Background: an optimization exercise with open tools, aiming at small area, a short achievable clock period and few clock cycles. Do not read the settings as production practice.
The RTL was checked by simulation tests, not by an equivalence proof against the original design.
Some runs may be left out. An edit can pass the tests and still lose a function that they never use.
Treat power and IR drop as tool artefacts here; the default activity estimate runs too high for this design.

==> design/flow/design.v <==
module milestone1 (
	input  logic        CLOCK_50_I,
	input  logic        resetn,
	input  logic        M1_en,
	output logic        M1_end,
	output logic [17:0] SRAM_address,
	input  logic [15:0] SRAM_read_data,
	output logic [15:0] SRAM_write_data,
	output logic        SRAM_we_n
);
localparam logic [17:0] UBASE = 18'd38400;
localparam logic [17:0] VOFS  = 18'd19200;
localparam logic [17:0] RGBBASE = 18'd146944;
logic [3:0]  ph;
logic        run;
logic [6:0]  gcnt;      
logic [15:0] ya;        
logic [17:0] ca;        
logic [17:0] ra;        
logic [7:0] UW [0:5];
logic [7:0] VW [0:5];
logic [7:0] SU, SV;
logic [7:0] PY, PU, PV;     
logic [7:0] YL;             
logic [7:0] INT;            
logic [7:0] EB;             
wire [7:0] rh = SRAM_read_data[15:8];
wire [7:0] rl = SRAM_read_data[7:0];
wire active = run | M1_en;
wire clamp  = (gcnt >= 7'd78);
wire last_g = (gcnt == 7'd79);
logic isel_v;    
wire [7:0] t0 = isel_v ? VW[0] : UW[0];
wire [7:0] t1 = isel_v ? VW[1] : UW[1];
wire [7:0] t2 = isel_v ? VW[2] : UW[2];
wire [7:0] t3 = isel_v ? VW[3] : UW[3];
wire [7:0] t4 = isel_v ? VW[4] : UW[4];
wire [7:0] t5 = isel_v ? VW[5] : UW[5];
wire q_1 = t0[5] ^ t0[3];
wire q_2 = t0[5] & t0[3];
wire q_3 = t0[6] ^ t0[4] ^ t0[2];
wire q_4 = (t0[6] & t0[4]) | (t0[6] & t0[2]) | (t0[4] & t0[2]);
wire q_5 = t5[6] ^ t5[4] ^ t5[2];
wire q_6 = (t5[6] & t5[4]) | (t5[6] & t5[2]) | (t5[4] & t5[2]);
wire q_7 = t0[7] ^ t0[5] ^ t0[3];
wire q_8 = (t0[7] & t0[5]) | (t0[7] & t0[3]) | (t0[5] & t0[3]);
wire q_9 = t5[7] ^ t5[5] ^ t5[3];
wire q_10 = (t5[7] & t5[5]) | (t5[7] & t5[3]) | (t5[5] & t5[3]);
wire q_11 = t1[3] ^ t4[3] ^ t2[2];
wire q_12 = (t1[3] & t4[3]) | (t1[3] & t2[2]) | (t4[3] & t2[2]);
wire q_13 = t2[0] ^ t3[2];
wire q_14 = t2[0] & t3[2];
wire q_15 = t0[6] ^ t0[4] ^ t5[6];
wire q_16 = (t0[6] & t0[4]) | (t0[6] & t5[6]) | (t0[4] & t5[6]);
wire q_17 = t5[4] ^ t1[4] ^ t4[4];
wire q_18 = (t5[4] & t1[4]) | (t5[4] & t4[4]) | (t1[4] & t4[4]);
wire q_19 = t2[3] ^ t2[1] ^ t3[3];
wire q_20 = (t2[3] & t2[1]) | (t2[3] & t3[3]) | (t2[1] & t3[3]);
wire q_21 = t0[7] ^ t0[5] ^ t5[7];
wire q_22 = (t0[7] & t0[5]) | (t0[7] & t5[7]) | (t0[5] & t5[7]);
wire q_23 = t5[5] ^ t1[5] ^ t4[5];
wire q_24 = (t5[5] & t1[5]) | (t5[5] & t4[5]) | (t1[5] & t4[5]);
wire q_25 = t2[4] ^ t2[2];
wire q_26 = t2[4] & t2[2];
wire q_27 = t0[6] ^ t5[6];
wire q_28 = t0[6] & t5[6];
wire q_29 = t0[4] ^ t0[2] ^ t0[0];
wire q_30 = (t0[4] & t0[2]) | (t0[4] & t0[0]) | (t0[2] & t0[0]);
wire q_31 = t5[4] ^ t5[2];
wire q_32 = t5[4] & t5[2];
wire q_33 = q_1 ^ t0[1] ^ t5[5];
wire q_34 = (q_1 & t0[1]) | (q_1 & t5[5]) | (t0[1] & t5[5]);
wire q_35 = t5[3] ^ t5[1] ^ t1[1];
wire q_36 = (t5[3] & t5[1]) | (t5[3] & t1[1]) | (t5[1] & t1[1]);
wire q_37 = t4[1] ^ t2[0] ^ t3[0];
wire q_38 = (t4[1] & t2[0]) | (t4[1] & t3[0]) | (t2[0] & t3[0]);
wire q_39 = q_3 ^ q_5 ^ t1[2];
wire q_40 = (q_3 & q_5) | (q_3 & t1[2]) | (q_5 & t1[2]);
wire q_41 = t4[2] ^ t2[1] ^ t3[1];
wire q_42 = (t4[2] & t2[1]) | (t4[2] & t3[1]) | (t2[1] & t3[1]);
wire q_43 = q_2 ^ ~t1[4] ^ ~t1[0];
wire q_44 = (q_2 & ~t1[4]) | (q_2 & ~t1[0]) | (~t1[4] & ~t1[0]);
wire q_45 = t4[4] ^ t4[0];
wire q_46 = ~(t4[4] | t4[0]);
wire q_47 = q_7 ^ q_9 ^ q_11;
wire q_48 = (q_7 & q_9) | (q_7 & q_11) | (q_9 & q_11);
wire q_49 = q_13 ^ t3[0] ^ q_4;
wire q_50 = (q_13 & t3[0]) | (q_13 & q_4) | (t3[0] & q_4);
wire q_51 = q_6 ^ ~t1[5] ^ ~t1[1];
wire q_52 = (q_6 & ~t1[5]) | (q_6 & ~t1[1]) | (~t1[5] & ~t1[1]);
wire q_53 = t4[5] ^ t4[1] ^ t2[7];
wire q_54 = (t4[5] & t4[1]) | (t4[5] & t2[7]) | (t4[1] & t2[7]);
wire q_55 = q_15 ^ q_17 ^ q_19;
wire q_56 = (q_15 & q_17) | (q_15 & q_19) | (q_17 & q_19);
wire q_57 = t3[1] ^ q_8 ^ q_10;
wire q_58 = (t3[1] & q_8) | (t3[1] & q_10) | (q_8 & q_10);
wire q_59 = q_12 ^ q_14 ^ ~t1[6];
wire q_60 = (q_12 & q_14) | (q_12 & ~t1[6]) | (q_14 & ~t1[6]);
wire q_61 = t1[2] ^ t4[6] ^ t4[2];
wire q_62 = (t1[2] & t4[6]) | (t1[2] & t4[2]) | (t4[6] & t4[2]);
wire q_63 = q_21 ^ q_23 ^ q_25;
wire q_64 = (q_21 & q_23) | (q_21 & q_25) | (q_23 & q_25);
wire q_65 = t3[4] ^ t3[2] ^ q_16;
wire q_66 = (t3[4] & t3[2]) | (t3[4] & q_16) | (t3[2] & q_16);
wire q_67 = q_18 ^ q_20 ^ ~t1[7];
wire q_68 = (q_18 & q_20) | (q_18 & ~t1[7]) | (q_20 & ~t1[7]);
wire q_69 = t1[3] ^ t4[7] ^ t4[3];
wire q_70 = (t1[3] & t4[7]) | (t1[3] & t4[3]) | (t4[7] & t4[3]);
wire q_71 = q_27 ^ t1[6] ^ t4[6];
wire q_72 = (q_27 & t1[6]) | (q_27 & t4[6]) | (t1[6] & t4[6]);
wire q_73 = t2[5] ^ t2[3] ^ t3[5];
wire q_74 = (t2[5] & t2[3]) | (t2[5] & t3[5]) | (t2[3] & t3[5]);
wire q_75 = t3[3] ^ q_22 ^ q_24;
wire q_76 = (t3[3] & q_22) | (t3[3] & q_24) | (q_22 & q_24);
wire q_77 = q_26 ^ ~t1[4] ^ ~t4[4];
wire q_78 = (q_26 & ~t1[4]) | (q_26 & ~t4[4]) | (~t1[4] & ~t4[4]);
wire q_79 = t0[7] ^ t5[7] ^ t1[7];
wire q_80 = (t0[7] & t5[7]) | (t0[7] & t1[7]) | (t5[7] & t1[7]);
wire q_81 = t4[7] ^ t2[6] ^ t2[4];
wire q_82 = (t4[7] & t2[6]) | (t4[7] & t2[4]) | (t2[6] & t2[4]);
wire q_83 = t3[6] ^ t3[4] ^ q_28;
wire q_84 = (t3[6] & t3[4]) | (t3[6] & q_28) | (t3[4] & q_28);
wire q_85 = t2[7] ^ t2[5];
wire q_86 = t2[7] & t2[5];
wire q_87 = t0[2] ^ t0[0] ^ t5[2];
wire q_88 = (t0[2] & t0[0]) | (t0[2] & t5[2]) | (t0[0] & t5[2]);
wire q_89 = t0[3] ^ t0[1] ^ t5[3];
wire q_90 = (t0[3] & t0[1]) | (t0[3] & t5[3]) | (t0[1] & t5[3]);
wire q_91 = t5[1] ^ ~t1[1] ^ ~t4[1];
wire q_92 = (t5[1] & ~t1[1]) | (t5[1] & ~t4[1]) | (~t1[1] & ~t4[1]);
wire q_93 = q_29 ^ q_31 ^ t5[0];
wire q_94 = (q_29 & q_31) | (q_29 & t5[0]) | (q_31 & t5[0]);
wire q_95 = t1[0] ^ t4[0] ^ ~t1[2];
wire q_96 = (t1[0] & t4[0]) | (t1[0] & ~t1[2]) | (t4[0] & ~t1[2]);
wire q_97 = t4[2] ^ t2[4];
wire q_98 = ~(t4[2] | t2[4]);
wire q_99 = q_33 ^ q_35 ^ q_37;
wire q_100 = (q_33 & q_35) | (q_33 & q_37) | (q_35 & q_37);
wire q_101 = q_30 ^ q_32 ^ ~t1[3];
wire q_102 = (q_30 & q_32) | (q_30 & ~t1[3]) | (q_32 & ~t1[3]);
wire q_103 = t4[3] ^ t2[5] ^ t3[5];
wire q_104 = (t4[3] & t2[5]) | (t4[3] & t3[5]) | (t2[5] & t3[5]);
wire q_105 = q_39 ^ q_41 ^ q_43;
wire q_106 = (q_39 & q_41) | (q_39 & q_43) | (q_41 & q_43);
wire q_107 = q_45 ^ q_34 ^ q_36;
wire q_108 = (q_45 & q_34) | (q_45 & q_36) | (q_34 & q_36);
wire q_109 = q_38 ^ ~t2[6] ^ ~t3[6];
wire q_110 = (q_38 & ~t2[6]) | (q_38 & ~t3[6]) | (~t2[6] & ~t3[6]);
wire q_111 = q_47 ^ q_49 ^ q_51;
wire q_112 = (q_47 & q_49) | (q_47 & q_51) | (q_49 & q_51);
wire q_113 = q_40 ^ q_42 ^ q_44;
wire q_114 = (q_40 & q_42) | (q_40 & q_44) | (q_42 & q_44);
wire q_115 = q_46 ^ ~q_53 ^ ~t3[7];
wire q_116 = (q_46 & ~q_53) | (q_46 & ~t3[7]) | (~q_53 & ~t3[7]);
wire q_117 = q_55 ^ q_57 ^ q_59;
wire q_118 = (q_55 & q_57) | (q_55 & q_59) | (q_57 & q_59);
wire q_119 = q_48 ^ q_50 ^ q_52;
wire q_120 = (q_48 & q_50) | (q_48 & q_52) | (q_50 & q_52);
wire q_121 = ~q_61 ^ ~q_54 ^ 1'b1;
wire q_122 = (~q_61 & ~q_54) | (~q_61 & 1'b1) | (~q_54 & 1'b1);
wire q_123 = q_63 ^ q_65 ^ q_67;
wire q_124 = (q_63 & q_65) | (q_63 & q_67) | (q_65 & q_67);
wire q_125 = q_56 ^ q_58 ^ q_60;
wire q_126 = (q_56 & q_58) | (q_56 & q_60) | (q_58 & q_60);
wire q_127 = ~q_69 ^ ~q_62 ^ 1'b1;
wire q_128 = (~q_69 & ~q_62) | (~q_69 & 1'b1) | (~q_62 & 1'b1);
wire q_129 = q_71 ^ q_73 ^ q_75;
wire q_130 = (q_71 & q_73) | (q_71 & q_75) | (q_73 & q_75);
wire q_131 = q_77 ^ q_64 ^ q_66;
wire q_132 = (q_77 & q_64) | (q_77 & q_66) | (q_64 & q_66);
wire q_133 = q_68 ^ ~q_70 ^ 1'b1;
wire q_134 = (q_68 & ~q_70) | (q_68 & 1'b1) | (~q_70 & 1'b1);
wire q_135 = q_79 ^ q_81 ^ q_83;
wire q_136 = (q_79 & q_81) | (q_79 & q_83) | (q_81 & q_83);
wire q_137 = q_72 ^ q_74 ^ q_76;
wire q_138 = (q_72 & q_74) | (q_72 & q_76) | (q_74 & q_76);
wire q_139 = q_78 ^ ~t1[5] ^ ~t4[5];
wire q_140 = (q_78 & ~t1[5]) | (q_78 & ~t4[5]) | (~t1[5] & ~t4[5]);
wire q_141 = q_85 ^ t3[7] ^ t3[5];
wire q_142 = (q_85 & t3[7]) | (q_85 & t3[5]) | (t3[7] & t3[5]);
wire q_143 = q_80 ^ q_82 ^ q_84;
wire q_144 = (q_80 & q_82) | (q_80 & q_84) | (q_82 & q_84);
wire q_145 = ~t1[6] ^ ~t4[6] ^ 1'b1;
wire q_146 = (~t1[6] & ~t4[6]) | (~t1[6] & 1'b1) | (~t4[6] & 1'b1);
wire q_147 = t2[6] ^ t3[6] ^ q_86;
wire q_148 = (t2[6] & t3[6]) | (t2[6] & q_86) | (t3[6] & q_86);
wire q_149 = t1[7] ^ t4[7];
wire q_150 = ~(t1[7] | t4[7]);
wire q_151 = t0[1] ^ t5[1];
wire q_152 = t0[1] & t5[1];
wire q_153 = q_87 ^ t5[0] ^ ~t1[0];
wire q_154 = (q_87 & t5[0]) | (q_87 & ~t1[0]) | (t5[0] & ~t1[0]);
wire q_155 = t4[0] ^ t2[2];
wire q_156 = ~(t4[0] | t2[2]);
wire q_157 = q_89 ^ q_91 ^ q_88;
wire q_158 = (q_89 & q_91) | (q_89 & q_88) | (q_91 & q_88);
wire q_159 = ~t2[3] ^ ~t3[3] ^ 1'b1;
wire q_160 = (~t2[3] & ~t3[3]) | (~t2[3] & 1'b1) | (~t3[3] & 1'b1);
wire q_161 = q_93 ^ q_95 ^ q_97;
wire q_162 = (q_93 & q_95) | (q_93 & q_97) | (q_95 & q_97);
wire q_163 = q_90 ^ q_92 ^ ~t3[4];
wire q_164 = (q_90 & q_92) | (q_90 & ~t3[4]) | (q_92 & ~t3[4]);
wire q_165 = q_99 ^ q_101 ^ q_94;
wire q_166 = (q_99 & q_101) | (q_99 & q_94) | (q_101 & q_94);
wire q_167 = q_96 ^ q_98 ^ ~q_103;
wire q_168 = (q_96 & q_98) | (q_96 & ~q_103) | (q_98 & ~q_103);
wire q_169 = q_105 ^ q_107 ^ q_109;
wire q_170 = (q_105 & q_107) | (q_105 & q_109) | (q_107 & q_109);
wire q_171 = q_100 ^ q_102 ^ ~q_104;
wire q_172 = (q_100 & q_102) | (q_100 & ~q_104) | (q_102 & ~q_104);
wire q_173 = q_111 ^ q_113 ^ q_115;
wire q_174 = (q_111 & q_113) | (q_111 & q_115) | (q_113 & q_115);
wire q_175 = q_106 ^ q_108 ^ q_110;
wire q_176 = (q_106 & q_108) | (q_106 & q_110) | (q_108 & q_110);
wire q_177 = q_117 ^ q_119 ^ q_121;
wire q_178 = (q_117 & q_119) | (q_117 & q_121) | (q_119 & q_121);
wire q_179 = q_112 ^ q_114 ^ q_116;
wire q_180 = (q_112 & q_114) | (q_112 & q_116) | (q_114 & q_116);
wire q_181 = q_123 ^ q_125 ^ q_127;
wire q_182 = (q_123 & q_125) | (q_123 & q_127) | (q_125 & q_127);
wire q_183 = q_118 ^ q_120 ^ q_122;
wire q_184 = (q_118 & q_120) | (q_118 & q_122) | (q_120 & q_122);
wire q_185 = q_129 ^ q_131 ^ q_133;
wire q_186 = (q_129 & q_131) | (q_129 & q_133) | (q_131 & q_133);
wire q_187 = q_124 ^ q_126 ^ q_128;
wire q_188 = (q_124 & q_126) | (q_124 & q_128) | (q_126 & q_128);
wire q_189 = q_135 ^ q_137 ^ q_139;
wire q_190 = (q_135 & q_137) | (q_135 & q_139) | (q_137 & q_139);
wire q_191 = q_130 ^ q_132 ^ q_134;
wire q_192 = (q_130 & q_132) | (q_130 & q_134) | (q_132 & q_134);
wire q_193 = q_141 ^ q_143 ^ q_145;
wire q_194 = (q_141 & q_143) | (q_141 & q_145) | (q_143 & q_145);
wire q_195 = q_136 ^ q_138 ^ q_140;
wire q_196 = (q_136 & q_138) | (q_136 & q_140) | (q_138 & q_140);
wire q_197 = q_147 ^ q_149 ^ q_142;
wire q_198 = (q_147 & q_149) | (q_147 & q_142) | (q_149 & q_142);
wire q_199 = q_144 ^ q_146 ^ 1'b1;
wire q_200 = (q_144 & q_146) | (q_144 & 1'b1) | (q_146 & 1'b1);
wire q_201 = t2[7] ^ t3[7] ^ q_148;
wire q_202 = (t2[7] & t3[7]) | (t2[7] & q_148) | (t3[7] & q_148);
wire q_203 = q_150 ^ 1'b1;
wire q_204 = q_150 & 1'b1;
wire q_205 = t0[0] ^ t5[0];
wire q_206 = t0[0] & t5[0];
wire q_207 = q_151 ^ ~t2[1] ^ ~t3[1];
wire q_208 = (q_151 & ~t2[1]) | (q_151 & ~t3[1]) | (~t2[1] & ~t3[1]);
wire q_209 = q_153 ^ q_155 ^ q_152;
wire q_210 = (q_153 & q_155) | (q_153 & q_152) | (q_155 & q_152);
wire q_211 = q_157 ^ q_159 ^ q_154;
wire q_212 = (q_157 & q_159) | (q_157 & q_154) | (q_159 & q_154);
wire q_213 = q_161 ^ q_163 ^ q_158;
wire q_214 = (q_161 & q_163) | (q_161 & q_158) | (q_163 & q_158);
wire q_215 = q_165 ^ q_167 ^ q_162;
wire q_216 = (q_165 & q_167) | (q_165 & q_162) | (q_167 & q_162);
wire q_217 = q_169 ^ q_171 ^ q_166;
wire q_218 = (q_169 & q_171) | (q_169 & q_166) | (q_171 & q_166);
wire q_219 = q_173 ^ q_175 ^ q_170;
wire q_220 = (q_173 & q_175) | (q_173 & q_170) | (q_175 & q_170);
wire q_221 = q_177 ^ q_179 ^ q_174;
wire q_222 = (q_177 & q_179) | (q_177 & q_174) | (q_179 & q_174);
wire q_223 = q_181 ^ q_183 ^ q_178;
wire q_224 = (q_181 & q_183) | (q_181 & q_178) | (q_183 & q_178);
wire q_225 = q_185 ^ q_187 ^ q_182;
wire q_226 = (q_185 & q_187) | (q_185 & q_182) | (q_187 & q_182);
wire q_227 = q_189 ^ q_191 ^ q_186;
wire q_228 = (q_189 & q_191) | (q_189 & q_186) | (q_191 & q_186);
wire q_229 = q_193 ^ q_195 ^ q_190;
wire q_230 = (q_193 & q_195) | (q_193 & q_190) | (q_195 & q_190);
wire q_231 = q_197 ^ q_199 ^ q_194;
wire q_232 = (q_197 & q_199) | (q_197 & q_194) | (q_199 & q_194);
wire q_233 = q_201 ^ q_203 ^ q_198;
wire q_234 = (q_201 & q_203) | (q_201 & q_198) | (q_203 & q_198);
wire q_235 = q_205 ^ ~t2[0];
wire q_236 = q_205 & ~t2[0];
wire q_237 = q_207 ^ q_206 ^ 1'b1;
wire q_238 = (q_207 & q_206) | (q_207 & 1'b1) | (q_206 & 1'b1);
wire q_239 = q_209 ^ q_208 ^ ~t3[2];
wire q_240 = (q_209 & q_208) | (q_209 & ~t3[2]) | (q_208 & ~t3[2]);
wire q_241 = q_211 ^ q_156 ^ q_210;
wire q_242 = (q_211 & q_156) | (q_211 & q_210) | (q_156 & q_210);
wire q_243 = q_213 ^ q_160 ^ q_212;
wire q_244 = (q_213 & q_160) | (q_213 & q_212) | (q_160 & q_212);
wire q_245 = q_215 ^ q_164 ^ q_214;
wire q_246 = (q_215 & q_164) | (q_215 & q_214) | (q_164 & q_214);
wire q_247 = q_217 ^ q_168 ^ q_216;
wire q_248 = (q_217 & q_168) | (q_217 & q_216) | (q_168 & q_216);
wire q_249 = q_219 ^ q_172 ^ q_218;
wire q_250 = (q_219 & q_172) | (q_219 & q_218) | (q_172 & q_218);
wire q_251 = q_221 ^ q_176 ^ q_220;
wire q_252 = (q_221 & q_176) | (q_221 & q_220) | (q_176 & q_220);
wire q_253 = q_223 ^ q_180 ^ q_222;
wire q_254 = (q_223 & q_180) | (q_223 & q_222) | (q_180 & q_222);
wire q_255 = q_225 ^ q_184 ^ q_224;
wire q_256 = (q_225 & q_184) | (q_225 & q_224) | (q_184 & q_224);
wire q_257 = q_227 ^ q_188 ^ q_226;
wire q_258 = (q_227 & q_188) | (q_227 & q_226) | (q_188 & q_226);
wire q_259 = q_229 ^ q_192 ^ q_228;
wire q_260 = (q_229 & q_192) | (q_229 & q_228) | (q_192 & q_228);
wire q_261 = q_231 ^ q_196 ^ q_230;
wire q_262 = (q_231 & q_196) | (q_231 & q_230) | (q_196 & q_230);
wire q_263 = q_233 ^ q_200 ^ q_232;
wire q_264 = (q_233 & q_200) | (q_233 & q_232) | (q_200 & q_232);
wire q_265 = q_202 ^ q_204 ^ q_234;
wire q_266 = (q_202 & q_204) | (q_202 & q_234) | (q_204 & q_234);
wire [15:0] q_a = {q_265, q_263, q_261, q_259, q_257, q_255, q_253, q_251, q_249, q_247, q_245, q_243, q_241, q_239, q_237, q_235};
wire [15:0] q_b = {q_264, q_262, q_260, q_258, q_256, q_254, q_252, q_250, q_248, q_246, q_244, q_242, q_240, q_238, q_236, ~t3[0]};
wire [15:0] isum = q_a + q_b;
wire [7:0] ip = isum[15:8];
wire r_1 = PY[6] ^ PY[4];
wire r_2 = PY[6] & PY[4];
wire r_3 = PY[7] ^ PY[5] ^ PY[3];
wire r_4 = (PY[7] & PY[5]) | (PY[7] & PY[3]) | (PY[5] & PY[3]);
wire r_5 = PY[0] ^ PV[3];
wire r_6 = PY[0] & PV[3];
wire r_7 = PY[6] ^ PY[4] ^ PY[1];
wire r_8 = (PY[6] & PY[4]) | (PY[6] & PY[1]) | (PY[4] & PY[1]);
wire r_9 = PV[4] ^ PV[0];
wire r_10 = PV[4] & PV[0];
wire r_11 = PY[7] ^ PY[5] ^ PY[2];
wire r_12 = (PY[7] & PY[5]) | (PY[7] & PY[2]) | (PY[5] & PY[2]);
wire r_13 = PV[5] ^ PV[1];
wire r_14 = PV[5] & PV[1];
wire r_15 = PY[6] ^ PY[3] ^ PV[6];
wire r_16 = (PY[6] & PY[3]) | (PY[6] & PV[6]) | (PY[3] & PV[6]);
wire r_17 = PY[7] ^ PY[4];
wire r_18 = PY[7] & PY[4];
wire r_19 = PV[4] ^ PV[2];
wire r_20 = PV[4] & PV[2];
wire r_21 = PV[5] ^ PV[3] ^ PV[0];
wire r_22 = (PV[5] & PV[3]) | (PV[5] & PV[0]) | (PV[3] & PV[0]);
wire r_23 = PY[5] ^ PV[7];
wire r_24 = ~(PY[5] | PV[7]);
wire r_25 = PV[6] ^ PV[4] ^ PV[1];
wire r_26 = (PV[6] & PV[4]) | (PV[6] & PV[1]) | (PV[4] & PV[1]);
wire r_27 = ~PY[6] ^ 1'b1;
wire r_28 = ~PY[6] & 1'b1;
wire r_29 = PY[0] ^ PV[7] ^ PV[5];
wire r_30 = (PY[0] & PV[7]) | (PY[0] & PV[5]) | (PV[7] & PV[5]);
wire r_31 = PV[2] ^ ~PY[7];
wire r_32 = PV[2] & ~PY[7];
wire r_33 = PY[1] ^ PV[6];
wire r_34 = PY[1] & PV[6];
wire r_35 = PY[2] ^ PY[0] ^ PV[7];
wire r_36 = (PY[2] & PY[0]) | (PY[2] & PV[7]) | (PY[0] & PV[7]);
wire r_37 = PV[4] ^ ~PV[0];
wire r_38 = PV[4] & ~PV[0];
wire r_39 = PY[3] ^ PY[1] ^ PV[5];
wire r_40 = (PY[3] & PY[1]) | (PY[3] & PV[5]) | (PY[1] & PV[5]);
wire r_41 = ~PV[1] ^ 1'b1;
wire r_42 = ~PV[1] & 1'b1;
wire r_43 = PY[4] ^ PY[2] ^ PY[0];
wire r_44 = (PY[4] & PY[2]) | (PY[4] & PY[0]) | (PY[2] & PY[0]);
wire r_45 = PV[6] ^ PV[0] ^ ~PV[2];
wire r_46 = (PV[6] & PV[0]) | (PV[6] & ~PV[2]) | (PV[0] & ~PV[2]);
wire r_47 = PY[5] ^ PY[3] ^ PY[1];
wire r_48 = (PY[5] & PY[3]) | (PY[5] & PY[1]) | (PY[3] & PY[1]);
wire r_49 = PV[7] ^ PV[1] ^ ~PV[3];
wire r_50 = (PV[7] & PV[1]) | (PV[7] & ~PV[3]) | (PV[1] & ~PV[3]);
wire r_51 = r_1 ^ PY[2] ^ PV[2];
wire r_52 = (r_1 & PY[2]) | (r_1 & PV[2]) | (PY[2] & PV[2]);
wire r_53 = ~PV[4] ^ ~PV[0] ^ 1'b1;
wire r_54 = (~PV[4] & ~PV[0]) | (~PV[4] & 1'b1) | (~PV[0] & 1'b1);
wire r_55 = r_3 ^ r_5 ^ r_2;
wire r_56 = (r_3 & r_5) | (r_3 & r_2) | (r_5 & r_2);
wire r_57 = ~PV[5] ^ ~PV[1] ^ 1'b1;
wire r_58 = (~PV[5] & ~PV[1]) | (~PV[5] & 1'b1) | (~PV[1] & 1'b1);
wire r_59 = r_7 ^ r_9 ^ r_4;
wire r_60 = (r_7 & r_9) | (r_7 & r_4) | (r_9 & r_4);
wire r_61 = r_6 ^ ~PV[6] ^ ~PV[2];
wire r_62 = (r_6 & ~PV[6]) | (r_6 & ~PV[2]) | (~PV[6] & ~PV[2]);
wire r_63 = r_11 ^ r_13 ^ r_8;
wire r_64 = (r_11 & r_13) | (r_11 & r_8) | (r_13 & r_8);
wire r_65 = r_10 ^ ~PV[7] ^ ~PV[3];
wire r_66 = (r_10 & ~PV[7]) | (r_10 & ~PV[3]) | (~PV[7] & ~PV[3]);
wire r_67 = r_15 ^ PV[2] ^ r_12;
wire r_68 = (r_15 & PV[2]) | (r_15 & r_12) | (PV[2] & r_12);
wire r_69 = r_14 ^ ~PV[4] ^ 1'b1;
wire r_70 = (r_14 & ~PV[4]) | (r_14 & 1'b1) | (~PV[4] & 1'b1);
wire r_71 = r_17 ^ PV[7] ^ PV[3];
wire r_72 = (r_17 & PV[7]) | (r_17 & PV[3]) | (PV[7] & PV[3]);
wire r_73 = r_16 ^ ~PV[5] ^ 1'b1;
wire r_74 = (r_16 & ~PV[5]) | (r_16 & 1'b1) | (~PV[5] & 1'b1);
wire r_75 = PY[5] ^ PV[4] ^ r_18;
wire r_76 = (PY[5] & PV[4]) | (PY[5] & r_18) | (PV[4] & r_18);
wire r_77 = PV[0] ^ ~PY[0];
wire r_78 = PV[0] & ~PY[0];
wire r_79 = PV[1] ^ ~PY[1];
wire r_80 = PV[1] & ~PY[1];
wire r_81 = PV[2] ^ PV[0] ^ ~PY[2];
wire r_82 = (PV[2] & PV[0]) | (PV[2] & ~PY[2]) | (PV[0] & ~PY[2]);
wire r_83 = PV[3] ^ PV[1] ^ ~PY[3];
wire r_84 = (PV[3] & PV[1]) | (PV[3] & ~PY[3]) | (PV[1] & ~PY[3]);
wire r_85 = r_19 ^ ~PY[4] ^ ~PV[6];
wire r_86 = (r_19 & ~PY[4]) | (r_19 & ~PV[6]) | (~PY[4] & ~PV[6]);
wire r_87 = r_21 ^ r_23 ^ r_20;
wire r_88 = (r_21 & r_23) | (r_21 & r_20) | (r_23 & r_20);
wire r_89 = r_25 ^ r_27 ^ r_22;
wire r_90 = (r_25 & r_27) | (r_25 & r_22) | (r_27 & r_22);
wire r_91 = r_29 ^ r_31 ^ r_26;
wire r_92 = (r_29 & r_31) | (r_29 & r_26) | (r_31 & r_26);
wire r_93 = r_33 ^ PV[3] ^ r_30;
wire r_94 = (r_33 & PV[3]) | (r_33 & r_30) | (PV[3] & r_30);
wire r_95 = r_35 ^ r_37 ^ r_34;
wire r_96 = (r_35 & r_37) | (r_35 & r_34) | (r_37 & r_34);
wire r_97 = r_39 ^ r_41 ^ r_36;
wire r_98 = (r_39 & r_41) | (r_39 & r_36) | (r_41 & r_36);
wire r_99 = r_43 ^ r_45 ^ r_40;
wire r_100 = (r_43 & r_45) | (r_43 & r_40) | (r_45 & r_40);
wire r_101 = r_47 ^ r_49 ^ r_44;
wire r_102 = (r_47 & r_49) | (r_47 & r_44) | (r_49 & r_44);
wire r_103 = r_51 ^ r_53 ^ r_48;
wire r_104 = (r_51 & r_53) | (r_51 & r_48) | (r_53 & r_48);
wire r_105 = r_55 ^ r_57 ^ r_52;
wire r_106 = (r_55 & r_57) | (r_55 & r_52) | (r_57 & r_52);
wire r_107 = r_59 ^ r_61 ^ r_56;
wire r_108 = (r_59 & r_61) | (r_59 & r_56) | (r_61 & r_56);
wire r_109 = r_63 ^ r_65 ^ r_60;
wire r_110 = (r_63 & r_65) | (r_63 & r_60) | (r_65 & r_60);
wire r_111 = r_67 ^ r_69 ^ r_64;
wire r_112 = (r_67 & r_69) | (r_67 & r_64) | (r_69 & r_64);
wire r_113 = r_71 ^ r_73 ^ r_68;
wire r_114 = (r_71 & r_73) | (r_71 & r_68) | (r_73 & r_68);
wire r_115 = r_75 ^ r_72 ^ r_74;
wire r_116 = (r_75 & r_72) | (r_75 & r_74) | (r_72 & r_74);
wire r_117 = PY[6] ^ PV[5] ^ r_76;
wire r_118 = (PY[6] & PV[5]) | (PY[6] & r_76) | (PV[5] & r_76);
wire r_119 = PY[7] ^ PV[6];
wire r_120 = PY[7] & PV[6];
wire r_121 = r_77 ^ ~PV[2];
wire r_122 = r_77 & ~PV[2];
wire r_123 = r_79 ^ r_78 ^ ~PV[3];
wire r_124 = (r_79 & r_78) | (r_79 & ~PV[3]) | (r_78 & ~PV[3]);
wire r_125 = r_81 ^ r_80 ^ ~PV[4];
wire r_126 = (r_81 & r_80) | (r_81 & ~PV[4]) | (r_80 & ~PV[4]);
wire r_127 = r_83 ^ r_82 ^ ~PV[5];
wire r_128 = (r_83 & r_82) | (r_83 & ~PV[5]) | (r_82 & ~PV[5]);
wire r_129 = r_85 ^ r_84 ^ 1'b1;
wire r_130 = (r_85 & r_84) | (r_85 & 1'b1) | (r_84 & 1'b1);
wire r_131 = r_87 ^ r_86 ^ 1'b1;
wire r_132 = (r_87 & r_86) | (r_87 & 1'b1) | (r_86 & 1'b1);
wire r_133 = r_89 ^ r_24 ^ r_88;
wire r_134 = (r_89 & r_24) | (r_89 & r_88) | (r_24 & r_88);
wire r_135 = r_91 ^ r_28 ^ r_90;
wire r_136 = (r_91 & r_28) | (r_91 & r_90) | (r_28 & r_90);
wire r_137 = r_93 ^ r_32 ^ r_92;
wire r_138 = (r_93 & r_32) | (r_93 & r_92) | (r_32 & r_92);
wire r_139 = r_95 ^ r_94 ^ 1'b1;
wire r_140 = (r_95 & r_94) | (r_95 & 1'b1) | (r_94 & 1'b1);
wire r_141 = r_97 ^ r_38 ^ r_96;
wire r_142 = (r_97 & r_38) | (r_97 & r_96) | (r_38 & r_96);
wire r_143 = r_99 ^ r_42 ^ r_98;
wire r_144 = (r_99 & r_42) | (r_99 & r_98) | (r_42 & r_98);
wire r_145 = r_101 ^ r_46 ^ r_100;
wire r_146 = (r_101 & r_46) | (r_101 & r_100) | (r_46 & r_100);
wire r_147 = r_103 ^ r_50 ^ r_102;
wire r_148 = (r_103 & r_50) | (r_103 & r_102) | (r_50 & r_102);
wire r_149 = r_105 ^ r_54 ^ r_104;
wire r_150 = (r_105 & r_54) | (r_105 & r_104) | (r_54 & r_104);
wire r_151 = r_107 ^ r_58 ^ r_106;
wire r_152 = (r_107 & r_58) | (r_107 & r_106) | (r_58 & r_106);
wire r_153 = r_109 ^ r_62 ^ r_108;
wire r_154 = (r_109 & r_62) | (r_109 & r_108) | (r_62 & r_108);
wire r_155 = r_111 ^ r_66 ^ r_110;
wire r_156 = (r_111 & r_66) | (r_111 & r_110) | (r_66 & r_110);
wire r_157 = r_113 ^ r_70 ^ r_112;
wire r_158 = (r_113 & r_70) | (r_113 & r_112) | (r_70 & r_112);
wire r_159 = r_115 ^ r_114 ^ ~PV[6];
wire r_160 = (r_115 & r_114) | (r_115 & ~PV[6]) | (r_114 & ~PV[6]);
wire r_161 = r_117 ^ r_116 ^ ~PV[7];
wire r_162 = (r_117 & r_116) | (r_117 & ~PV[7]) | (r_116 & ~PV[7]);
wire r_163 = r_119 ^ r_118 ^ 1'b1;
wire r_164 = (r_119 & r_118) | (r_119 & 1'b1) | (r_118 & 1'b1);
wire r_165 = PV[7] ^ r_120;
wire r_166 = PV[7] & r_120;
wire [26:0] r_a = {1'b1, 1'b1, r_165, r_163, r_161, r_159, r_157, r_155, r_153, r_151, r_149, r_147, r_145, r_143, r_141, r_139, r_137, r_135, r_133, r_131, r_129, r_127, r_125, r_123, r_121, ~PV[1], ~PV[0]};
wire [26:0] r_b = {1'b0, r_166, r_164, r_162, r_160, r_158, r_156, r_154, r_152, r_150, r_148, r_146, r_144, r_142, r_140, r_138, r_136, r_134, r_132, r_130, r_128, r_126, r_124, r_122, 1'b1, 1'b0, 1'b1};
wire [26:0] Rs = r_a + r_b;
wire g_1 = PY[7] ^ PY[5];
wire g_2 = PY[7] & PY[5];
wire g_3 = PY[6] ^ PY[4];
wire g_4 = PY[6] & PY[4];
wire g_5 = PY[7] ^ PY[5];
wire g_6 = PY[7] & PY[5];
wire g_7 = PY[5] ^ PY[3] ^ PY[1];
wire g_8 = (PY[5] & PY[3]) | (PY[5] & PY[1]) | (PY[3] & PY[1]);
wire g_9 = PY[6] ^ PY[4] ^ PY[2];
wire g_10 = (PY[6] & PY[4]) | (PY[6] & PY[2]) | (PY[4] & PY[2]);
wire g_11 = PU[2] ^ PV[1] ^ ~PU[5];
wire g_12 = (PU[2] & PV[1]) | (PU[2] & ~PU[5]) | (PV[1] & ~PU[5]);
wire g_13 = g_1 ^ PY[3] ^ PY[0];
wire g_14 = (g_1 & PY[3]) | (g_1 & PY[0]) | (PY[3] & PY[0]);
wire g_15 = PU[3] ^ PV[2] ^ ~PU[6];
wire g_16 = (PU[3] & PV[2]) | (PU[3] & ~PU[6]) | (PV[2] & ~PU[6]);
wire g_17 = PU[1] ^ PV[4];
wire g_18 = ~(PU[1] | PV[4]);
wire g_19 = g_3 ^ PY[1] ^ PU[4];
wire g_20 = (g_3 & PY[1]) | (g_3 & PU[4]) | (PY[1] & PU[4]);
wire g_21 = PV[3] ^ g_2 ^ ~PU[7];
wire g_22 = (PV[3] & g_2) | (PV[3] & ~PU[7]) | (g_2 & ~PU[7]);
wire g_23 = PU[2] ^ PV[5] ^ PV[1];
wire g_24 = (PU[2] & PV[5]) | (PU[2] & PV[1]) | (PV[5] & PV[1]);
wire g_25 = g_5 ^ PY[2] ^ PU[5];
wire g_26 = (g_5 & PY[2]) | (g_5 & PU[5]) | (PY[2] & PU[5]);
wire g_27 = PV[4] ^ g_4 ^ ~PU[3];
wire g_28 = (PV[4] & g_4) | (PV[4] & ~PU[3]) | (g_4 & ~PU[3]);
wire g_29 = ~PV[6] ^ ~PV[2] ^ 1'b1;
wire g_30 = (~PV[6] & ~PV[2]) | (~PV[6] & 1'b1) | (~PV[2] & 1'b1);
wire g_31 = PY[6] ^ PY[3] ^ PU[6];
wire g_32 = (PY[6] & PY[3]) | (PY[6] & PU[6]) | (PY[3] & PU[6]);
wire g_33 = PV[5] ^ g_6 ^ ~PU[4];
wire g_34 = (PV[5] & g_6) | (PV[5] & ~PU[4]) | (g_6 & ~PU[4]);
wire g_35 = PV[7] ^ PV[3];
wire g_36 = ~(PV[7] | PV[3]);
wire g_37 = PY[7] ^ PY[4] ^ PU[7];
wire g_38 = (PY[7] & PY[4]) | (PY[7] & PU[7]) | (PY[4] & PU[7]);
wire g_39 = PV[6] ^ ~PU[5] ^ ~PV[4];
wire g_40 = (PV[6] & ~PU[5]) | (PV[6] & ~PV[4]) | (~PU[5] & ~PV[4]);
wire g_41 = PY[5] ^ PV[7];
wire g_42 = PY[5] & PV[7];
wire g_43 = PU[2] ^ ~PY[3];
wire g_44 = PU[2] & ~PY[3];
wire g_45 = PU[3] ^ ~PY[4] ^ ~PU[1];
wire g_46 = (PU[3] & ~PY[4]) | (PU[3] & ~PU[1]) | (~PY[4] & ~PU[1]);
wire g_47 = PU[4] ^ ~PY[5] ^ ~PU[2];
wire g_48 = (PU[4] & ~PY[5]) | (PU[4] & ~PU[2]) | (~PY[5] & ~PU[2]);
wire g_49 = PU[5] ^ ~PY[6];
wire g_50 = PU[5] & ~PY[6];
wire g_51 = PY[0] ^ PU[6] ^ ~PY[7];
wire g_52 = (PY[0] & PU[6]) | (PY[0] & ~PY[7]) | (PU[6] & ~PY[7]);
wire g_53 = PY[1] ^ PU[7] ^ ~PU[5];
wire g_54 = (PY[1] & PU[7]) | (PY[1] & ~PU[5]) | (PU[7] & ~PU[5]);
wire g_55 = PU[0] ^ PV[5];
wire g_56 = ~(PU[0] | PV[5]);
wire g_57 = PY[2] ^ PY[0] ^ ~PU[6];
wire g_58 = (PY[2] & PY[0]) | (PY[2] & ~PU[6]) | (PY[0] & ~PU[6]);
wire g_59 = ~PU[1] ^ ~PV[6] ^ 1'b1;
wire g_60 = (~PU[1] & ~PV[6]) | (~PU[1] & 1'b1) | (~PV[6] & 1'b1);
wire g_61 = PY[3] ^ PY[1] ^ ~PU[7];
wire g_62 = (PY[3] & PY[1]) | (PY[3] & ~PU[7]) | (PY[1] & ~PU[7]);
wire g_63 = PU[2] ^ PV[7] ^ PV[0];
wire g_64 = (PU[2] & PV[7]) | (PU[2] & PV[0]) | (PV[7] & PV[0]);
wire g_65 = PY[4] ^ PY[2] ^ PY[0];
wire g_66 = (PY[4] & PY[2]) | (PY[4] & PY[0]) | (PY[2] & PY[0]);
wire g_67 = PU[0] ^ ~PU[3] ^ ~PV[1];
wire g_68 = (PU[0] & ~PU[3]) | (PU[0] & ~PV[1]) | (~PU[3] & ~PV[1]);
wire g_69 = g_7 ^ PU[1] ^ PV[0];
wire g_70 = (g_7 & PU[1]) | (g_7 & PV[0]) | (PU[1] & PV[0]);
wire g_71 = ~PU[4] ^ ~PV[2] ^ 1'b1;
wire g_72 = (~PU[4] & ~PV[2]) | (~PU[4] & 1'b1) | (~PV[2] & 1'b1);
wire g_73 = g_9 ^ g_11 ^ g_8;
wire g_74 = (g_9 & g_11) | (g_9 & g_8) | (g_11 & g_8);
wire g_75 = ~PU[0] ^ ~PV[3] ^ 1'b1;
wire g_76 = (~PU[0] & ~PV[3]) | (~PU[0] & 1'b1) | (~PV[3] & 1'b1);
wire g_77 = g_13 ^ g_15 ^ g_17;
wire g_78 = (g_13 & g_15) | (g_13 & g_17) | (g_15 & g_17);
wire g_79 = g_10 ^ g_12 ^ ~PV[0];
wire g_80 = (g_10 & g_12) | (g_10 & ~PV[0]) | (g_12 & ~PV[0]);
wire g_81 = g_19 ^ g_21 ^ g_14;
wire g_82 = (g_19 & g_21) | (g_19 & g_14) | (g_21 & g_14);
wire g_83 = g_16 ^ g_18 ^ ~g_23;
wire g_84 = (g_16 & g_18) | (g_16 & ~g_23) | (g_18 & ~g_23);
wire g_85 = g_25 ^ g_27 ^ g_29;
wire g_86 = (g_25 & g_27) | (g_25 & g_29) | (g_27 & g_29);
wire g_87 = g_20 ^ g_22 ^ ~g_24;
wire g_88 = (g_20 & g_22) | (g_20 & ~g_24) | (g_22 & ~g_24);
wire g_89 = g_31 ^ g_33 ^ g_35;
wire g_90 = (g_31 & g_33) | (g_31 & g_35) | (g_33 & g_35);
wire g_91 = g_26 ^ g_28 ^ g_30;
wire g_92 = (g_26 & g_28) | (g_26 & g_30) | (g_28 & g_30);
wire g_93 = g_37 ^ g_39 ^ g_32;
wire g_94 = (g_37 & g_39) | (g_37 & g_32) | (g_39 & g_32);
wire g_95 = g_34 ^ g_36 ^ 1'b1;
wire g_96 = (g_34 & g_36) | (g_34 & 1'b1) | (g_36 & 1'b1);
wire g_97 = g_41 ^ g_38 ^ g_40;
wire g_98 = (g_41 & g_38) | (g_41 & g_40) | (g_38 & g_40);
wire g_99 = ~PU[6] ^ ~PV[5] ^ 1'b1;
wire g_100 = (~PU[6] & ~PV[5]) | (~PU[6] & 1'b1) | (~PV[5] & 1'b1);
wire g_101 = PY[6] ^ g_42 ^ ~PU[7];
wire g_102 = (PY[6] & g_42) | (PY[6] & ~PU[7]) | (g_42 & ~PU[7]);
wire g_103 = ~PV[6] ^ 1'b1;
wire g_104 = ~PV[6] & 1'b1;
wire g_105 = PY[7] ^ ~PV[7];
wire g_106 = PY[7] & ~PV[7];
wire g_107 = g_43 ^ ~PU[0];
wire g_108 = g_43 & ~PU[0];
wire g_109 = g_45 ^ g_44 ^ ~PV[6];
wire g_110 = (g_45 & g_44) | (g_45 & ~PV[6]) | (g_44 & ~PV[6]);
wire g_111 = g_47 ^ g_46 ^ ~PV[7];
wire g_112 = (g_47 & g_46) | (g_47 & ~PV[7]) | (g_46 & ~PV[7]);
wire g_113 = g_49 ^ g_48 ^ ~PU[3];
wire g_114 = (g_49 & g_48) | (g_49 & ~PU[3]) | (g_48 & ~PU[3]);
wire g_115 = g_51 ^ g_50 ^ ~PU[4];
wire g_116 = (g_51 & g_50) | (g_51 & ~PU[4]) | (g_50 & ~PU[4]);
wire g_117 = g_53 ^ g_55 ^ g_52;
wire g_118 = (g_53 & g_55) | (g_53 & g_52) | (g_55 & g_52);
wire g_119 = g_57 ^ g_59 ^ g_54;
wire g_120 = (g_57 & g_59) | (g_57 & g_54) | (g_59 & g_54);
wire g_121 = g_61 ^ g_58 ^ g_60;
wire g_122 = (g_61 & g_58) | (g_61 & g_60) | (g_58 & g_60);
wire g_123 = g_65 ^ g_67 ^ g_62;
wire g_124 = (g_65 & g_67) | (g_65 & g_62) | (g_67 & g_62);
wire g_125 = g_69 ^ g_71 ^ g_66;
wire g_126 = (g_69 & g_71) | (g_69 & g_66) | (g_71 & g_66);
wire g_127 = g_73 ^ g_75 ^ g_70;
wire g_128 = (g_73 & g_75) | (g_73 & g_70) | (g_75 & g_70);
wire g_129 = g_77 ^ g_79 ^ g_74;
wire g_130 = (g_77 & g_79) | (g_77 & g_74) | (g_79 & g_74);
wire g_131 = g_81 ^ g_83 ^ g_78;
wire g_132 = (g_81 & g_83) | (g_81 & g_78) | (g_83 & g_78);
wire g_133 = g_85 ^ g_87 ^ g_82;
wire g_134 = (g_85 & g_87) | (g_85 & g_82) | (g_87 & g_82);
wire g_135 = g_89 ^ g_91 ^ g_86;
wire g_136 = (g_89 & g_91) | (g_89 & g_86) | (g_91 & g_86);
wire g_137 = g_93 ^ g_95 ^ g_90;
wire g_138 = (g_93 & g_95) | (g_93 & g_90) | (g_95 & g_90);
wire g_139 = g_97 ^ g_99 ^ g_94;
wire g_140 = (g_97 & g_99) | (g_97 & g_94) | (g_99 & g_94);
wire g_141 = g_101 ^ g_103 ^ g_98;
wire g_142 = (g_101 & g_103) | (g_101 & g_98) | (g_103 & g_98);
wire g_143 = g_105 ^ g_102 ^ g_104;
wire g_144 = (g_105 & g_102) | (g_105 & g_104) | (g_102 & g_104);
wire g_145 = PY[0] ^ PV[2];
wire g_146 = ~(PY[0] | PV[2]);
wire g_147 = PU[0] ^ ~PY[1] ^ ~PV[3];
wire g_148 = (PU[0] & ~PY[1]) | (PU[0] & ~PV[3]) | (~PY[1] & ~PV[3]);
wire g_149 = PU[1] ^ ~PY[2] ^ ~PV[4];
wire g_150 = (PU[1] & ~PY[2]) | (PU[1] & ~PV[4]) | (~PY[2] & ~PV[4]);
wire g_151 = g_107 ^ ~PV[5] ^ ~PV[0];
wire g_152 = (g_107 & ~PV[5]) | (g_107 & ~PV[0]) | (~PV[5] & ~PV[0]);
wire g_153 = g_109 ^ g_108 ^ ~PV[1];
wire g_154 = (g_109 & g_108) | (g_109 & ~PV[1]) | (g_108 & ~PV[1]);
wire g_155 = g_111 ^ g_110 ^ ~PV[2];
wire g_156 = (g_111 & g_110) | (g_111 & ~PV[2]) | (g_110 & ~PV[2]);
wire g_157 = g_113 ^ g_112 ^ ~PV[3];
wire g_158 = (g_113 & g_112) | (g_113 & ~PV[3]) | (g_112 & ~PV[3]);
wire g_159 = g_115 ^ g_114 ^ ~PV[4];
wire g_160 = (g_115 & g_114) | (g_115 & ~PV[4]) | (g_114 & ~PV[4]);
wire g_161 = g_117 ^ g_116 ^ 1'b1;
wire g_162 = (g_117 & g_116) | (g_117 & 1'b1) | (g_116 & 1'b1);
wire g_163 = g_119 ^ g_56 ^ g_118;
wire g_164 = (g_119 & g_56) | (g_119 & g_118) | (g_56 & g_118);
wire g_165 = g_121 ^ g_120 ^ ~g_63;
wire g_166 = (g_121 & g_120) | (g_121 & ~g_63) | (g_120 & ~g_63);
wire g_167 = g_123 ^ g_122 ^ ~g_64;
wire g_168 = (g_123 & g_122) | (g_123 & ~g_64) | (g_122 & ~g_64);
wire g_169 = g_125 ^ g_68 ^ g_124;
wire g_170 = (g_125 & g_68) | (g_125 & g_124) | (g_68 & g_124);
wire g_171 = g_127 ^ g_72 ^ g_126;
wire g_172 = (g_127 & g_72) | (g_127 & g_126) | (g_72 & g_126);
wire g_173 = g_129 ^ g_76 ^ g_128;
wire g_174 = (g_129 & g_76) | (g_129 & g_128) | (g_76 & g_128);
wire g_175 = g_131 ^ g_80 ^ g_130;
wire g_176 = (g_131 & g_80) | (g_131 & g_130) | (g_80 & g_130);
wire g_177 = g_133 ^ g_84 ^ g_132;
wire g_178 = (g_133 & g_84) | (g_133 & g_132) | (g_84 & g_132);
wire g_179 = g_135 ^ g_88 ^ g_134;
wire g_180 = (g_135 & g_88) | (g_135 & g_134) | (g_88 & g_134);
wire g_181 = g_137 ^ g_92 ^ g_136;
wire g_182 = (g_137 & g_92) | (g_137 & g_136) | (g_92 & g_136);
wire g_183 = g_139 ^ g_96 ^ g_138;
wire g_184 = (g_139 & g_96) | (g_139 & g_138) | (g_96 & g_138);
wire g_185 = g_141 ^ g_100 ^ g_140;
wire g_186 = (g_141 & g_100) | (g_141 & g_140) | (g_100 & g_140);
wire g_187 = g_143 ^ g_142 ^ 1'b1;
wire g_188 = (g_143 & g_142) | (g_143 & 1'b1) | (g_142 & 1'b1);
wire g_189 = g_106 ^ g_144;
wire g_190 = g_106 & g_144;
wire [26:0] g_a = {1'b1, 1'b1, g_189, g_187, g_185, g_183, g_181, g_179, g_177, g_175, g_173, g_171, g_169, g_167, g_165, g_163, g_161, g_159, g_157, g_155, g_153, g_151, g_149, g_147, g_145, ~PV[1], ~PV[0]};
wire [26:0] g_b = {1'b0, g_190, g_188, g_186, g_184, g_182, g_180, g_178, g_176, g_174, g_172, g_170, g_168, g_166, g_164, g_162, g_160, g_158, g_156, g_154, g_152, g_150, g_148, g_146, 1'b1, 1'b0, 1'b1};
wire [26:0] Gs = g_a + g_b;
wire b_1 = PU[1] ^ ~PY[4];
wire b_2 = PU[1] & ~PY[4];
wire b_3 = PU[2] ^ PU[0] ^ ~PY[5];
wire b_4 = (PU[2] & PU[0]) | (PU[2] & ~PY[5]) | (PU[0] & ~PY[5]);
wire b_5 = PU[7] ^ PU[5];
wire b_6 = ~(PU[7] | PU[5]);
wire b_7 = PU[3] ^ PU[1] ^ ~PY[6];
wire b_8 = (PU[3] & PU[1]) | (PU[3] & ~PY[6]) | (PU[1] & ~PY[6]);
wire b_9 = ~PU[6] ^ 1'b1;
wire b_10 = ~PU[6] & 1'b1;
wire b_11 = PY[0] ^ PU[4] ^ PU[2];
wire b_12 = (PY[0] & PU[4]) | (PY[0] & PU[2]) | (PU[4] & PU[2]);
wire b_13 = PY[7] ^ PU[7];
wire b_14 = ~(PY[7] | PU[7]);
wire b_15 = PY[1] ^ PU[5] ^ PU[3];
wire b_16 = (PY[1] & PU[5]) | (PY[1] & PU[3]) | (PU[5] & PU[3]);
wire b_17 = PY[2] ^ PY[0] ^ PU[6];
wire b_18 = (PY[2] & PY[0]) | (PY[2] & PU[6]) | (PY[0] & PU[6]);
wire b_19 = PU[4] ^ PU[1];
wire b_20 = PU[4] & PU[1];
wire b_21 = PY[3] ^ PY[1] ^ PU[7];
wire b_22 = (PY[3] & PY[1]) | (PY[3] & PU[7]) | (PY[1] & PU[7]);
wire b_23 = PU[5] ^ PU[2];
wire b_24 = PU[5] & PU[2];
wire b_25 = PY[4] ^ PY[2] ^ PY[0];
wire b_26 = (PY[4] & PY[2]) | (PY[4] & PY[0]) | (PY[2] & PY[0]);
wire b_27 = PU[6] ^ PU[3];
wire b_28 = PU[6] & PU[3];
wire b_29 = PY[5] ^ PY[3] ^ PY[1];
wire b_30 = (PY[5] & PY[3]) | (PY[5] & PY[1]) | (PY[3] & PY[1]);
wire b_31 = PU[7] ^ PU[4];
wire b_32 = PU[7] & PU[4];
wire b_33 = PY[6] ^ PY[4] ^ PY[2];
wire b_34 = (PY[6] & PY[4]) | (PY[6] & PY[2]) | (PY[4] & PY[2]);
wire b_35 = PY[7] ^ PY[5] ^ PY[3];
wire b_36 = (PY[7] & PY[5]) | (PY[7] & PY[3]) | (PY[5] & PY[3]);
wire b_37 = PY[0] ^ PU[6];
wire b_38 = PY[0] & PU[6];
wire b_39 = PY[6] ^ PY[4] ^ PY[1];
wire b_40 = (PY[6] & PY[4]) | (PY[6] & PY[1]) | (PY[4] & PY[1]);
wire b_41 = PU[7] ^ PU[0] ^ 1'b1;
wire b_42 = (PU[7] & PU[0]) | (PU[7] & 1'b1) | (PU[0] & 1'b1);
wire b_43 = PY[7] ^ PY[5] ^ PY[2];
wire b_44 = (PY[7] & PY[5]) | (PY[7] & PY[2]) | (PY[5] & PY[2]);
wire b_45 = PY[6] ^ PY[3];
wire b_46 = PY[6] & PY[3];
wire b_47 = PY[1] ^ PU[3];
wire b_48 = ~(PY[1] | PU[3]);
wire b_49 = PY[2] ^ PU[4];
wire b_50 = ~(PY[2] | PU[4]);
wire b_51 = PU[0] ^ ~PY[3] ^ ~PU[5];
wire b_52 = (PU[0] & ~PY[3]) | (PU[0] & ~PU[5]) | (~PY[3] & ~PU[5]);
wire b_53 = b_1 ^ ~PU[6] ^ ~PU[4];
wire b_54 = (b_1 & ~PU[6]) | (b_1 & ~PU[4]) | (~PU[6] & ~PU[4]);
wire b_55 = b_3 ^ b_5 ^ b_2;
wire b_56 = (b_3 & b_5) | (b_3 & b_2) | (b_5 & b_2);
wire b_57 = b_7 ^ b_9 ^ b_4;
wire b_58 = (b_7 & b_9) | (b_7 & b_4) | (b_9 & b_4);
wire b_59 = b_11 ^ b_13 ^ b_8;
wire b_60 = (b_11 & b_13) | (b_11 & b_8) | (b_13 & b_8);
wire b_61 = b_15 ^ PU[0] ^ b_12;
wire b_62 = (b_15 & PU[0]) | (b_15 & b_12) | (PU[0] & b_12);
wire b_63 = b_17 ^ b_19 ^ b_16;
wire b_64 = (b_17 & b_19) | (b_17 & b_16) | (b_19 & b_16);
wire b_65 = b_21 ^ b_23 ^ b_18;
wire b_66 = (b_21 & b_23) | (b_21 & b_18) | (b_23 & b_18);
wire b_67 = b_25 ^ b_27 ^ b_22;
wire b_68 = (b_25 & b_27) | (b_25 & b_22) | (b_27 & b_22);
wire b_69 = b_29 ^ b_31 ^ b_26;
wire b_70 = (b_29 & b_31) | (b_29 & b_26) | (b_31 & b_26);
wire b_71 = b_33 ^ PU[5] ^ b_30;
wire b_72 = (b_33 & PU[5]) | (b_33 & b_30) | (PU[5] & b_30);
wire b_73 = b_35 ^ b_37 ^ b_34;
wire b_74 = (b_35 & b_37) | (b_35 & b_34) | (b_37 & b_34);
wire b_75 = b_39 ^ b_41 ^ b_36;
wire b_76 = (b_39 & b_41) | (b_39 & b_36) | (b_41 & b_36);
wire b_77 = b_43 ^ PU[1] ^ b_40;
wire b_78 = (b_43 & PU[1]) | (b_43 & b_40) | (PU[1] & b_40);
wire b_79 = b_45 ^ PU[2] ^ b_44;
wire b_80 = (b_45 & PU[2]) | (b_45 & b_44) | (PU[2] & b_44);
wire b_81 = PY[7] ^ PY[4] ^ PU[3];
wire b_82 = (PY[7] & PY[4]) | (PY[7] & PU[3]) | (PY[4] & PU[3]);
wire b_83 = PY[5] ^ PU[4];
wire b_84 = PY[5] & PU[4];
wire b_85 = PY[6] ^ PU[5];
wire b_86 = PY[6] & PU[5];
wire b_87 = PY[7] ^ PU[6];
wire b_88 = PY[7] & PU[6];
wire b_89 = PY[0] ^ PU[2];
wire b_90 = ~(PY[0] | PU[2]);
wire b_91 = b_47 ^ ~PU[1] ^ 1'b1;
wire b_92 = (b_47 & ~PU[1]) | (b_47 & 1'b1) | (~PU[1] & 1'b1);
wire b_93 = b_49 ^ b_48 ^ ~PU[2];
wire b_94 = (b_49 & b_48) | (b_49 & ~PU[2]) | (b_48 & ~PU[2]);
wire b_95 = b_51 ^ b_50 ^ ~PU[3];
wire b_96 = (b_51 & b_50) | (b_51 & ~PU[3]) | (b_50 & ~PU[3]);
wire b_97 = b_53 ^ b_52 ^ 1'b1;
wire b_98 = (b_53 & b_52) | (b_53 & 1'b1) | (b_52 & 1'b1);
wire b_99 = b_55 ^ b_54 ^ 1'b1;
wire b_100 = (b_55 & b_54) | (b_55 & 1'b1) | (b_54 & 1'b1);
wire b_101 = b_57 ^ b_6 ^ b_56;
wire b_102 = (b_57 & b_6) | (b_57 & b_56) | (b_6 & b_56);
wire b_103 = b_59 ^ b_10 ^ b_58;
wire b_104 = (b_59 & b_10) | (b_59 & b_58) | (b_10 & b_58);
wire b_105 = b_61 ^ b_14 ^ b_60;
wire b_106 = (b_61 & b_14) | (b_61 & b_60) | (b_14 & b_60);
wire b_107 = b_63 ^ b_62 ^ 1'b1;
wire b_108 = (b_63 & b_62) | (b_63 & 1'b1) | (b_62 & 1'b1);
wire b_109 = b_65 ^ b_20 ^ b_64;
wire b_110 = (b_65 & b_20) | (b_65 & b_64) | (b_20 & b_64);
wire b_111 = b_67 ^ b_24 ^ b_66;
wire b_112 = (b_67 & b_24) | (b_67 & b_66) | (b_24 & b_66);
wire b_113 = b_69 ^ b_28 ^ b_68;
wire b_114 = (b_69 & b_28) | (b_69 & b_68) | (b_28 & b_68);
wire b_115 = b_71 ^ b_32 ^ b_70;
wire b_116 = (b_71 & b_32) | (b_71 & b_70) | (b_32 & b_70);
wire b_117 = b_73 ^ b_72 ^ 1'b1;
wire b_118 = (b_73 & b_72) | (b_73 & 1'b1) | (b_72 & 1'b1);
wire b_119 = b_75 ^ b_38 ^ b_74;
wire b_120 = (b_75 & b_38) | (b_75 & b_74) | (b_38 & b_74);
wire b_121 = b_77 ^ b_42 ^ b_76;
wire b_122 = (b_77 & b_42) | (b_77 & b_76) | (b_42 & b_76);
wire b_123 = b_79 ^ b_78 ^ 1'b1;
wire b_124 = (b_79 & b_78) | (b_79 & 1'b1) | (b_78 & 1'b1);
wire b_125 = b_81 ^ b_46 ^ b_80;
wire b_126 = (b_81 & b_46) | (b_81 & b_80) | (b_46 & b_80);
wire b_127 = b_83 ^ b_82 ^ 1'b1;
wire b_128 = (b_83 & b_82) | (b_83 & 1'b1) | (b_82 & 1'b1);
wire b_129 = b_85 ^ b_84 ^ 1'b1;
wire b_130 = (b_85 & b_84) | (b_85 & 1'b1) | (b_84 & 1'b1);
wire b_131 = b_87 ^ b_86 ^ 1'b1;
wire b_132 = (b_87 & b_86) | (b_87 & 1'b1) | (b_86 & 1'b1);
wire b_133 = PU[7] ^ b_88;
wire b_134 = PU[7] & b_88;
wire [26:0] b_a = {1'b1, 1'b1, b_133, b_131, b_129, b_127, b_125, b_123, b_121, b_119, b_117, b_115, b_113, b_111, b_109, b_107, b_105, b_103, b_101, b_99, b_97, b_95, b_93, b_91, b_89, ~PU[1], ~PU[0]};
wire [26:0] b_b = {1'b0, b_134, b_132, b_130, b_128, b_126, b_124, b_122, b_120, b_118, b_116, b_114, b_112, b_110, b_108, b_106, b_104, b_102, b_100, b_98, b_96, b_94, b_92, b_90, ~PU[0], 1'b0, 1'b1};
wire [26:0] Bs = b_a + b_b;
function automatic [7:0] clip(input logic [26:0] x);
	clip = x[26] ? 8'd0 : (|x[25:24]) ? 8'd255 : x[23:16];
endfunction
wire [7:0] Ro = clip(Rs);
wire [7:0] Go = clip(Gs);
wire [7:0] Bo = clip(Bs);
logic [3:0] nph;
always_comb begin
	case (ph)
		4'd6:  nph = last_g ? 4'd10 : 4'd7;
		4'd9:  nph = 4'd0;
		4'd13: nph = 4'd14;
		4'd15: nph = 4'd9;
		default: nph = ph + 4'd1;
	endcase
end
wire frame_done = (ph == 4'd6) && last_g && (&SRAM_address);
always_ff @(posedge CLOCK_50_I or negedge resetn) begin
	if (!resetn) begin
		ph <= 4'd10;
		run <= 1'b0;
		M1_end <= 1'b0;
		gcnt <= 7'd0;
		ya <= 16'd0;
		ca <= UBASE;
		ra <= RGBBASE;
		SRAM_address <= UBASE;
		SRAM_we_n <= 1'b1;
		isel_v <= 1'b0;
	end else if (active && !M1_end) begin
		run <= 1'b1;
		isel_v <= (nph == 4'd0) || (nph == 4'd3);
		if (frame_done) begin
			M1_end <= 1'b1;
			SRAM_we_n <= 1'b1;
		end else begin
			ph <= nph;
			if (ph == 4'd6) gcnt <= last_g ? 7'd0 : gcnt + 7'd1;
			SRAM_we_n <= 1'b1;
			case (nph)
				4'd0, 4'd7, 4'd14: begin
					SRAM_address <= {2'b0, ya};
					ya <= ya + 16'd1;
				end
				4'd1, 4'd2, 4'd3, 4'd4, 4'd5, 4'd6: begin
					SRAM_address <= ra;
					ra <= ra + 18'd1;
					SRAM_we_n <= 1'b0;
				end
				4'd8, 4'd10, 4'd12, 4'd15: begin
					SRAM_address <= ca;
				end
				default: begin  
					SRAM_address <= ca + VOFS;
					if (nph != 4'd9 || !clamp) ca <= ca + 18'd1;
				end
			endcase
		end
	end
end
always_ff @(posedge CLOCK_50_I) begin
	case (ph)
		4'd0, 4'd3: SRAM_write_data <= {Ro, Go};
		4'd1, 4'd4: SRAM_write_data <= {EB, Ro};
		default:    SRAM_write_data <= {Go, Bo};
	endcase
	if (ph == 4'd0 || ph == 4'd3) EB <= Bo;
	if (ph == 4'd9 || ph == 4'd2) begin
		PY <= rh; YL <= rl;
		PU <= UW[2]; PV <= VW[2];
		INT <= ip;
	end else if (ph == 4'd0 || ph == 4'd3) begin
		PY <= YL; PU <= INT; PV <= ip;
	end
	if (ph == 4'd0 || ph == 4'd3) begin
		UW[0] <= UW[1]; UW[1] <= UW[2]; UW[2] <= UW[3]; UW[3] <= UW[4]; UW[4] <= UW[5];
		if (!clamp) UW[5] <= (ph == 4'd0) ? rh : SU;
		if (ph == 4'd0) SU <= rl;
	end else if (ph == 4'd12) begin
		UW[0] <= rh; UW[1] <= rh; UW[2] <= rh; UW[3] <= rl;
	end else if (ph == 4'd14) begin
		UW[4] <= rh; UW[5] <= rl;
	end
	if (ph == 4'd1 || ph == 4'd4) begin
		VW[0] <= VW[1]; VW[1] <= VW[2]; VW[2] <= VW[3]; VW[3] <= VW[4]; VW[4] <= VW[5];
		if (!clamp) VW[5] <= (ph == 4'd1) ? rh : SV;
		if (ph == 4'd1) SV <= rl;
	end else if (ph == 4'd13) begin
		VW[0] <= rh; VW[1] <= rh; VW[2] <= rh; VW[3] <= rl;
	end else if (ph == 4'd15) begin
		VW[4] <= rh; VW[5] <= rl;
	end
end
endmodule
==> design/flow/run.sh <==
#!/bin/bash
# synth_recipe.tcl (not shown) runs the flow's synth.tcl, then flattens the netlist and writes it again
# the make line also repeats each setting of config.mk as NAME=value (left out here)
make -C /OpenROAD-flow-scripts/flow DESIGN_CONFIG=/design/flow/config.mk WORK_HOME=/design/flow/orfs CLKGATE_MAP_FILE= SYNTH_SCRIPT=/design/flow/synth_recipe.tcl finish
==> design/flow/config.mk <==
export PLATFORM = sky130hd
export DESIGN_NAME = milestone1
export DESIGN_NICKNAME = milestone1
export VERILOG_FILES = /design/flow/design.v
export SDC_FILE = /design/flow/constraint.sdc
export NUM_CORES = 4
export LEC_CHECK = 0
export CAP_MARGIN = 20
export CORE_MARGIN = 2
export CORE_UTILIZATION = 40
export SLEW_MARGIN = 20
==> design/flow/constraint.sdc <==
create_clock -name core_clock -period 13.0 [get_ports {CLOCK_50_I}]
set_input_delay 2.6000 -clock core_clock [delete_from_list [all_inputs] [get_ports {CLOCK_50_I}]]
set_output_delay 2.6000 -clock core_clock [all_outputs]
set_load 0.01 [all_outputs]
**Run 1: floorplan with the power grid**

(2 px per µm) Pins as bars on the die edge. Tap cells in gray.
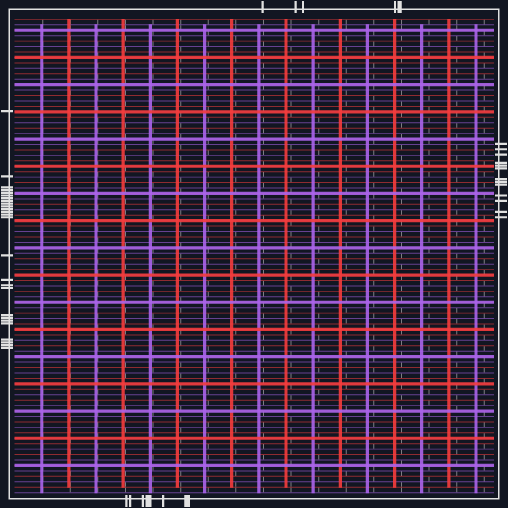
- purple: VSS
- red: VDD
- met5 straps: 17
- tap cells: 756
die width: 244 µm
Die Ht: 244 µm

**Run 1: final layout**

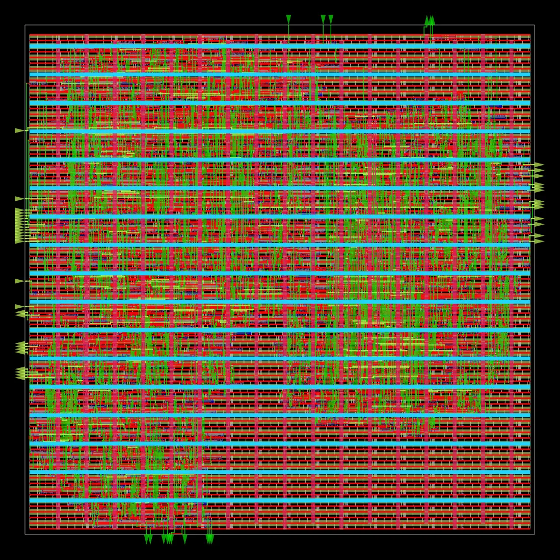
final core occ: 0.447
I/O pin cnt: 55
die area: 0.0596 mm²
Total Routed Length: 58,500 µm
fin area: 0.0254 mm²

**Run 1: routed clock nets over the placement**

(2 px per µm)
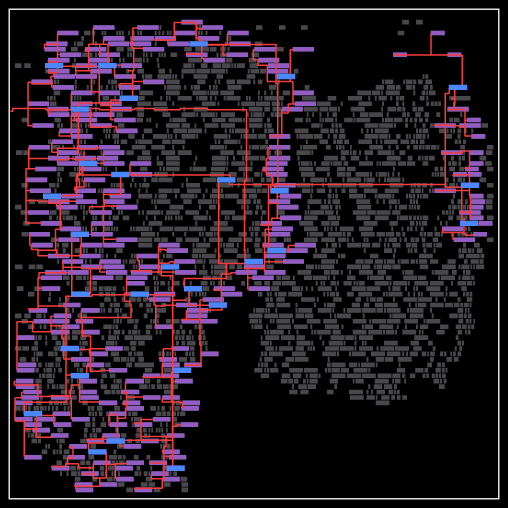
- purple: flip-flops (count 261)
- blue: clock drivers (count 29)
- red: clock wires (length 3,570 µm)
- routed clock nets: 30

==> results by group, run 1 <==
Status
  – Status: finished clean

Die
  – FP Rows: 87
  – CORE AREA: 0.0567 mm²
  – Initial Util: 0.406

Place
  – Dpl hpwl: 46,700 µm
  – GP Congestion: 0.918
  – Placed Area: 0.0245 mm²
  – Port-buffer cells: 54
  – Setup slack at placement: 6.27 ns

GRT
  – Most used routing layer in global routing: met2
  – GRT overflow: 0
  – Tot GR Track Use: 0.201
  – Vias in the first global route: 16,300
  – Initial antenna violation count: 3
  – GR Util met2: 0.330
  – First-pass GRT wire length: 93,500 µm
  – GR Util met1: 0.283

Worst setup path
  – CP Max Fanout: 49
  – Critical path capture point type: flop
  – R2R Path End: PV[7]
  – Critical-path cell list: buf_4 > mux2_2 > fa_1 > inv_1 > fa_1 > inv_1 > fa_1 > fa_1 > inv_1 > fa_1 > inv_1 > fa_1 > ha_1 > a21o_1 > a21oi_1 > o211ai_1 > nand2_1 > o21ai_1 > o41ai_1 > xnor2_1 > mux2_2
  – Worst Path Buf+Inv: 5
  – Reg2reg path depth: 21
  – Worst r2r src: isel_v
  – Critical path startpoint: isel_v

Clock tree
  – Clock Path Buffers: 3
  – CTS tree: done
  – CTS resizes: 0
  – Sink Count: 261
  – Inserted Clock Buffers: 29
  – H-tree level count: 1

STA
  – Final Setup Violations: 0
  – Slew HR: 0.298
  – Worst Clk Skew: 0.0378 ns
  – Max Clk Rate: 0.149 GHz
  – RSZ-0062 raised after global routing: no
  – Least-Margin Pin Slew: 1.05 ns

Hold path
  – Hold Path Origin: EB[0]
  – WHS Endpoint: SRAM_write_data[8]

Logic synthesis
  – Largest family of logic cells by synthesized area: adder cells
  – Post-synthesis mux area share: 0.0432
  – Async set-reset flop share out of synthesis: 0.326
  – Post-synthesis sequential area ratio: 0.316
  – Cells after Synth: 2,210
  – Simple-Gate Fraction of Synth Area: 0.103
  – Top-area cell type share of the netlist area: 0.235
  – Post-synth top cells: 417 x inv_1, 285 x nand2_1, 271 x fa_1
  – Ranking of synthesized cells by area: fa_1 24%, edfxtp_1 21%, ha_1 10%
  – #FFs+latches synth: 261
  – Yosys warning count: 3
  – Post-Synth XOR/XNOR Area: 0.0388
  – Most common cell in the synthesized netlist: inv_1
  – Yosys top cell by area: fa_1

Route
  – Via count: 15,600
  – WL/cell: 19.3 µm
  – DR pass1 iterations: 5
  – Detail-routed via count per cell: 5.12
  – # DRC: 0
  – Max layer used: met4
  – Routed wl met3: 2450 µm
  – Met2 Routed Length: 27,400 µm

Cells and area
  – Layout area overhead: 10.0%
  – Non-Filler Instances: 3,038
  – Fraction of final layout cells with drive strength greater than 1: 0.0618
Testbench counts for the RTL of run 1, summed over its fixed seeds: cycles 1,157,760.
run 1: final cells by class:
type | count | area, µm²
flip-flops and latches | 261 | 7270
multi-input cells | 1481 | 14000
clock buffers | 42 | 795
well taps | 756 | 946
fillers | 5315 | 31300
inverters | 417 | 1570
clock inverters | 12 | 91.3
repair buffers | 69 | 654
run 1: cells in the final DEF (no fill, tap or decap), drive strengths merged, types with 5 or more instances in the layout:
cell and count:
dfrtp 68, clkdlybuf4s50 53, o221ai 5, clkinv 8, a21boi 5, nor2 90
nand2 285, o211ai 11, nand2b 13, nor2b 7, ha 190, a31oi 21
a221o 5, mux2 36, a21oi 58, a22oi 12, o21bai 6, fa 271
dfstp 17, o21a 14, nor3 18, o21ai 80, xnor2 77, inv 419
mux2i 59, or2 7, a21o 23, nand3 47, clkbuf 42, dfxtp 16
xor2 25, nand4 22, and3 19, edfxtp 160, buf 16, and2 9
a222oi 9
run 1: worst max-delay path by stage:
stage,to
2_1_floorplan,PV[7]
3_3_place_gp,PV[7]
3_5_place_dp,PV[7]
4_1_cts,PV[7]
5_1_grt,PV[7]
6_report,PV[7]
**Run 1: signal wires by layer**

(1.5 px per µm) Only two layers are drawn.
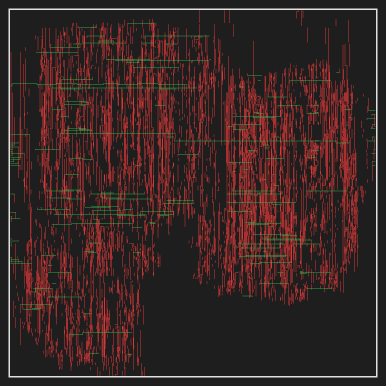

--- run 2: outline of the changes from run 1 ---
design/flow/design.v: 901 -> 664 lines; modules unchanged: 0
  milestone1: edited, 901 -> 664 lines
**Run 2: signal wires by layer**

(1.5 px per µm) Only two layers are drawn.
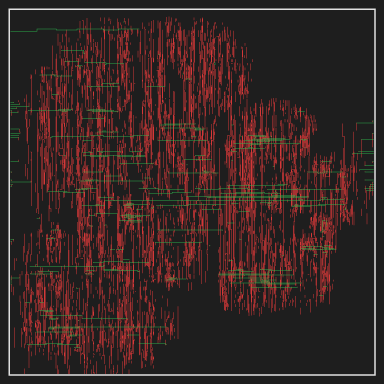
- red: metal 2 (wire length 25.3 mm)
- green: metal 3 (wire length 3,040 µm)
Tot GR Track Use: 0.192
Total Routed Length: 55,900 µm
WL/cell: 18.3 µm
via count: 15,900

==> run 2 against run 1 <==
- count of clock-buffer cells in the layout grew 13
- flip-flop and latch count grew 53
- worst hold slack improved by 0.0016 ns
- maximum frequency rose by 18%
- via count rose by 2.2%
- die area shrank 0.93%
- sequential share of layout area up 5.1 points
- global-route usage decreased by 0.82 points
- worst setup slack improved by 1.0 ns
- design area up 0.15%
==> results by group, run 2 <==
Cells and area
  – Final core occ: 0.451 (+0.00328)
  – Fraction of final layout cells with drive strength greater than 1: 0.0798 (+0.0180)
  – Fillers: 5,347 (+0.60%)
  – Layout area overhead: 11.3%
  – Layout Nets: 2,641
  – Most frequent cells in the layout: 346 x inv_1, 329 x nand2_1, 183 x edfxtp_1
  – Fin area: 0.0254 mm² (+0.15%)
  – # diodes: 0
  – Non-Filler Instances: 3,061 (+0.76%)
  – Commonest non-fill, non-tap cell in the layout: inv_1

STA
  – Worst Clk Skew: 0.0332 ns (-0.00461 ns)
  – Setup ws final: 7.31 ns
  – Final Setup Violations: 0 (unchanged)
  – Least-Margin Pin Slew: 1.09 ns (+0.0368 ns)
  – Setup TNS: 0 ns
  – Period Utilization, post-route: 0.438
  – Final min period: 5.69 ns
  – Fin. Hold Viols: 0
  – Slew HR: 0.274 (-0.0245)
  – Hold slack final: 0.441 ns
  – RSZ-0062 raised after global routing: no
  – Final Max Tran Viols: 0
  – Max Clk Rate: 0.176 GHz (+18%)

Worst setup path
  – Critical-path cell list: ha_1 > mux2i_2 > nor2_1 > mux2i_1 > inv_1 > ha_1 > inv_1 > ha_1 > inv_1 > ha_1 > a21o_1 > o41a_1 > a211o_1 > a31o_1 > a21oi_2 > xnor2_1
  – CP endpoint: T[20]
  – CP Max Fanout: 14 (-71%)
  – Startpoint Class: flop
  – Worst EP required: 13.29 ns
  – Worst r2r src: ph[0]
  – Critical path startpoint: ph[0]
  – Critical path capture point type: flop
  – Critical path's largest stage delay: 0.82 ns
  – Reg2reg path depth: 16 (-24%)
  – Worst Path Buf+Inv: 3 (-2)
  – R2R Path End: T[20]
  – CP dominant cell by count: ha_1

Logic synthesis
  – Async set-reset flop share out of synthesis: 0.280 (-0.0454)
  – Post-synthesis sequential area ratio: 0.376 (+0.0602)
  – Post-synth top cells: 346 x inv_1, 329 x nand2_1, 183 x edfxtp_1
  – Yosys top cell by area: edfxtp_1
  – Most common cell in the synthesized netlist: inv_1
  – #FFs+latches synth: 314 (+20%)
  – Yosys cell types: 93
  – Top-area cell type share of the netlist area: 0.241 (+0.00531)
  – Yosys warning count: 3 (unchanged)
  – Ranking of synthesized cells by area: edfxtp_1 24%, fa_1 15%, ha_1 9.5%
  – Cells after Synth: 2,230 (+0.90%)

Place
  – Dpl hpwl: 43,800 µm (-6.2%)
  – Port-buffer cells: 54 (unchanged)
  – Post-Place Cells: 2,993
  – Placed Area: 0.0242 mm² (-1.3%)
  – GP Congestion: 0.894 (-2.6%)
  – Setup slack at placement: 7.40 ns (+1.13 ns)

Clock tree
  – Clock Path Buffers: 3 (unchanged)
  – H-tree level count: 2 (+1)
  – Worst-path clk slew: 0.06 ns
  – CTS tree: done
  – Cts hold-fix bufs: 0
  – CTS resizes: 0 (unchanged)
  – Root Buffer: clkbuf_16
  – Worst skew pair latency: 0.57 ns
  – Sink Count: 314 (+20%)
  – Postcts setup bufs: 0
  – Inserted Clock Buffers: 37 (+28%)

Die
  – Die width: 243 µm (-0.47%)
  – CORE AREA: 0.0564 mm² (-0.58%)
  – Die area: 0.0590 mm² (-0.93%)
  – FP Rows: 87 (unchanged)
  – I/O pin cnt: 55 (unchanged)
  – Die Ht: 243 µm (-0.47%)
  – Initial Util: 0.405 (-0.00151)

Route
  – DR pass1 iterations: 5 (unchanged)
  – # DRC: 0 (unchanged)
  – DR iter-0 viols: 1,120
  – Detail-routed via count per cell: 5.20 (+1.5%)

GRT
  – First-pass GRT wire length: 89,600 µm (-4.2%)
  – GRT overflow: 0 (unchanged)
  – Initial antenna violation count: 0 (-3)
  – Largest net degree at the start of global routing: 64
  – Vias in the first global route: 16,300 (+0.031%)

Status
  – Status: finished clean

Hold path
  – Hold Path Origin: first
  – Hold path cells: 2
  – WHS Endpoint: first
Testbench counts for the RTL of run 2, summed over its fixed seeds: cycles 1,157,766.
**Run 2: IR drop map**

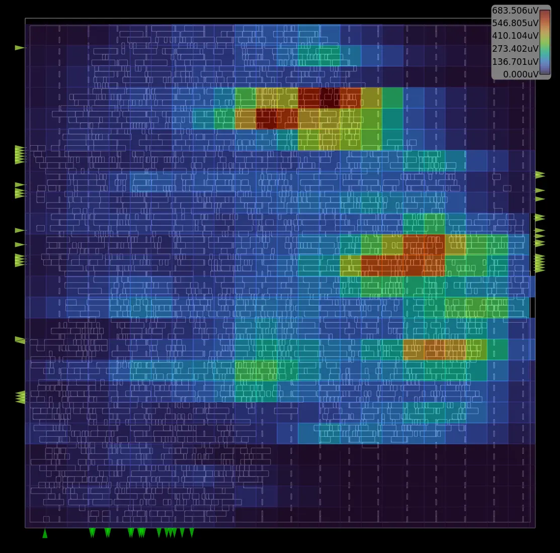

==> run 2: cell families (layout without fill, tap and decap cells) <==
| group | after synthesis | after routing | synth area share |
|---|---|---|---|
| and+or+nand+nor | 624 | 624 | 0.125 |
| buffers and inverters | 404 | 477 | 0.0684 |
| AOI/OAI and AO/OA | 350 | 350 | 0.104 |
| adders and majority gates | 346 | 346 | 0.246 |
| DFF | 314 | 314 | 0.376 |
| xor gates and xnor gates | 110 | 110 | 0.0422 |
| muxes | 81 | 81 | 0.0386 |
| other | 1 | 3 | 0.000164 |
==> run 2: routing by layer <==
layer | global-route usage | up-vias | wire (µm)
met5 | 0 | - | 0
met3 | 0.0304 | 80 | 3040
met2 | 0.307 | 451 | 25300
met4 | 0.0530 | 0 | 1500
li1 | - | 7612 | -
met1 | 0.271 | 7767 | 26100
==> run 2: final cells by class <==
cell class | count | area (µm²) | area share
Clock buffer | 55 | 1100 | 0.0433
Clock inverter | 13 | 125 | 0.00493
Inverter | 346 | 1300 | 0.0511
Multi-Input combinational cell | 1514 | 12700 | 0.502
Sequential cell | 314 | 8580 | 0.338
Tap cell | 756 | 946 | 0.0372
Timing Repair Buffer | 63 | 606 | 0.0238
==> run 3: changes to the inputs <==
--- a/design/flow/design.v
+++ b/design/flow/design.v
@@ -12,7 +12,7 @@
 localparam logic [17:0] VOFS  = 18'd19200;
 localparam logic [17:0] RGBBASE = 18'd146944;
-logic [3:0]  ph;
+logic [4:0]  ph;
 logic        run, first, rs;
-logic        isel_v, selR;
+logic        isel_v, selR, selB;
 logic [6:0]  gcnt;      
 logic [15:0] ya;        
@@ -29,5 +29,4 @@
 wire [7:0] rh = SRAM_read_data[15:8];
 wire [7:0] rl = SRAM_read_data[7:0];
-wire active = run | M1_en;
 wire clamp  = (gcnt >= 7'd78);
 wire last_g = (gcnt == 7'd79);
@@ -190,5 +189,5 @@
 wire [15:0] isum = q_a + q_b;
 wire [7:0] ip = isum[15:8];
-wire [7:0] TY = (ph == 4'd9 || ph == 4'd3) ? YH : YL;
+wire [7:0] TY = (ph == 5'd9 || ph == 5'd3) ? YH : YL;
 wire ty_1 = TY[7] ^ TY[5];
 wire ty_2 = TY[7] & TY[5];
@@ -243,5 +242,5 @@
 wire [22:0] Tn = ty_a + ty_b;
 wire [7:0] XR = PX & {8{selR}};
-wire [7:0] XB = PX & {8{~selR}};
+wire [7:0] XB = PX & {8{selB}};
 wire rb_1 = T[5] ^ PX[7];
 wire rb_2 = T[5] & PX[7];
@@ -298,6 +297,6 @@
 wire rb_53 = rb_3 ^ XR[6] ^ XR[5];
 wire rb_54 = (rb_3 & XR[6]) | (rb_3 & XR[5]) | (XR[6] & XR[5]);
-wire rb_55 = XB[7] ^ ~XR[2] ^ ~selR;
-wire rb_56 = (XB[7] & ~XR[2]) | (XB[7] & ~selR) | (~XR[2] & ~selR);
+wire rb_55 = XB[7] ^ selB ^ ~XR[2];
+wire rb_56 = (XB[7] & selB) | (XB[7] & ~XR[2]) | (selB & ~XR[2]);
 wire rb_57 = T[16] ^ PX[1] ^ XR[7];
 wire rb_58 = (T[16] & PX[1]) | (T[16] & XR[7]) | (PX[1] & XR[7]);
@@ -306,6 +305,6 @@
 wire rb_61 = T[17] ^ PX[2] ^ XR[7];
 wire rb_62 = (T[17] & PX[2]) | (T[17] & XR[7]) | (PX[2] & XR[7]);
-wire rb_63 = XR[4] ^ selR;
-wire rb_64 = ~(XR[4] | selR);
+wire rb_63 = selB ^ ~XR[4];
+wire rb_64 = selB & ~XR[4];
 wire rb_65 = T[18] ^ PX[3];
 wire rb_66 = T[18] & PX[3];
@@ -352,6 +351,6 @@
 wire rb_107 = rb_67 ^ rb_66 ^ ~XR[6];
 wire rb_108 = (rb_67 & rb_66) | (rb_67 & ~XR[6]) | (rb_66 & ~XR[6]);
-wire rb_109 = rb_69 ^ rb_68 ^ ~XR[7];
-wire rb_110 = (rb_69 & rb_68) | (rb_69 & ~XR[7]) | (rb_68 & ~XR[7]);
+wire rb_109 = rb_69 ^ selB ^ rb_68;
+wire rb_110 = (rb_69 & selB) | (rb_69 & rb_68) | (selB & rb_68);
 wire rb_111 = T[21] ^ PX[6] ^ selR;
 wire rb_112 = (T[21] & PX[6]) | (T[21] & selR) | (PX[6] & selR);
@@ -396,6 +395,6 @@
 wire rb_151 = rb_107 ^ rb_106 ^ 1'b1;
 wire rb_152 = (rb_107 & rb_106) | (rb_107 & 1'b1) | (rb_106 & 1'b1);
-wire rb_153 = rb_109 ^ rb_108 ^ ~selR;
-wire rb_154 = (rb_109 & rb_108) | (rb_109 & ~selR) | (rb_108 & ~selR);
+wire rb_153 = rb_109 ^ rb_108 ^ ~XR[7];
+wire rb_154 = (rb_109 & rb_108) | (rb_109 & ~XR[7]) | (rb_108 & ~XR[7]);
 wire rb_155 = rb_111 ^ rb_70 ^ rb_110;
 wire rb_156 = (rb_111 & rb_70) | (rb_111 & rb_110) | (rb_70 & rb_110);
@@ -561,18 +560,17 @@
 wire [7:0] cRB = clip(RBs);
 wire [7:0] cG  = clip(Gs);
-logic [3:0] nph;
+logic [4:0] nph;
 always_comb begin
 	case (ph)
-		4'd8:  nph = last_g ? 4'd10 : 4'd9;
-		4'd9:  nph = 4'd0;
-		4'd13: nph = 4'd9;
-		4'd14: nph = 4'd10;
-		default: nph = ph + 4'd1;
+		5'd8:  nph = last_g ? 5'd10 : 5'd9;
+		5'd9:  nph = 5'd0;
+		5'd16: nph = 5'd9;
+		default: nph = ph + 5'd1;
 	endcase
 end
-wire frame_done = (ph == 4'd8) && last_g && (&SRAM_address);
+wire frame_done = (ph == 5'd8) && last_g && (&SRAM_address);
 always_ff @(posedge CLOCK_50_I or negedge resetn) begin
 	if (!resetn) begin
-		ph <= 4'd14;
+		ph <= 5'd10;
 		run <= 1'b0;
 		first <= 1'b1;
@@ -580,18 +578,21 @@
 		isel_v <= 1'b0;
 		selR <= 1'b0;
+		selB <= 1'b0;
 		M1_end <= 1'b0;
 		gcnt <= 7'd0;
-		ya <= 16'd1;
+		ya <= 16'd0;
 		ca <= UBASE;
 		ra <= RGBBASE;
-		SRAM_address <= 18'd0;
+		SRAM_address <= UBASE + VOFS;
 		SRAM_we_n <= 1'b1;
-	end else if (active && !M1_end) begin
-		run <= 1'b1;
-		isel_v <= (nph == 4'd0) || (nph == 4'd4);
-		selR <= (nph == 4'd1) || (nph == 4'd2) || (nph == 4'd5) || (nph == 4'd6);
-		if (ph == 4'd11) first <= 1'b0;
-		if (ph == 4'd13) rs <= 1'b1;
-		else if (ph == 4'd0) rs <= 1'b0;
+	end else begin
+		if (M1_en) run <= 1'b1;
+		if (run && !M1_end) begin
+		isel_v <= (nph == 5'd0) || (nph == 5'd4);
+		selR <= (nph == 5'd1) || (nph == 5'd2) || (nph == 5'd5) || (nph == 5'd6);
+		selB <= !((nph == 5'd1) || (nph == 5'd2) || (nph == 5'd5) || (nph == 5'd6));
+		if (ph == 5'd14) first <= 1'b0;
+		if (ph == 5'd16) rs <= 1'b1;
+		else if (ph == 5'd0) rs <= 1'b0;
 		if (frame_done) begin
 			M1_end <= 1'b1;
@@ -599,20 +600,20 @@
 		end else begin
 			ph <= nph;
-			if (ph == 4'd8) gcnt <= last_g ? 7'd0 : gcnt + 7'd1;
+			if (ph == 5'd8) gcnt <= last_g ? 7'd0 : gcnt + 7'd1;
 			SRAM_we_n <= 1'b1;
 			case (nph)
-				4'd5, 4'd9: begin
+				5'd5, 5'd9, 5'd12: begin
 					SRAM_address <= {2'b0, ya};
-					ya <= ya + 16'd1;
+					if (nph != 5'd12 || first) ya <= ya + 16'd1;
 				end
-				4'd2, 4'd3, 4'd4, 4'd6, 4'd7, 4'd8: begin
+				5'd2, 5'd3, 5'd4, 5'd6, 5'd7, 5'd8: begin
 					SRAM_address <= ra;
 					ra <= ra + 18'd1;
 					SRAM_we_n <= 1'b0;
 				end
-				4'd0: begin
+				5'd0: begin
 					SRAM_address <= ca;
 				end
-				4'd11, 4'd13: begin
+				5'd11, 5'd15: begin
 					SRAM_address <= ca;
 					ca <= ca + 18'd1;
@@ -620,45 +621,48 @@
 				default: begin  
 					SRAM_address <= ca + VOFS;
-					if (nph == 4'd1 && !clamp) ca <= ca + 18'd1;
+					if (nph == 5'd1 && !clamp) ca <= ca + 18'd1;
 				end
 			endcase
 		end
+		end
 	end
 end
+wire u_sh = (ph == 5'd2) || (ph == 5'd6) || (ph == 5'd13) || (ph == 5'd14) || (ph == 5'd15) || (ph == 5'd16) ||
+            ((ph == 5'd9 || ph == 5'd0) && rs);
+wire u_rh = ((ph == 5'd2) && !clamp) || (ph == 5'd13) || (ph == 5'd9);
+wire u_su = ((ph == 5'd6) && !clamp) || (ph == 5'd16) || (ph == 5'd0);
+wire v_sh = (ph == 5'd3) || (ph == 5'd7) || (ph == 5'd12) || (ph == 5'd13) || (ph == 5'd14) || (ph == 5'd15) ||
+            (ph == 5'd16) || ((ph == 5'd9) && rs);
+wire v_rh = ((ph == 5'd3) && !clamp) || (ph == 5'd12) || (ph == 5'd16);
+wire v_sv = ((ph == 5'd7) && !clamp) || (ph == 5'd15) || (ph == 5'd9);
 always_ff @(posedge CLOCK_50_I) begin
-	if (ph == 4'd1 || ph == 4'd7 || (ph == 4'd11 && first)) begin
+	if (ph == 5'd1 || ph == 5'd7 || (ph == 5'd14 && first)) begin
 		YH <= rh; YL <= rl;
 	end
 	case (ph)
-		4'd1, 4'd5: SRAM_write_data <= {cRB, cG};
-		4'd2, 4'd6: SRAM_write_data <= {EB, cRB};
+		5'd1, 5'd5: SRAM_write_data <= {cRB, cG};
+		5'd2, 5'd6: SRAM_write_data <= {EB, cRB};
 		default:    SRAM_write_data <= {cG, cRB};
 	endcase
-	if (ph == 4'd0 || ph == 4'd4) EB <= cRB;
+	if (ph == 5'd0 || ph == 5'd4) EB <= cRB;
 	case (ph)
-		4'd9, 4'd3: begin T <= Tn; PX <= UW[2]; end
-		4'd0, 4'd4: begin PX <= VW[2]; PGU <= UW[2]; PGV <= VW[2]; end
-		4'd1, 4'd5: begin T <= Tn; PX <= ip; PGV <= ip; end
-		4'd2, 4'd6: begin PX <= ip; PGU <= ip; end
+		5'd9, 5'd3: begin T <= Tn; PX <= UW[2]; end
+		5'd0, 5'd4: begin PX <= VW[2]; PGU <= UW[2]; PGV <= VW[2]; end
+		5'd1, 5'd5: begin T <= Tn; PX <= ip; PGV <= ip; end
+		5'd2, 5'd6: begin PX <= ip; PGU <= ip; end
 		default: ;
 	endcase
-	if (ph == 4'd2 || ph == 4'd6) begin
+	if (u_sh) begin
 		UW[0] <= UW[1]; UW[1] <= UW[2]; UW[2] <= UW[3]; UW[3] <= UW[4]; UW[4] <= UW[5];
-		if (!clamp) UW[5] <= (ph == 4'd2) ? rh : SU;
-		if (ph == 4'd2) SU <= rl;
-	end else if (ph == 4'd13) begin
-		UW[0] <= rh; UW[1] <= rh; UW[2] <= rh; UW[3] <= rl;
-	end else if (ph == 4'd0 && rs) begin
-		UW[4] <= rh; UW[5] <= rl;
+		if (u_rh) UW[5] <= rh;
+		else if (u_su) UW[5] <= SU;
 	end
-	if (ph == 4'd3 || ph == 4'd7) begin
+	if (u_rh) SU <= rl;
+	if (v_sh) begin
 		VW[0] <= VW[1]; VW[1] <= VW[2]; VW[2] <= VW[3]; VW[3] <= VW[4]; VW[4] <= VW[5];
-		if (!clamp) VW[5] <= (ph == 4'd3) ? rh : SV;
-		if (ph == 4'd3) SV <= rl;
-	end else if (ph == 4'd12) begin
-		VW[0] <= rh; VW[1] <= rh; VW[2] <= rh; VW[3] <= rl;
-	end else if (ph == 4'd9 && rs) begin
-		VW[4] <= rh; VW[5] <= rl;
+		if (v_rh) VW[5] <= rh;
+		else if (v_sv) VW[5] <= SV;
 	end
+	if (v_rh) SV <= rl;
 end
 endmodule
**Run 3: final layout**

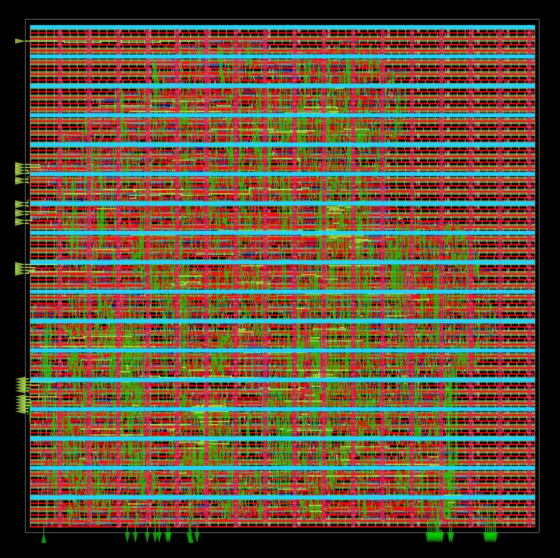
fin area: 0.0243 mm²
Total Routed Length: 50,700 µm
final core occ: 0.450
die width: 238 µm

**Run 3: signal wires on met1**

(2 px per µm)
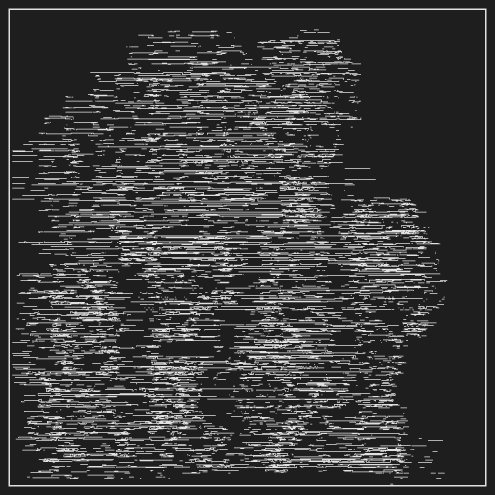
- nets with wire on the layer: 2,319
- main direction: horizontal
- share of all routed wire: 47%
- longest straight run: 72.9 µm

==> run 3 against run 2 <==
- area after synthesis is 4.5% lower
- cell count is 9.9% lower
- design area decreased by 4.4%
- critical path depth did not move
- still clean on timing, DRC and antenna
- via count shrank 9.8%
- highest routed layer unchanged
- worst hold slack barely moved
- maximum frequency increased by 0.39%
==> results by group, run 3 <==
STA
  – RSZ-0062 raised after global routing: no
  – Least-Margin Pin Slew: 0.948 ns (-0.141 ns)
  – Final Max Tran Viols: 0 (unchanged)
  – Setup ws final: 7.33 ns (+0.0224 ns)
  – Max Clk Rate: 0.176 GHz (+0.39%)
  – Slew HR: 0.366 (+0.0924)
  – Final Setup Violations: 0 (unchanged)
  – Final min period: 5.67 ns (-0.0224 ns)
  – Worst Clk Skew: 0.0188 ns (-0.0144 ns)
  – Fin. Hold Viols: 0 (unchanged)
  – Period Utilization, post-route: 0.436 (-0.00172)
  – Setup TNS: 0 ns (unchanged)

Cells and area
  – Clock Buffer Count: 49 (-11%)
  – Non-clk buf share: 0.0257 (+0.00187)
  – Layout area overhead: 11.3% (about the same)
  – Signal buffers: 65 (+3.2%)
  – # diodes: 0 (unchanged)
  – Fraction of final layout cells with drive strength greater than 1: 0.0848 (+0.00500)
  – Register area: 0.00863 mm² (+0.61%)
  – Fillers: 4,941 (-7.6%)
  – Clock tree cell share of total cell area: 0.0465 (-0.00169)
  – Seq_cells: 316 (+0.64%)
  – Most frequent cells in the layout: 346 x inv_1, 183 x edfxtp_1, 182 x ha_1
  – Inverters: 347 (+0.29%)
  – Layout Nets: 2,409 (-8.8%)
  – Seq/total area: 0.356 (+0.0178)
  – Multi-input gate area: 0.0117 mm² (-8.1%)
  – Non-Filler Instances: 2,759 (-9.9%)
  – #MultiIn Comb: 1,270 (-16%)
  – Top class by area: multi-input combinational cells

Clock tree
  – Cts hold-fix bufs: 0 (unchanged)
  – Worst skew pair latency: 0.54 ns (-0.03 ns)
  – Postcts setup bufs: 0 (unchanged)
  – CTS tree: done
  – Inserted Clock Buffers: 36 (-2.7%)
  – Worst-path clk slew: 0.06 ns (about the same)
  – Root Buffer: clkbuf_16
  – Clock Path Buffers: 3 (unchanged)
  – H-tree level count: 2 (unchanged)

Die
  – Initial Util: 0.405 (about the same)
  – FP Rows: 85 (-2.3%)
  – CORE AREA: 0.0539 mm² (-4.4%)

GRT
  – Largest net degree at the start of global routing: 87 (+36%)
  – Initial antenna violation count: 0 (unchanged)
  – GRT overflow: 0 (unchanged)
  – First-pass GRT wire length: 80,300 µm (-10%)
  – Vias in the first global route: 14,600 (-10%)

Place
  – GP Congestion: 0.911 (+1.9%)
  – Port-buffer cells: 54 (unchanged)
  – Post-Place Cells: 2,694 (-10%)

Route
  – Detail-routed via count per cell: 5.20 (about the same)
  – DR iter-0 viols: 987 (-12%)
  – # DRC: 0 (unchanged)
  – DR pass1 iterations: 6 (+1)
  – WL/cell: 18.4 µm (+0.64%)

Status
  – Status: finished clean

Logic synthesis
  – Yosys warning count: 3 (unchanged)
  – Async set-reset flop share out of synthesis: 0.285 (+0.00456)
  – Cells after Synth: 1,975 (-11%)
  – Yosys cell types: 86 (-7.5%)
  – Top-area cell type share of the netlist area: 0.252 (+0.0112)
  – Post-synth top cells: 346 x inv_1, 183 x edfxtp_1, 182 x ha_1
  – Post-synthesis sequential area ratio: 0.396 (+0.0199)
  – Yosys top cell by area: edfxtp_1
  – #FFs+latches synth: 316 (+0.64%)
  – Ranking of synthesized cells by area: edfxtp_1 25%, fa_1 16%, ha_1 10%
  – Most common cell in the synthesized netlist: inv_1

Worst setup path
  – Worst EP required: 13.45 ns (+0.16 ns)
  – Critical path's largest stage delay: 0.69 ns (-0.13 ns)
  – CP dominant cell by count: fa_1
  – Critical-path cell list: fa_1 > fa_1 > inv_1 > fa_1 > fa_1 > inv_1 > ha_1 > a21o_1 > a2111oi_0 > o21ai_0 > o2111ai_1 > a21oi_1 > a21o_1 > a21oi_1 > nor2_1 > o221ai_1
  – Worst Path Buf+Inv: 2 (-1)
  – Critical path capture point type: flop
  – CP Max Fanout: 12 (-2)
  – Startpoint Class: flop
Testbench counts for the RTL of run 3, summed over its fixed seeds: cycles 1,162,086.
## run 3: cell count changes after synthesis, sizes merged, moves of 11 or more
cell    previous run  this run
nand2            330       125
a21oi             77        60
mux2i             31        14
nor3              40        24
mux2              50        64
o21ai             94        80
clkbuf            39        26
nor2             105        94
## run 3: routing by layer
layer  vias up  global-route usage  part of all wire
li1       6823                   -                 -
met1      7144               0.253              0.47
met2       310               0.302              0.48
met3        71              0.0246             0.036
met4         0              0.0417             0.019
met5         -                   0                 0
## run 3: cell families after synthesis
family | Yosys count | share of synthesized area
simple gates | 405 | 0.0914
buf+inv | 389 | 0.0677
fa+ha+maj | 354 | 0.262
flops | 316 | 0.396
compound gates | 311 | 0.0943
xor+xnor | 122 | 0.0490
mux | 78 | 0.0398
## run 3: final timing paths
path	to	startpoint	cells after the start	slack (ns)
max	SRAM_write_data[8]	PGU[5]	16	7.33
min	UW[2][3]	UW[3][3]	0	0.44
max reg2reg	SRAM_write_data[8]	PGU[5]	16	7.33
min reg2reg	UW[2][3]	UW[3][3]	0	0.44
max in group asynchronous	isel_v	resetn	2	10.18
min in group asynchronous	ra[3]	resetn	1	1.85
**Run 3: signal wires by layer**

(1.5 px per µm) Only two layers are drawn.
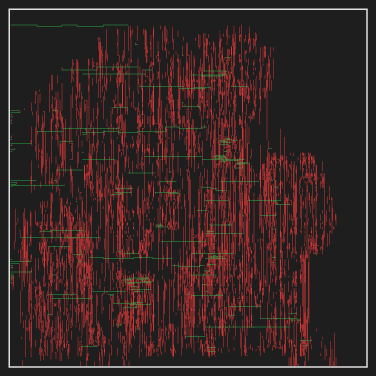

==> run 4: changes to the inputs <==
==> design/flow/flow/run.sh (new file) <==
#!/bin/bash
# The standard layout (standard.sh, unchanged synthesis and steps), with the
# timing repair after CTS and global routing asked to reach 9 ns of setup slack
# at the design's clock period, using only gate sizing, pin swaps and buffering
# (no gate cloning, no buffer removal). The full make output, which holds every
# tool's output, goes to layout.log here; ORFS keeps each step's log under orfs/logs.
set -euo pipefail
bash standard.sh SETUP_SLACK_MARGIN=9 SKIP_GATE_CLONING=1 SETUP_MOVE_SEQUENCE=sizeup,swap,buffer finish > layout.log 2>&1
==> design/flow/standard.sh (new file) <==
#!/bin/bash
# synth_recipe.tcl (not shown) runs the flow's synth.tcl, then flattens the netlist and writes it again
# the make line also repeats each setting of config.mk as NAME=value (left out here)
make -C /OpenROAD-flow-scripts/flow DESIGN_CONFIG=/design/flow/config.mk WORK_HOME=/design/flow/orfs CLKGATE_MAP_FILE= SYNTH_SCRIPT=/design/flow/synth_recipe.tcl "${@:-finish}"
removed: design/flow/run.sh
**Run 4: signal wires by layer**

(1.5 px per µm) Only two layers are drawn.
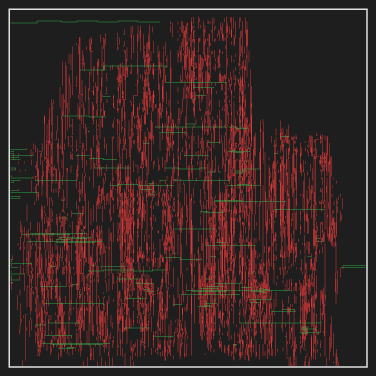
- green: metal 3 (wire length 2,000 µm)
- red: metal 2 (wire length 25.7 mm)

**Run 4: IR drop map**

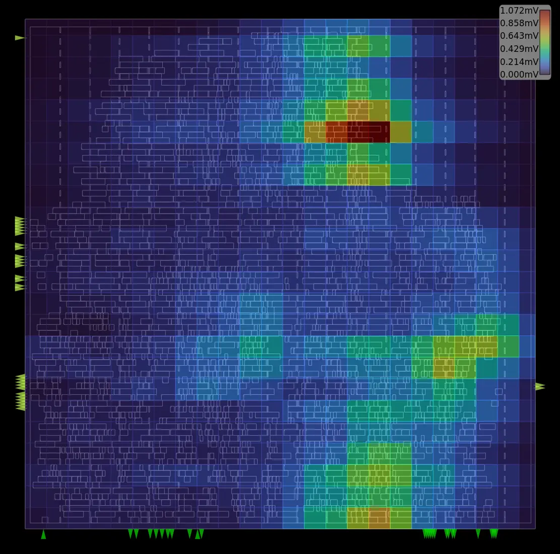

==> run 4 against run 3 <==
- critical path depth is 2 higher
- sequential share of layout area decreased by 2.5 points
- utilization is 3.4 points higher
- largest cell class unchanged
- area after synthesis stayed put
- wire length is 4.7% higher
==> results by group, run 4 <==
Logic synthesis
  – Post-Synth Adder-Cell Area: 0.262 (unchanged)
  – Top-area cell type share of the netlist area: 0.252 (unchanged)
  – Ranking of synthesized cells by area: edfxtp_1 25%, fa_1 16%, ha_1 10%
  – Compound-Gate Fraction of Synth Area: 0.0943 (unchanged)
  – Yosys warning count: 3 (unchanged)
  – Simple-Gate Fraction of Synth Area: 0.0914 (unchanged)
  – Yosys top cell by area: edfxtp_1
  – Post-synth top cells: 346 x inv_1, 183 x edfxtp_1, 182 x ha_1
  – Post-Synth XOR/XNOR Area: 0.0490 (unchanged)
  – Yosys cell types: 86 (unchanged)
  – #FFs+latches synth: 316 (unchanged)
  – Post-synthesis mux area share: 0.0398 (unchanged)
  – Async set-reset flop share out of synthesis: 0.285 (unchanged)
  – Largest family of logic cells by synthesized area: adder cells
  – Cells after Synth: 1,975 (unchanged)
  – Post-synthesis sequential area ratio: 0.396 (unchanged)

STA
  – Final min period: 4.55 ns (-1.12 ns)
  – Least-Margin Pin Slew: 1.04 ns (+0.0870 ns)
  – Final Max Tran Viols: 0 (unchanged)
  – RSZ-0062 raised after global routing: yes
  – Setup TNS: 0 ns (unchanged)
  – Slew HR: 0.308 (-0.0581)
  – Setup ws final: 8.45 ns (+1.12 ns)
  – Worst Clk Skew: 0.0324 ns (+0.0136 ns)
  – Final Setup Violations: 0 (unchanged)
  – Period Utilization, post-route: 0.350 (-0.0861)

Cells and area
  – Fin area: 0.0261 mm² (+7.7%)
  – Clock Buffer Count: 51 (+4.1%)
  – Register area: 0.00865 mm² (+0.17%)
  – Most frequent cells in the layout: 319 x inv_1, 183 x edfxtp_1, 169 x fa_1
  – Layout area overhead: 19.8%
  – Seq_cells: 316 (unchanged)
  – Fraction of final layout cells with drive strength greater than 1: 0.200 (+0.115)
  – Non-Filler Instances: 2,846 (+3.2%)
  – Final core occ: 0.485 (+0.0345)
  – Layout Nets: 2,493 (+3.5%)
  – #MultiIn Comb: 1,270 (unchanged)
  – Fillers: 4,773 (-3.4%)
  – Clock tree cell share of total cell area: 0.0505 (+0.00402)
  – Non-clk buf share: 0.0483 (+0.0226)
  – Seq/total area: 0.331 (-0.0247)
  – Signal buffers: 147 (+130%)
  – Inverters: 347 (unchanged)

Route
  – # DRC: 0 (unchanged)
  – DR iter-0 viols: 926 (-6.2%)
  – Detail-routed via count per cell: 5.16 (-0.83%)
  – WL/cell: 18.7 µm (+1.5%)
  – DR pass1 iterations: 5 (-1)
  – Total Routed Length: 53,100 µm (+4.7%)

Worst setup path
  – Startpoint Class: flop
  – Worst Path Buf+Inv: 4 (+2)
  – Critical path's largest stage delay: 0.52 ns (-0.17 ns)
  – Critical path capture point type: flop
  – Critical-path cell list: buf_4 > nand2_1 > inv_1 > fa_1 > inv_1 > fa_1 > fa_1 > inv_1 > ha_1 > a21o_1 > a21oi_1 > nor2b_1 > o21ai_0 > a21oi_1 > o21ai_0 > nand2_1 > a31oi_4 > nor2_1
  – CP Max Fanout: 4 (-8)

Status
  – Status: finished clean

Die
  – CORE AREA: 0.0539 mm² (unchanged)
  – Initial Util: 0.405 (unchanged)

Clock tree
  – CTS tree: done
  – H-tree level count: 2 (unchanged)
  – Worst skew pair latency: 0.57 ns (+0.03 ns)
  – Root Buffer: clkbuf_16
  – Clock Path Buffers: 3 (unchanged)
  – Worst-path clk slew: 0.06 ns (about the same)
  – Inserted Clock Buffers: 38 (+5.6%)
  – Sink Count: 316

GRT
  – Vias in the first global route: 15,400 (+5.3%)
  – Largest net degree at the start of global routing: 62 (-29%)
  – GRT overflow: 0 (unchanged)
  – First-pass GRT wire length: 84,200 µm (+4.8%)

Place
  – Port-buffer cells: 54 (unchanged)
  – GP Congestion: 0.908 (-0.43%)
  – Post-Place Cells: 2,693 (-0.037%)
[run 4: cell counts after synthesis]
Identical to the previous run, type by type.
[run 4: what timing repair did]
item                       CTS  global route
gates resized for setup    173            36
setup endpoints to repair   94            61
hold buffers                 0             0
pin swaps                   73            42
setup buffers               59            24
[run 4: per-layer routing]
metal,vias to the layer above,track usage,wire [µm]
li1,7008,-,-
met1,7315,0.256,24300
met2,277,0.323,25700
met3,77,0.0288,2000
met4,0,0.0509,1140
met5,-,0,0
[run 4: final timing paths]
kind | from | endpoint | slack (ns) | cells past startpoint
setup / recovery | PX[0] | EB[2] | 8.45 | 18
hold / removal | UW[4][0] | UW[3][0] | 0.44 | 0
setup reg to reg | PX[0] | EB[2] | 8.45 | 18
hold reg to reg | UW[4][0] | UW[3][0] | 0.44 | 0
max in group asynchronous | resetn | isel_v | 9.91 | 2
min in group asynchronous | resetn | ra[4] | 1.96 | 1
[run 4: metrics by stage]
step                      hold WS [ns]
final                            0.442
after global routing             0.450
after CTS                        0.442
after detailed placement         0.427
after global placement           0.423
after floorplan                  0.420
==> run 5: changes to the inputs <==
--- a/design/flow/design.v
+++ b/design/flow/design.v
@@ -13,6 +13,6 @@
 localparam logic [17:0] RGBBASE = 18'd146944;
 logic [4:0]  ph;
-logic        run, first, rs;
-logic        isel_v, selR, selB;
+logic        run, first, fs, nob;
+logic        isel_v, selR, selB, tyh;
 logic [6:0]  gcnt;      
 logic [15:0] ya;        
@@ -21,9 +21,11 @@
 logic [7:0] UW [0:5];
 logic [7:0] VW [0:5];
-logic [7:0] SU, SV;
+logic [7:0] SU, SV, NV;
 logic [7:0] YH, YL;         
 logic [22:0] T;             
 logic [7:0] PX;             
 logic [7:0] PGU, PGV;       
+logic [10:0] PRB, PG;       
+logic [7:0] IP;             
 logic [7:0] EB;             
 wire [7:0] rh = SRAM_read_data[15:8];
@@ -31,4 +33,5 @@
 wire clamp  = (gcnt >= 7'd78);
 wire last_g = (gcnt == 7'd79);
+wire rowend9;    
 wire [7:0] t0 = isel_v ? VW[0] : UW[0];
 wire [7:0] t1 = isel_v ? VW[1] : UW[1];
@@ -38,9 +41,4 @@
 wire [7:0] t5 = isel_v ? VW[5] : UW[5];
 logic [8:0] S1, S2, S3;
-always_ff @(posedge CLOCK_50_I) begin
-	S1 <= t0 + t5;
-	S2 <= t1 + t4;
-	S3 <= t2 + t3;
-end
 wire q_1 = S1[7] ^ S1[5];
 wire q_2 = S1[7] & S1[5];
@@ -188,6 +186,11 @@
 wire [15:0] q_b = {q_140, q_138, q_136, q_134, q_132, q_130, q_128, q_126, q_124, q_122, q_120, q_118, q_116, q_114, q_112, 1'b1};
 wire [15:0] isum = q_a + q_b;
-wire [7:0] ip = isum[15:8];
-wire [7:0] TY = (ph == 5'd9 || ph == 5'd3) ? YH : YL;
+always_ff @(posedge CLOCK_50_I) begin
+	S1 <= t0 + t5;
+	S2 <= t1 + t4;
+	S3 <= t2 + t3;
+	IP <= isum[15:8];
+end
+wire [7:0] TY = tyh ? YH : YL;
 wire ty_1 = TY[7] ^ TY[5];
 wire ty_2 = TY[7] & TY[5];
@@ -555,28 +558,36 @@
 wire [26:0] g_b = {1'b0, g_148, g_146, g_144, g_142, g_140, g_138, g_136, g_134, g_132, g_130, g_128, g_126, g_124, g_122, g_120, g_118, g_116, g_114, g_112, g_110, g_108, g_106, ~PGV[3], ~PGV[2], 1'b0, 1'b1};
 wire [26:0] Gs = g_a + g_b;
-function automatic [7:0] clip(input logic [26:0] x);
-	clip = x[26] ? 8'd0 : (|x[25:24]) ? 8'd255 : x[23:16];
+always_ff @(posedge CLOCK_50_I) begin
+	PRB <= RBs[26:16];
+	PG  <= Gs[26:16];
+end
+function automatic [7:0] clip(input logic [10:0] x);
+	clip = x[10] ? 8'd0 : (|x[9:8]) ? 8'd255 : x[7:0];
 endfunction
-wire [7:0] cRB = clip(RBs);
-wire [7:0] cG  = clip(Gs);
+wire [7:0] cRB = clip(PRB);
+wire [7:0] cG  = clip(PG);
 logic [4:0] nph;
 always_comb begin
 	case (ph)
-		5'd8:  nph = last_g ? 5'd10 : 5'd9;
-		5'd9:  nph = 5'd0;
-		5'd16: nph = 5'd9;
+		5'd9:  nph = ((last_g && !nob) || fs) ? 5'd10 : 5'd0;
+		5'd15: nph = 5'd7;
 		default: nph = ph + 5'd1;
 	endcase
 end
-wire frame_done = (ph == 5'd8) && last_g && (&SRAM_address);
+assign rowend9 = (ph == 5'd9) && (nph == 5'd10);
+wire wr_ph = (nph == 5'd3) || (nph == 5'd4) || (nph == 5'd5) ||
+             (!nob && ((nph == 5'd9) || (nph == 5'd0) || (nph == 5'd1) || (nph == 5'd10) || (nph == 5'd11)));
+wire frame_done = (ph == 5'd11) && !nob && (&SRAM_address);
 always_ff @(posedge CLOCK_50_I or negedge resetn) begin
 	if (!resetn) begin
-		ph <= 5'd10;
+		ph <= 5'd7;
 		run <= 1'b0;
 		first <= 1'b1;
-		rs <= 1'b0;
+		fs <= 1'b1;
+		nob <= 1'b1;
 		isel_v <= 1'b0;
 		selR <= 1'b0;
 		selB <= 1'b0;
+		tyh <= 1'b0;
 		M1_end <= 1'b0;
 		gcnt <= 7'd0;
@@ -589,10 +600,12 @@
 		if (M1_en) run <= 1'b1;
 		if (run && !M1_end) begin
-		isel_v <= (nph == 5'd0) || (nph == 5'd4);
-		selR <= (nph == 5'd1) || (nph == 5'd2) || (nph == 5'd5) || (nph == 5'd6);
-		selB <= !((nph == 5'd1) || (nph == 5'd2) || (nph == 5'd5) || (nph == 5'd6));
-		if (ph == 5'd14) first <= 1'b0;
-		if (ph == 5'd16) rs <= 1'b1;
-		else if (ph == 5'd0) rs <= 1'b0;
+		isel_v <= (nph == 5'd9) || (nph == 5'd5);
+		tyh <= (nph == 5'd9) || (nph == 5'd5);
+		selR <= (nph == 5'd1) || (nph == 5'd2) || (nph == 5'd7) || (nph == 5'd8);
+		selB <= !((nph == 5'd1) || (nph == 5'd2) || (nph == 5'd7) || (nph == 5'd8));
+		if (ph == 5'd9) fs <= 1'b0;
+		if (ph == 5'd7 && !fs) first <= 1'b0;
+		if (ph == 5'd12) nob <= 1'b1;
+		else if (ph == 5'd1) nob <= 1'b0;
 		if (frame_done) begin
 			M1_end <= 1'b1;
@@ -600,55 +613,51 @@
 		end else begin
 			ph <= nph;
-			if (ph == 5'd8) gcnt <= last_g ? 7'd0 : gcnt + 7'd1;
-			SRAM_we_n <= 1'b1;
-			case (nph)
-				5'd5, 5'd9, 5'd12: begin
-					SRAM_address <= {2'b0, ya};
-					if (nph != 5'd12 || first) ya <= ya + 16'd1;
-				end
-				5'd2, 5'd3, 5'd4, 5'd6, 5'd7, 5'd8: begin
-					SRAM_address <= ra;
-					ra <= ra + 18'd1;
-					SRAM_we_n <= 1'b0;
-				end
-				5'd0: begin
-					SRAM_address <= ca;
-				end
-				5'd11, 5'd15: begin
-					SRAM_address <= ca;
-					ca <= ca + 18'd1;
-				end
-				default: begin  
-					SRAM_address <= ca + VOFS;
-					if (nph == 5'd1 && !clamp) ca <= ca + 18'd1;
-				end
-			endcase
+			if (ph == 5'd9 && !nob) gcnt <= last_g ? 7'd0 : gcnt + 7'd1;
+			SRAM_we_n <= !wr_ph;
+			if (wr_ph) begin
+				SRAM_address <= ra;
+				ra <= ra + 18'd1;
+			end else begin
+				case (nph)
+					5'd2, 5'd6, 5'd14: begin
+						SRAM_address <= {2'b0, ya};
+						if (nph != 5'd14 || first) ya <= ya + 16'd1;
+					end
+					5'd7, 5'd12: SRAM_address <= ca + VOFS;
+					5'd8, 5'd13: begin
+						SRAM_address <= ca;
+						if (nph == 5'd13 || gcnt < 7'd77 || last_g) ca <= ca + 18'd1;
+					end
+					default: ;
+				endcase
+			end
 		end
 		end
 	end
 end
-wire u_sh = (ph == 5'd2) || (ph == 5'd6) || (ph == 5'd13) || (ph == 5'd14) || (ph == 5'd15) || (ph == 5'd16) ||
-            ((ph == 5'd9 || ph == 5'd0) && rs);
-wire u_rh = ((ph == 5'd2) && !clamp) || (ph == 5'd13) || (ph == 5'd9);
-wire u_su = ((ph == 5'd6) && !clamp) || (ph == 5'd16) || (ph == 5'd0);
-wire v_sh = (ph == 5'd3) || (ph == 5'd7) || (ph == 5'd12) || (ph == 5'd13) || (ph == 5'd14) || (ph == 5'd15) ||
-            (ph == 5'd16) || ((ph == 5'd9) && rs);
-wire v_rh = ((ph == 5'd3) && !clamp) || (ph == 5'd12) || (ph == 5'd16);
-wire v_sv = ((ph == 5'd7) && !clamp) || (ph == 5'd15) || (ph == 5'd9);
+wire u_sh  = (ph == 5'd0) || (ph == 5'd7) || (ph == 5'd10) || (ph == 5'd11) || (ph == 5'd12) ||
+             (ph == 5'd13) || (ph == 5'd15);
+wire u_rh  = ((ph == 5'd0) && !clamp) || (ph == 5'd10) || (ph == 5'd15);
+wire u_su  = ((ph == 5'd7) && !clamp) || (ph == 5'd13);
+wire v_sh  = (ph == 5'd1) || ((ph == 5'd7) && !nob) || rowend9 || (ph == 5'd10) ||
+             (ph == 5'd11) || (ph == 5'd12) || (ph == 5'd14) || (ph == 5'd15);
+wire v_rh  = rowend9 || (ph == 5'd14);
+wire v_nv  = (ph == 5'd1) && !clamp;
+wire v_sv  = ((ph == 5'd7) && !clamp) || (ph == 5'd12) || (ph == 5'd15);
 always_ff @(posedge CLOCK_50_I) begin
-	if (ph == 5'd1 || ph == 5'd7 || (ph == 5'd14 && first)) begin
+	if (((ph == 5'd4 || ph == 5'd8) && !nob) || (ph == 5'd7 && first)) begin
 		YH <= rh; YL <= rl;
 	end
 	case (ph)
-		5'd1, 5'd5: SRAM_write_data <= {cRB, cG};
-		5'd2, 5'd6: SRAM_write_data <= {EB, cRB};
+		5'd2, 5'd8: SRAM_write_data <= {cRB, cG};
+		5'd3, 5'd9: SRAM_write_data <= {EB, cRB};
 		default:    SRAM_write_data <= {cG, cRB};
 	endcase
-	if (ph == 5'd0 || ph == 5'd4) EB <= cRB;
+	if (ph == 5'd1 || ph == 5'd7) EB <= cRB;
 	case (ph)
-		5'd9, 5'd3: begin T <= Tn; PX <= UW[2]; end
-		5'd0, 5'd4: begin PX <= VW[2]; PGU <= UW[2]; PGV <= VW[2]; end
-		5'd1, 5'd5: begin T <= Tn; PX <= ip; PGV <= ip; end
-		5'd2, 5'd6: begin PX <= ip; PGU <= ip; end
+		5'd9, 5'd5: begin T <= Tn; PX <= UW[2]; end
+		5'd0, 5'd6: begin PX <= VW[2]; PGU <= UW[2]; PGV <= VW[2]; end
+		5'd1, 5'd7: begin T <= Tn; PX <= IP; PGV <= IP; end
+		5'd2, 5'd8: begin PX <= IP; PGU <= IP; end
 		default: ;
 	endcase
@@ -662,7 +671,9 @@
 		VW[0] <= VW[1]; VW[1] <= VW[2]; VW[2] <= VW[3]; VW[3] <= VW[4]; VW[4] <= VW[5];
 		if (v_rh) VW[5] <= rh;
+		else if (v_nv) VW[5] <= NV;
 		else if (v_sv) VW[5] <= SV;
 	end
-	if (v_rh) SV <= rl;
+	if (ph == 5'd9 || ph == 5'd14) SV <= rl;
+	if (ph == 5'd9) NV <= rh;
 end
 endmodule
==> run 5 against run 4 <==
- first-iteration DRC count down 4.2%
- design area up 2.5%
- via count up 1.8%
- cell count up 2.8%
- non-clock buffer count down 35
- still clean on timing, DRC and antenna
- flip-flop and latch count up 39
- synthesized cell count up 2.8%
- critical endpoint is now PG[9]
- wire length up 2.7%
- maximum frequency up 7.0%
==> results by group, run 5 <==
Clock tree
  – CTS tree: done
  – H-tree level count: 2 (unchanged)
  – Inserted Clock Buffers: 40 (+5.3%)
  – Worst skew pair latency: 0.57 ns (about the same)
  – Root Buffer: clkbuf_16

Route
  – Met2 Routed Length: 25,800 µm (+0.29%)
  – # DRC: 0 (unchanged)
  – DR iter-0 viols: 887 (-4.2%)

Status
  – Status: finished clean

Cells and area
  – Fin area: 0.0268 mm² (+2.5%)
  – Seq/total area: 0.355 (+0.0244)
  – Most frequent cells in the layout: 349 x inv_1, 191 x edfxtp_1, 172 x fa_1
  – Inverters: 366 (+5.5%)
  – Non-Filler Instances: 2,926 (+2.8%)
  – Fillers: 5,133 (+7.5%)
  – Layout area overhead: 16.0%

Place
  – Post-Place Cells: 2,804 (+4.1%)
  – GP Congestion: 0.878 (-3.2%)

Worst setup path
  – Critical-path cell list: fa_1 > fa_1 > inv_2 > fa_1 > fa_1 > inv_2 > ha_4 > a21oi_2 > o221ai_2 > o41a_1 > buf_4 > a211oi_4 > nor3_2 > xnor2_1
  – Critical path startpoint: PGV[3]
  – Worst Path Buf+Inv: 3 (-1)
  – Worst r2r src: PGV[3]

Logic synthesis
  – #FFs+latches synth: 355 (+12%)
  – Post-synthesis mux area share: 0.0457 (+0.00589)
  – Compound-Gate Fraction of Synth Area: 0.0934 (-0.000903)
  – Cells after Synth: 2,030 (+2.8%)
  – Post-Synth Adder-Cell Area: 0.248 (-0.0147)
  – Ranking of synthesized cells by area: edfxtp_1 25%, fa_1 15%, ha_1 9.9%
  – Post-Synth XOR/XNOR Area: 0.0485 (-0.000528)
  – Largest family of logic cells by synthesized area: adder cells
  – Simple-Gate Fraction of Synth Area: 0.0821 (-0.00929)

STA
  – Final Setup Violations: 0 (unchanged)
  – Slew HR: 0.259 (-0.0491)
  – Setup TNS: 0 ns (unchanged)
  – Setup ws final: 8.74 ns (+0.296 ns)
  – Period Utilization, post-route: 0.327 (-0.0228)
  – Hold slack final: 0.442 ns (+0.000335 ns)

Hold path
  – Hold Path Origin: VW[1][6]
Testbench counts for the RTL of run 5, summed over its fixed seeds: cycles 1,164,996.
run 5: what timing repair did:
action	in CTS	in global routing
setup endpoints to repair	77	56
gates cloned	0	0
resized for setup	114	63
hold buffers	0	0
setup buffers	37	11
pin swaps	45	46
run 5: worst paths after layout:
check | end | slack [ns]
worst max-delay path | PG[9] | 8.74
worst min-delay path | VW[0][6] | 0.44
worst max register to register | PG[9] | 8.74
worst min register to register | VW[0][6] | 0.44
max in group asynchronous | ra[3] | 9.88
min in group asynchronous | ph[4] | 1.89
run 5: metal layers:
layer,global-route usage,up-vias
met1,0.258,7411
met5,0,-
met4,0.0629,0
met3,0.0218,85
li1,-,7099
met2,0.299,349
run 5: cell families after synthesis:
kind of cell | after synthesis
multiplexers | 96
flip-flops | 355
XOR/XNOR | 127
adder cells (fa/ha/maj) | 354
AND/OR/NAND/NOR | 380
AO/OA/AOI/OAI | 297
buffers and inverters | 421
**Run 5: signal wires on met1**

(2 px per µm)
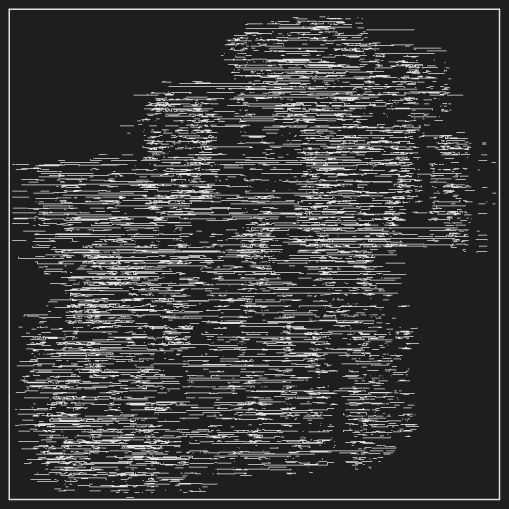
- main direction: horizontal
- share of all routed wire: 46%

**Run 5: floorplan with the power grid**

(2 px per µm) Pins as bars on the die edge. Tap cells in gray.
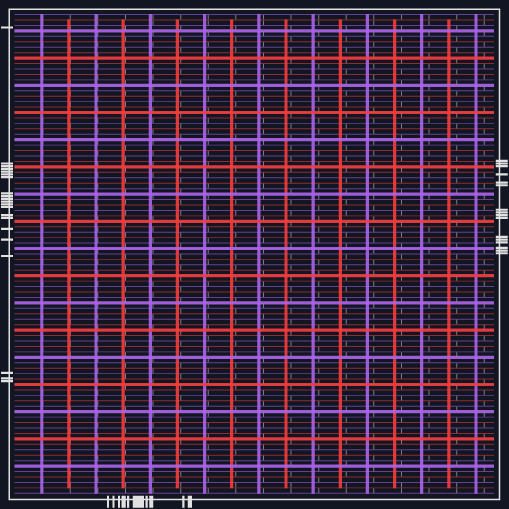
- red: VDD
- purple: VSS
- met5 straps: 17
- rows: 88
- signal pins: 55


==> gallery <==
Final layout.
(a)
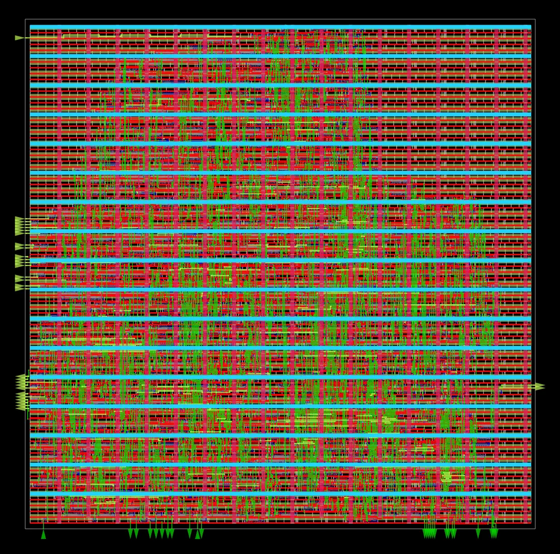
(b)
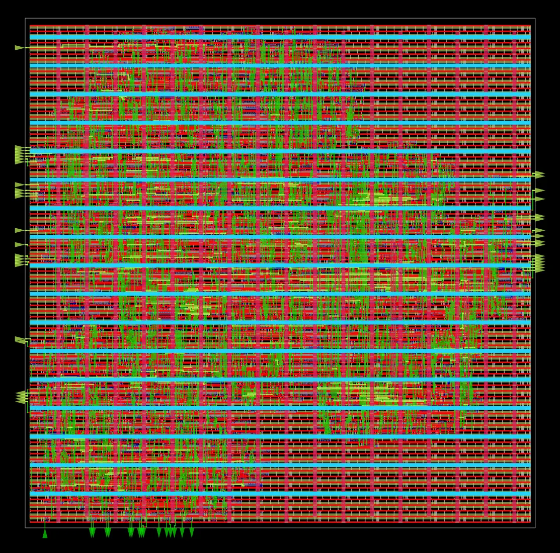
(c)
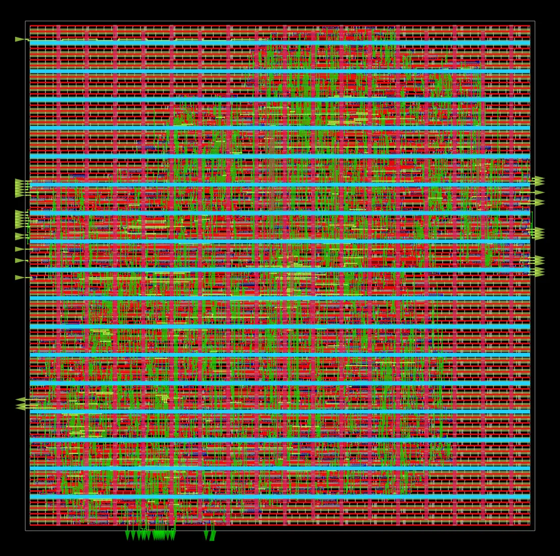
(b) -> run 2
(a) -> run 4
(c) -> run 5

==> afterwards: timing with drivers on the ports <==
Ports are ideal in the flow. The routed layouts listed here were re-timed in OpenROAD. Step 1: set_driving_cell puts a clkbuf_16 on CLOCK_50_I and a buf_2 on each other input, an assumption about the parent block. Step 2 times the ports against the registers' clock, not the clock port: input delays grow and output delays shrink by t, the midpoint of the rising clock arrivals with the driver on. Three values: no drivers, after step 1, after step 2; two values: the first two.
run	t, ns	slack for setup (ns)	worst data-port slew with drivers (ns)
run 1	0.617	6.290 / 6.290 / 6.290	0.06
run 2	0.612	7.306 / 7.306 / 7.306	0.03
run 3	0.585	7.328 / 7.328 / 7.328	0.05
run 4	0.607	8.448 / 8.448 / 8.448	0.04
run 5	0.617	8.744 / 8.744 / 8.744	0.04
After both steps setup and hold are still met in every run listed.
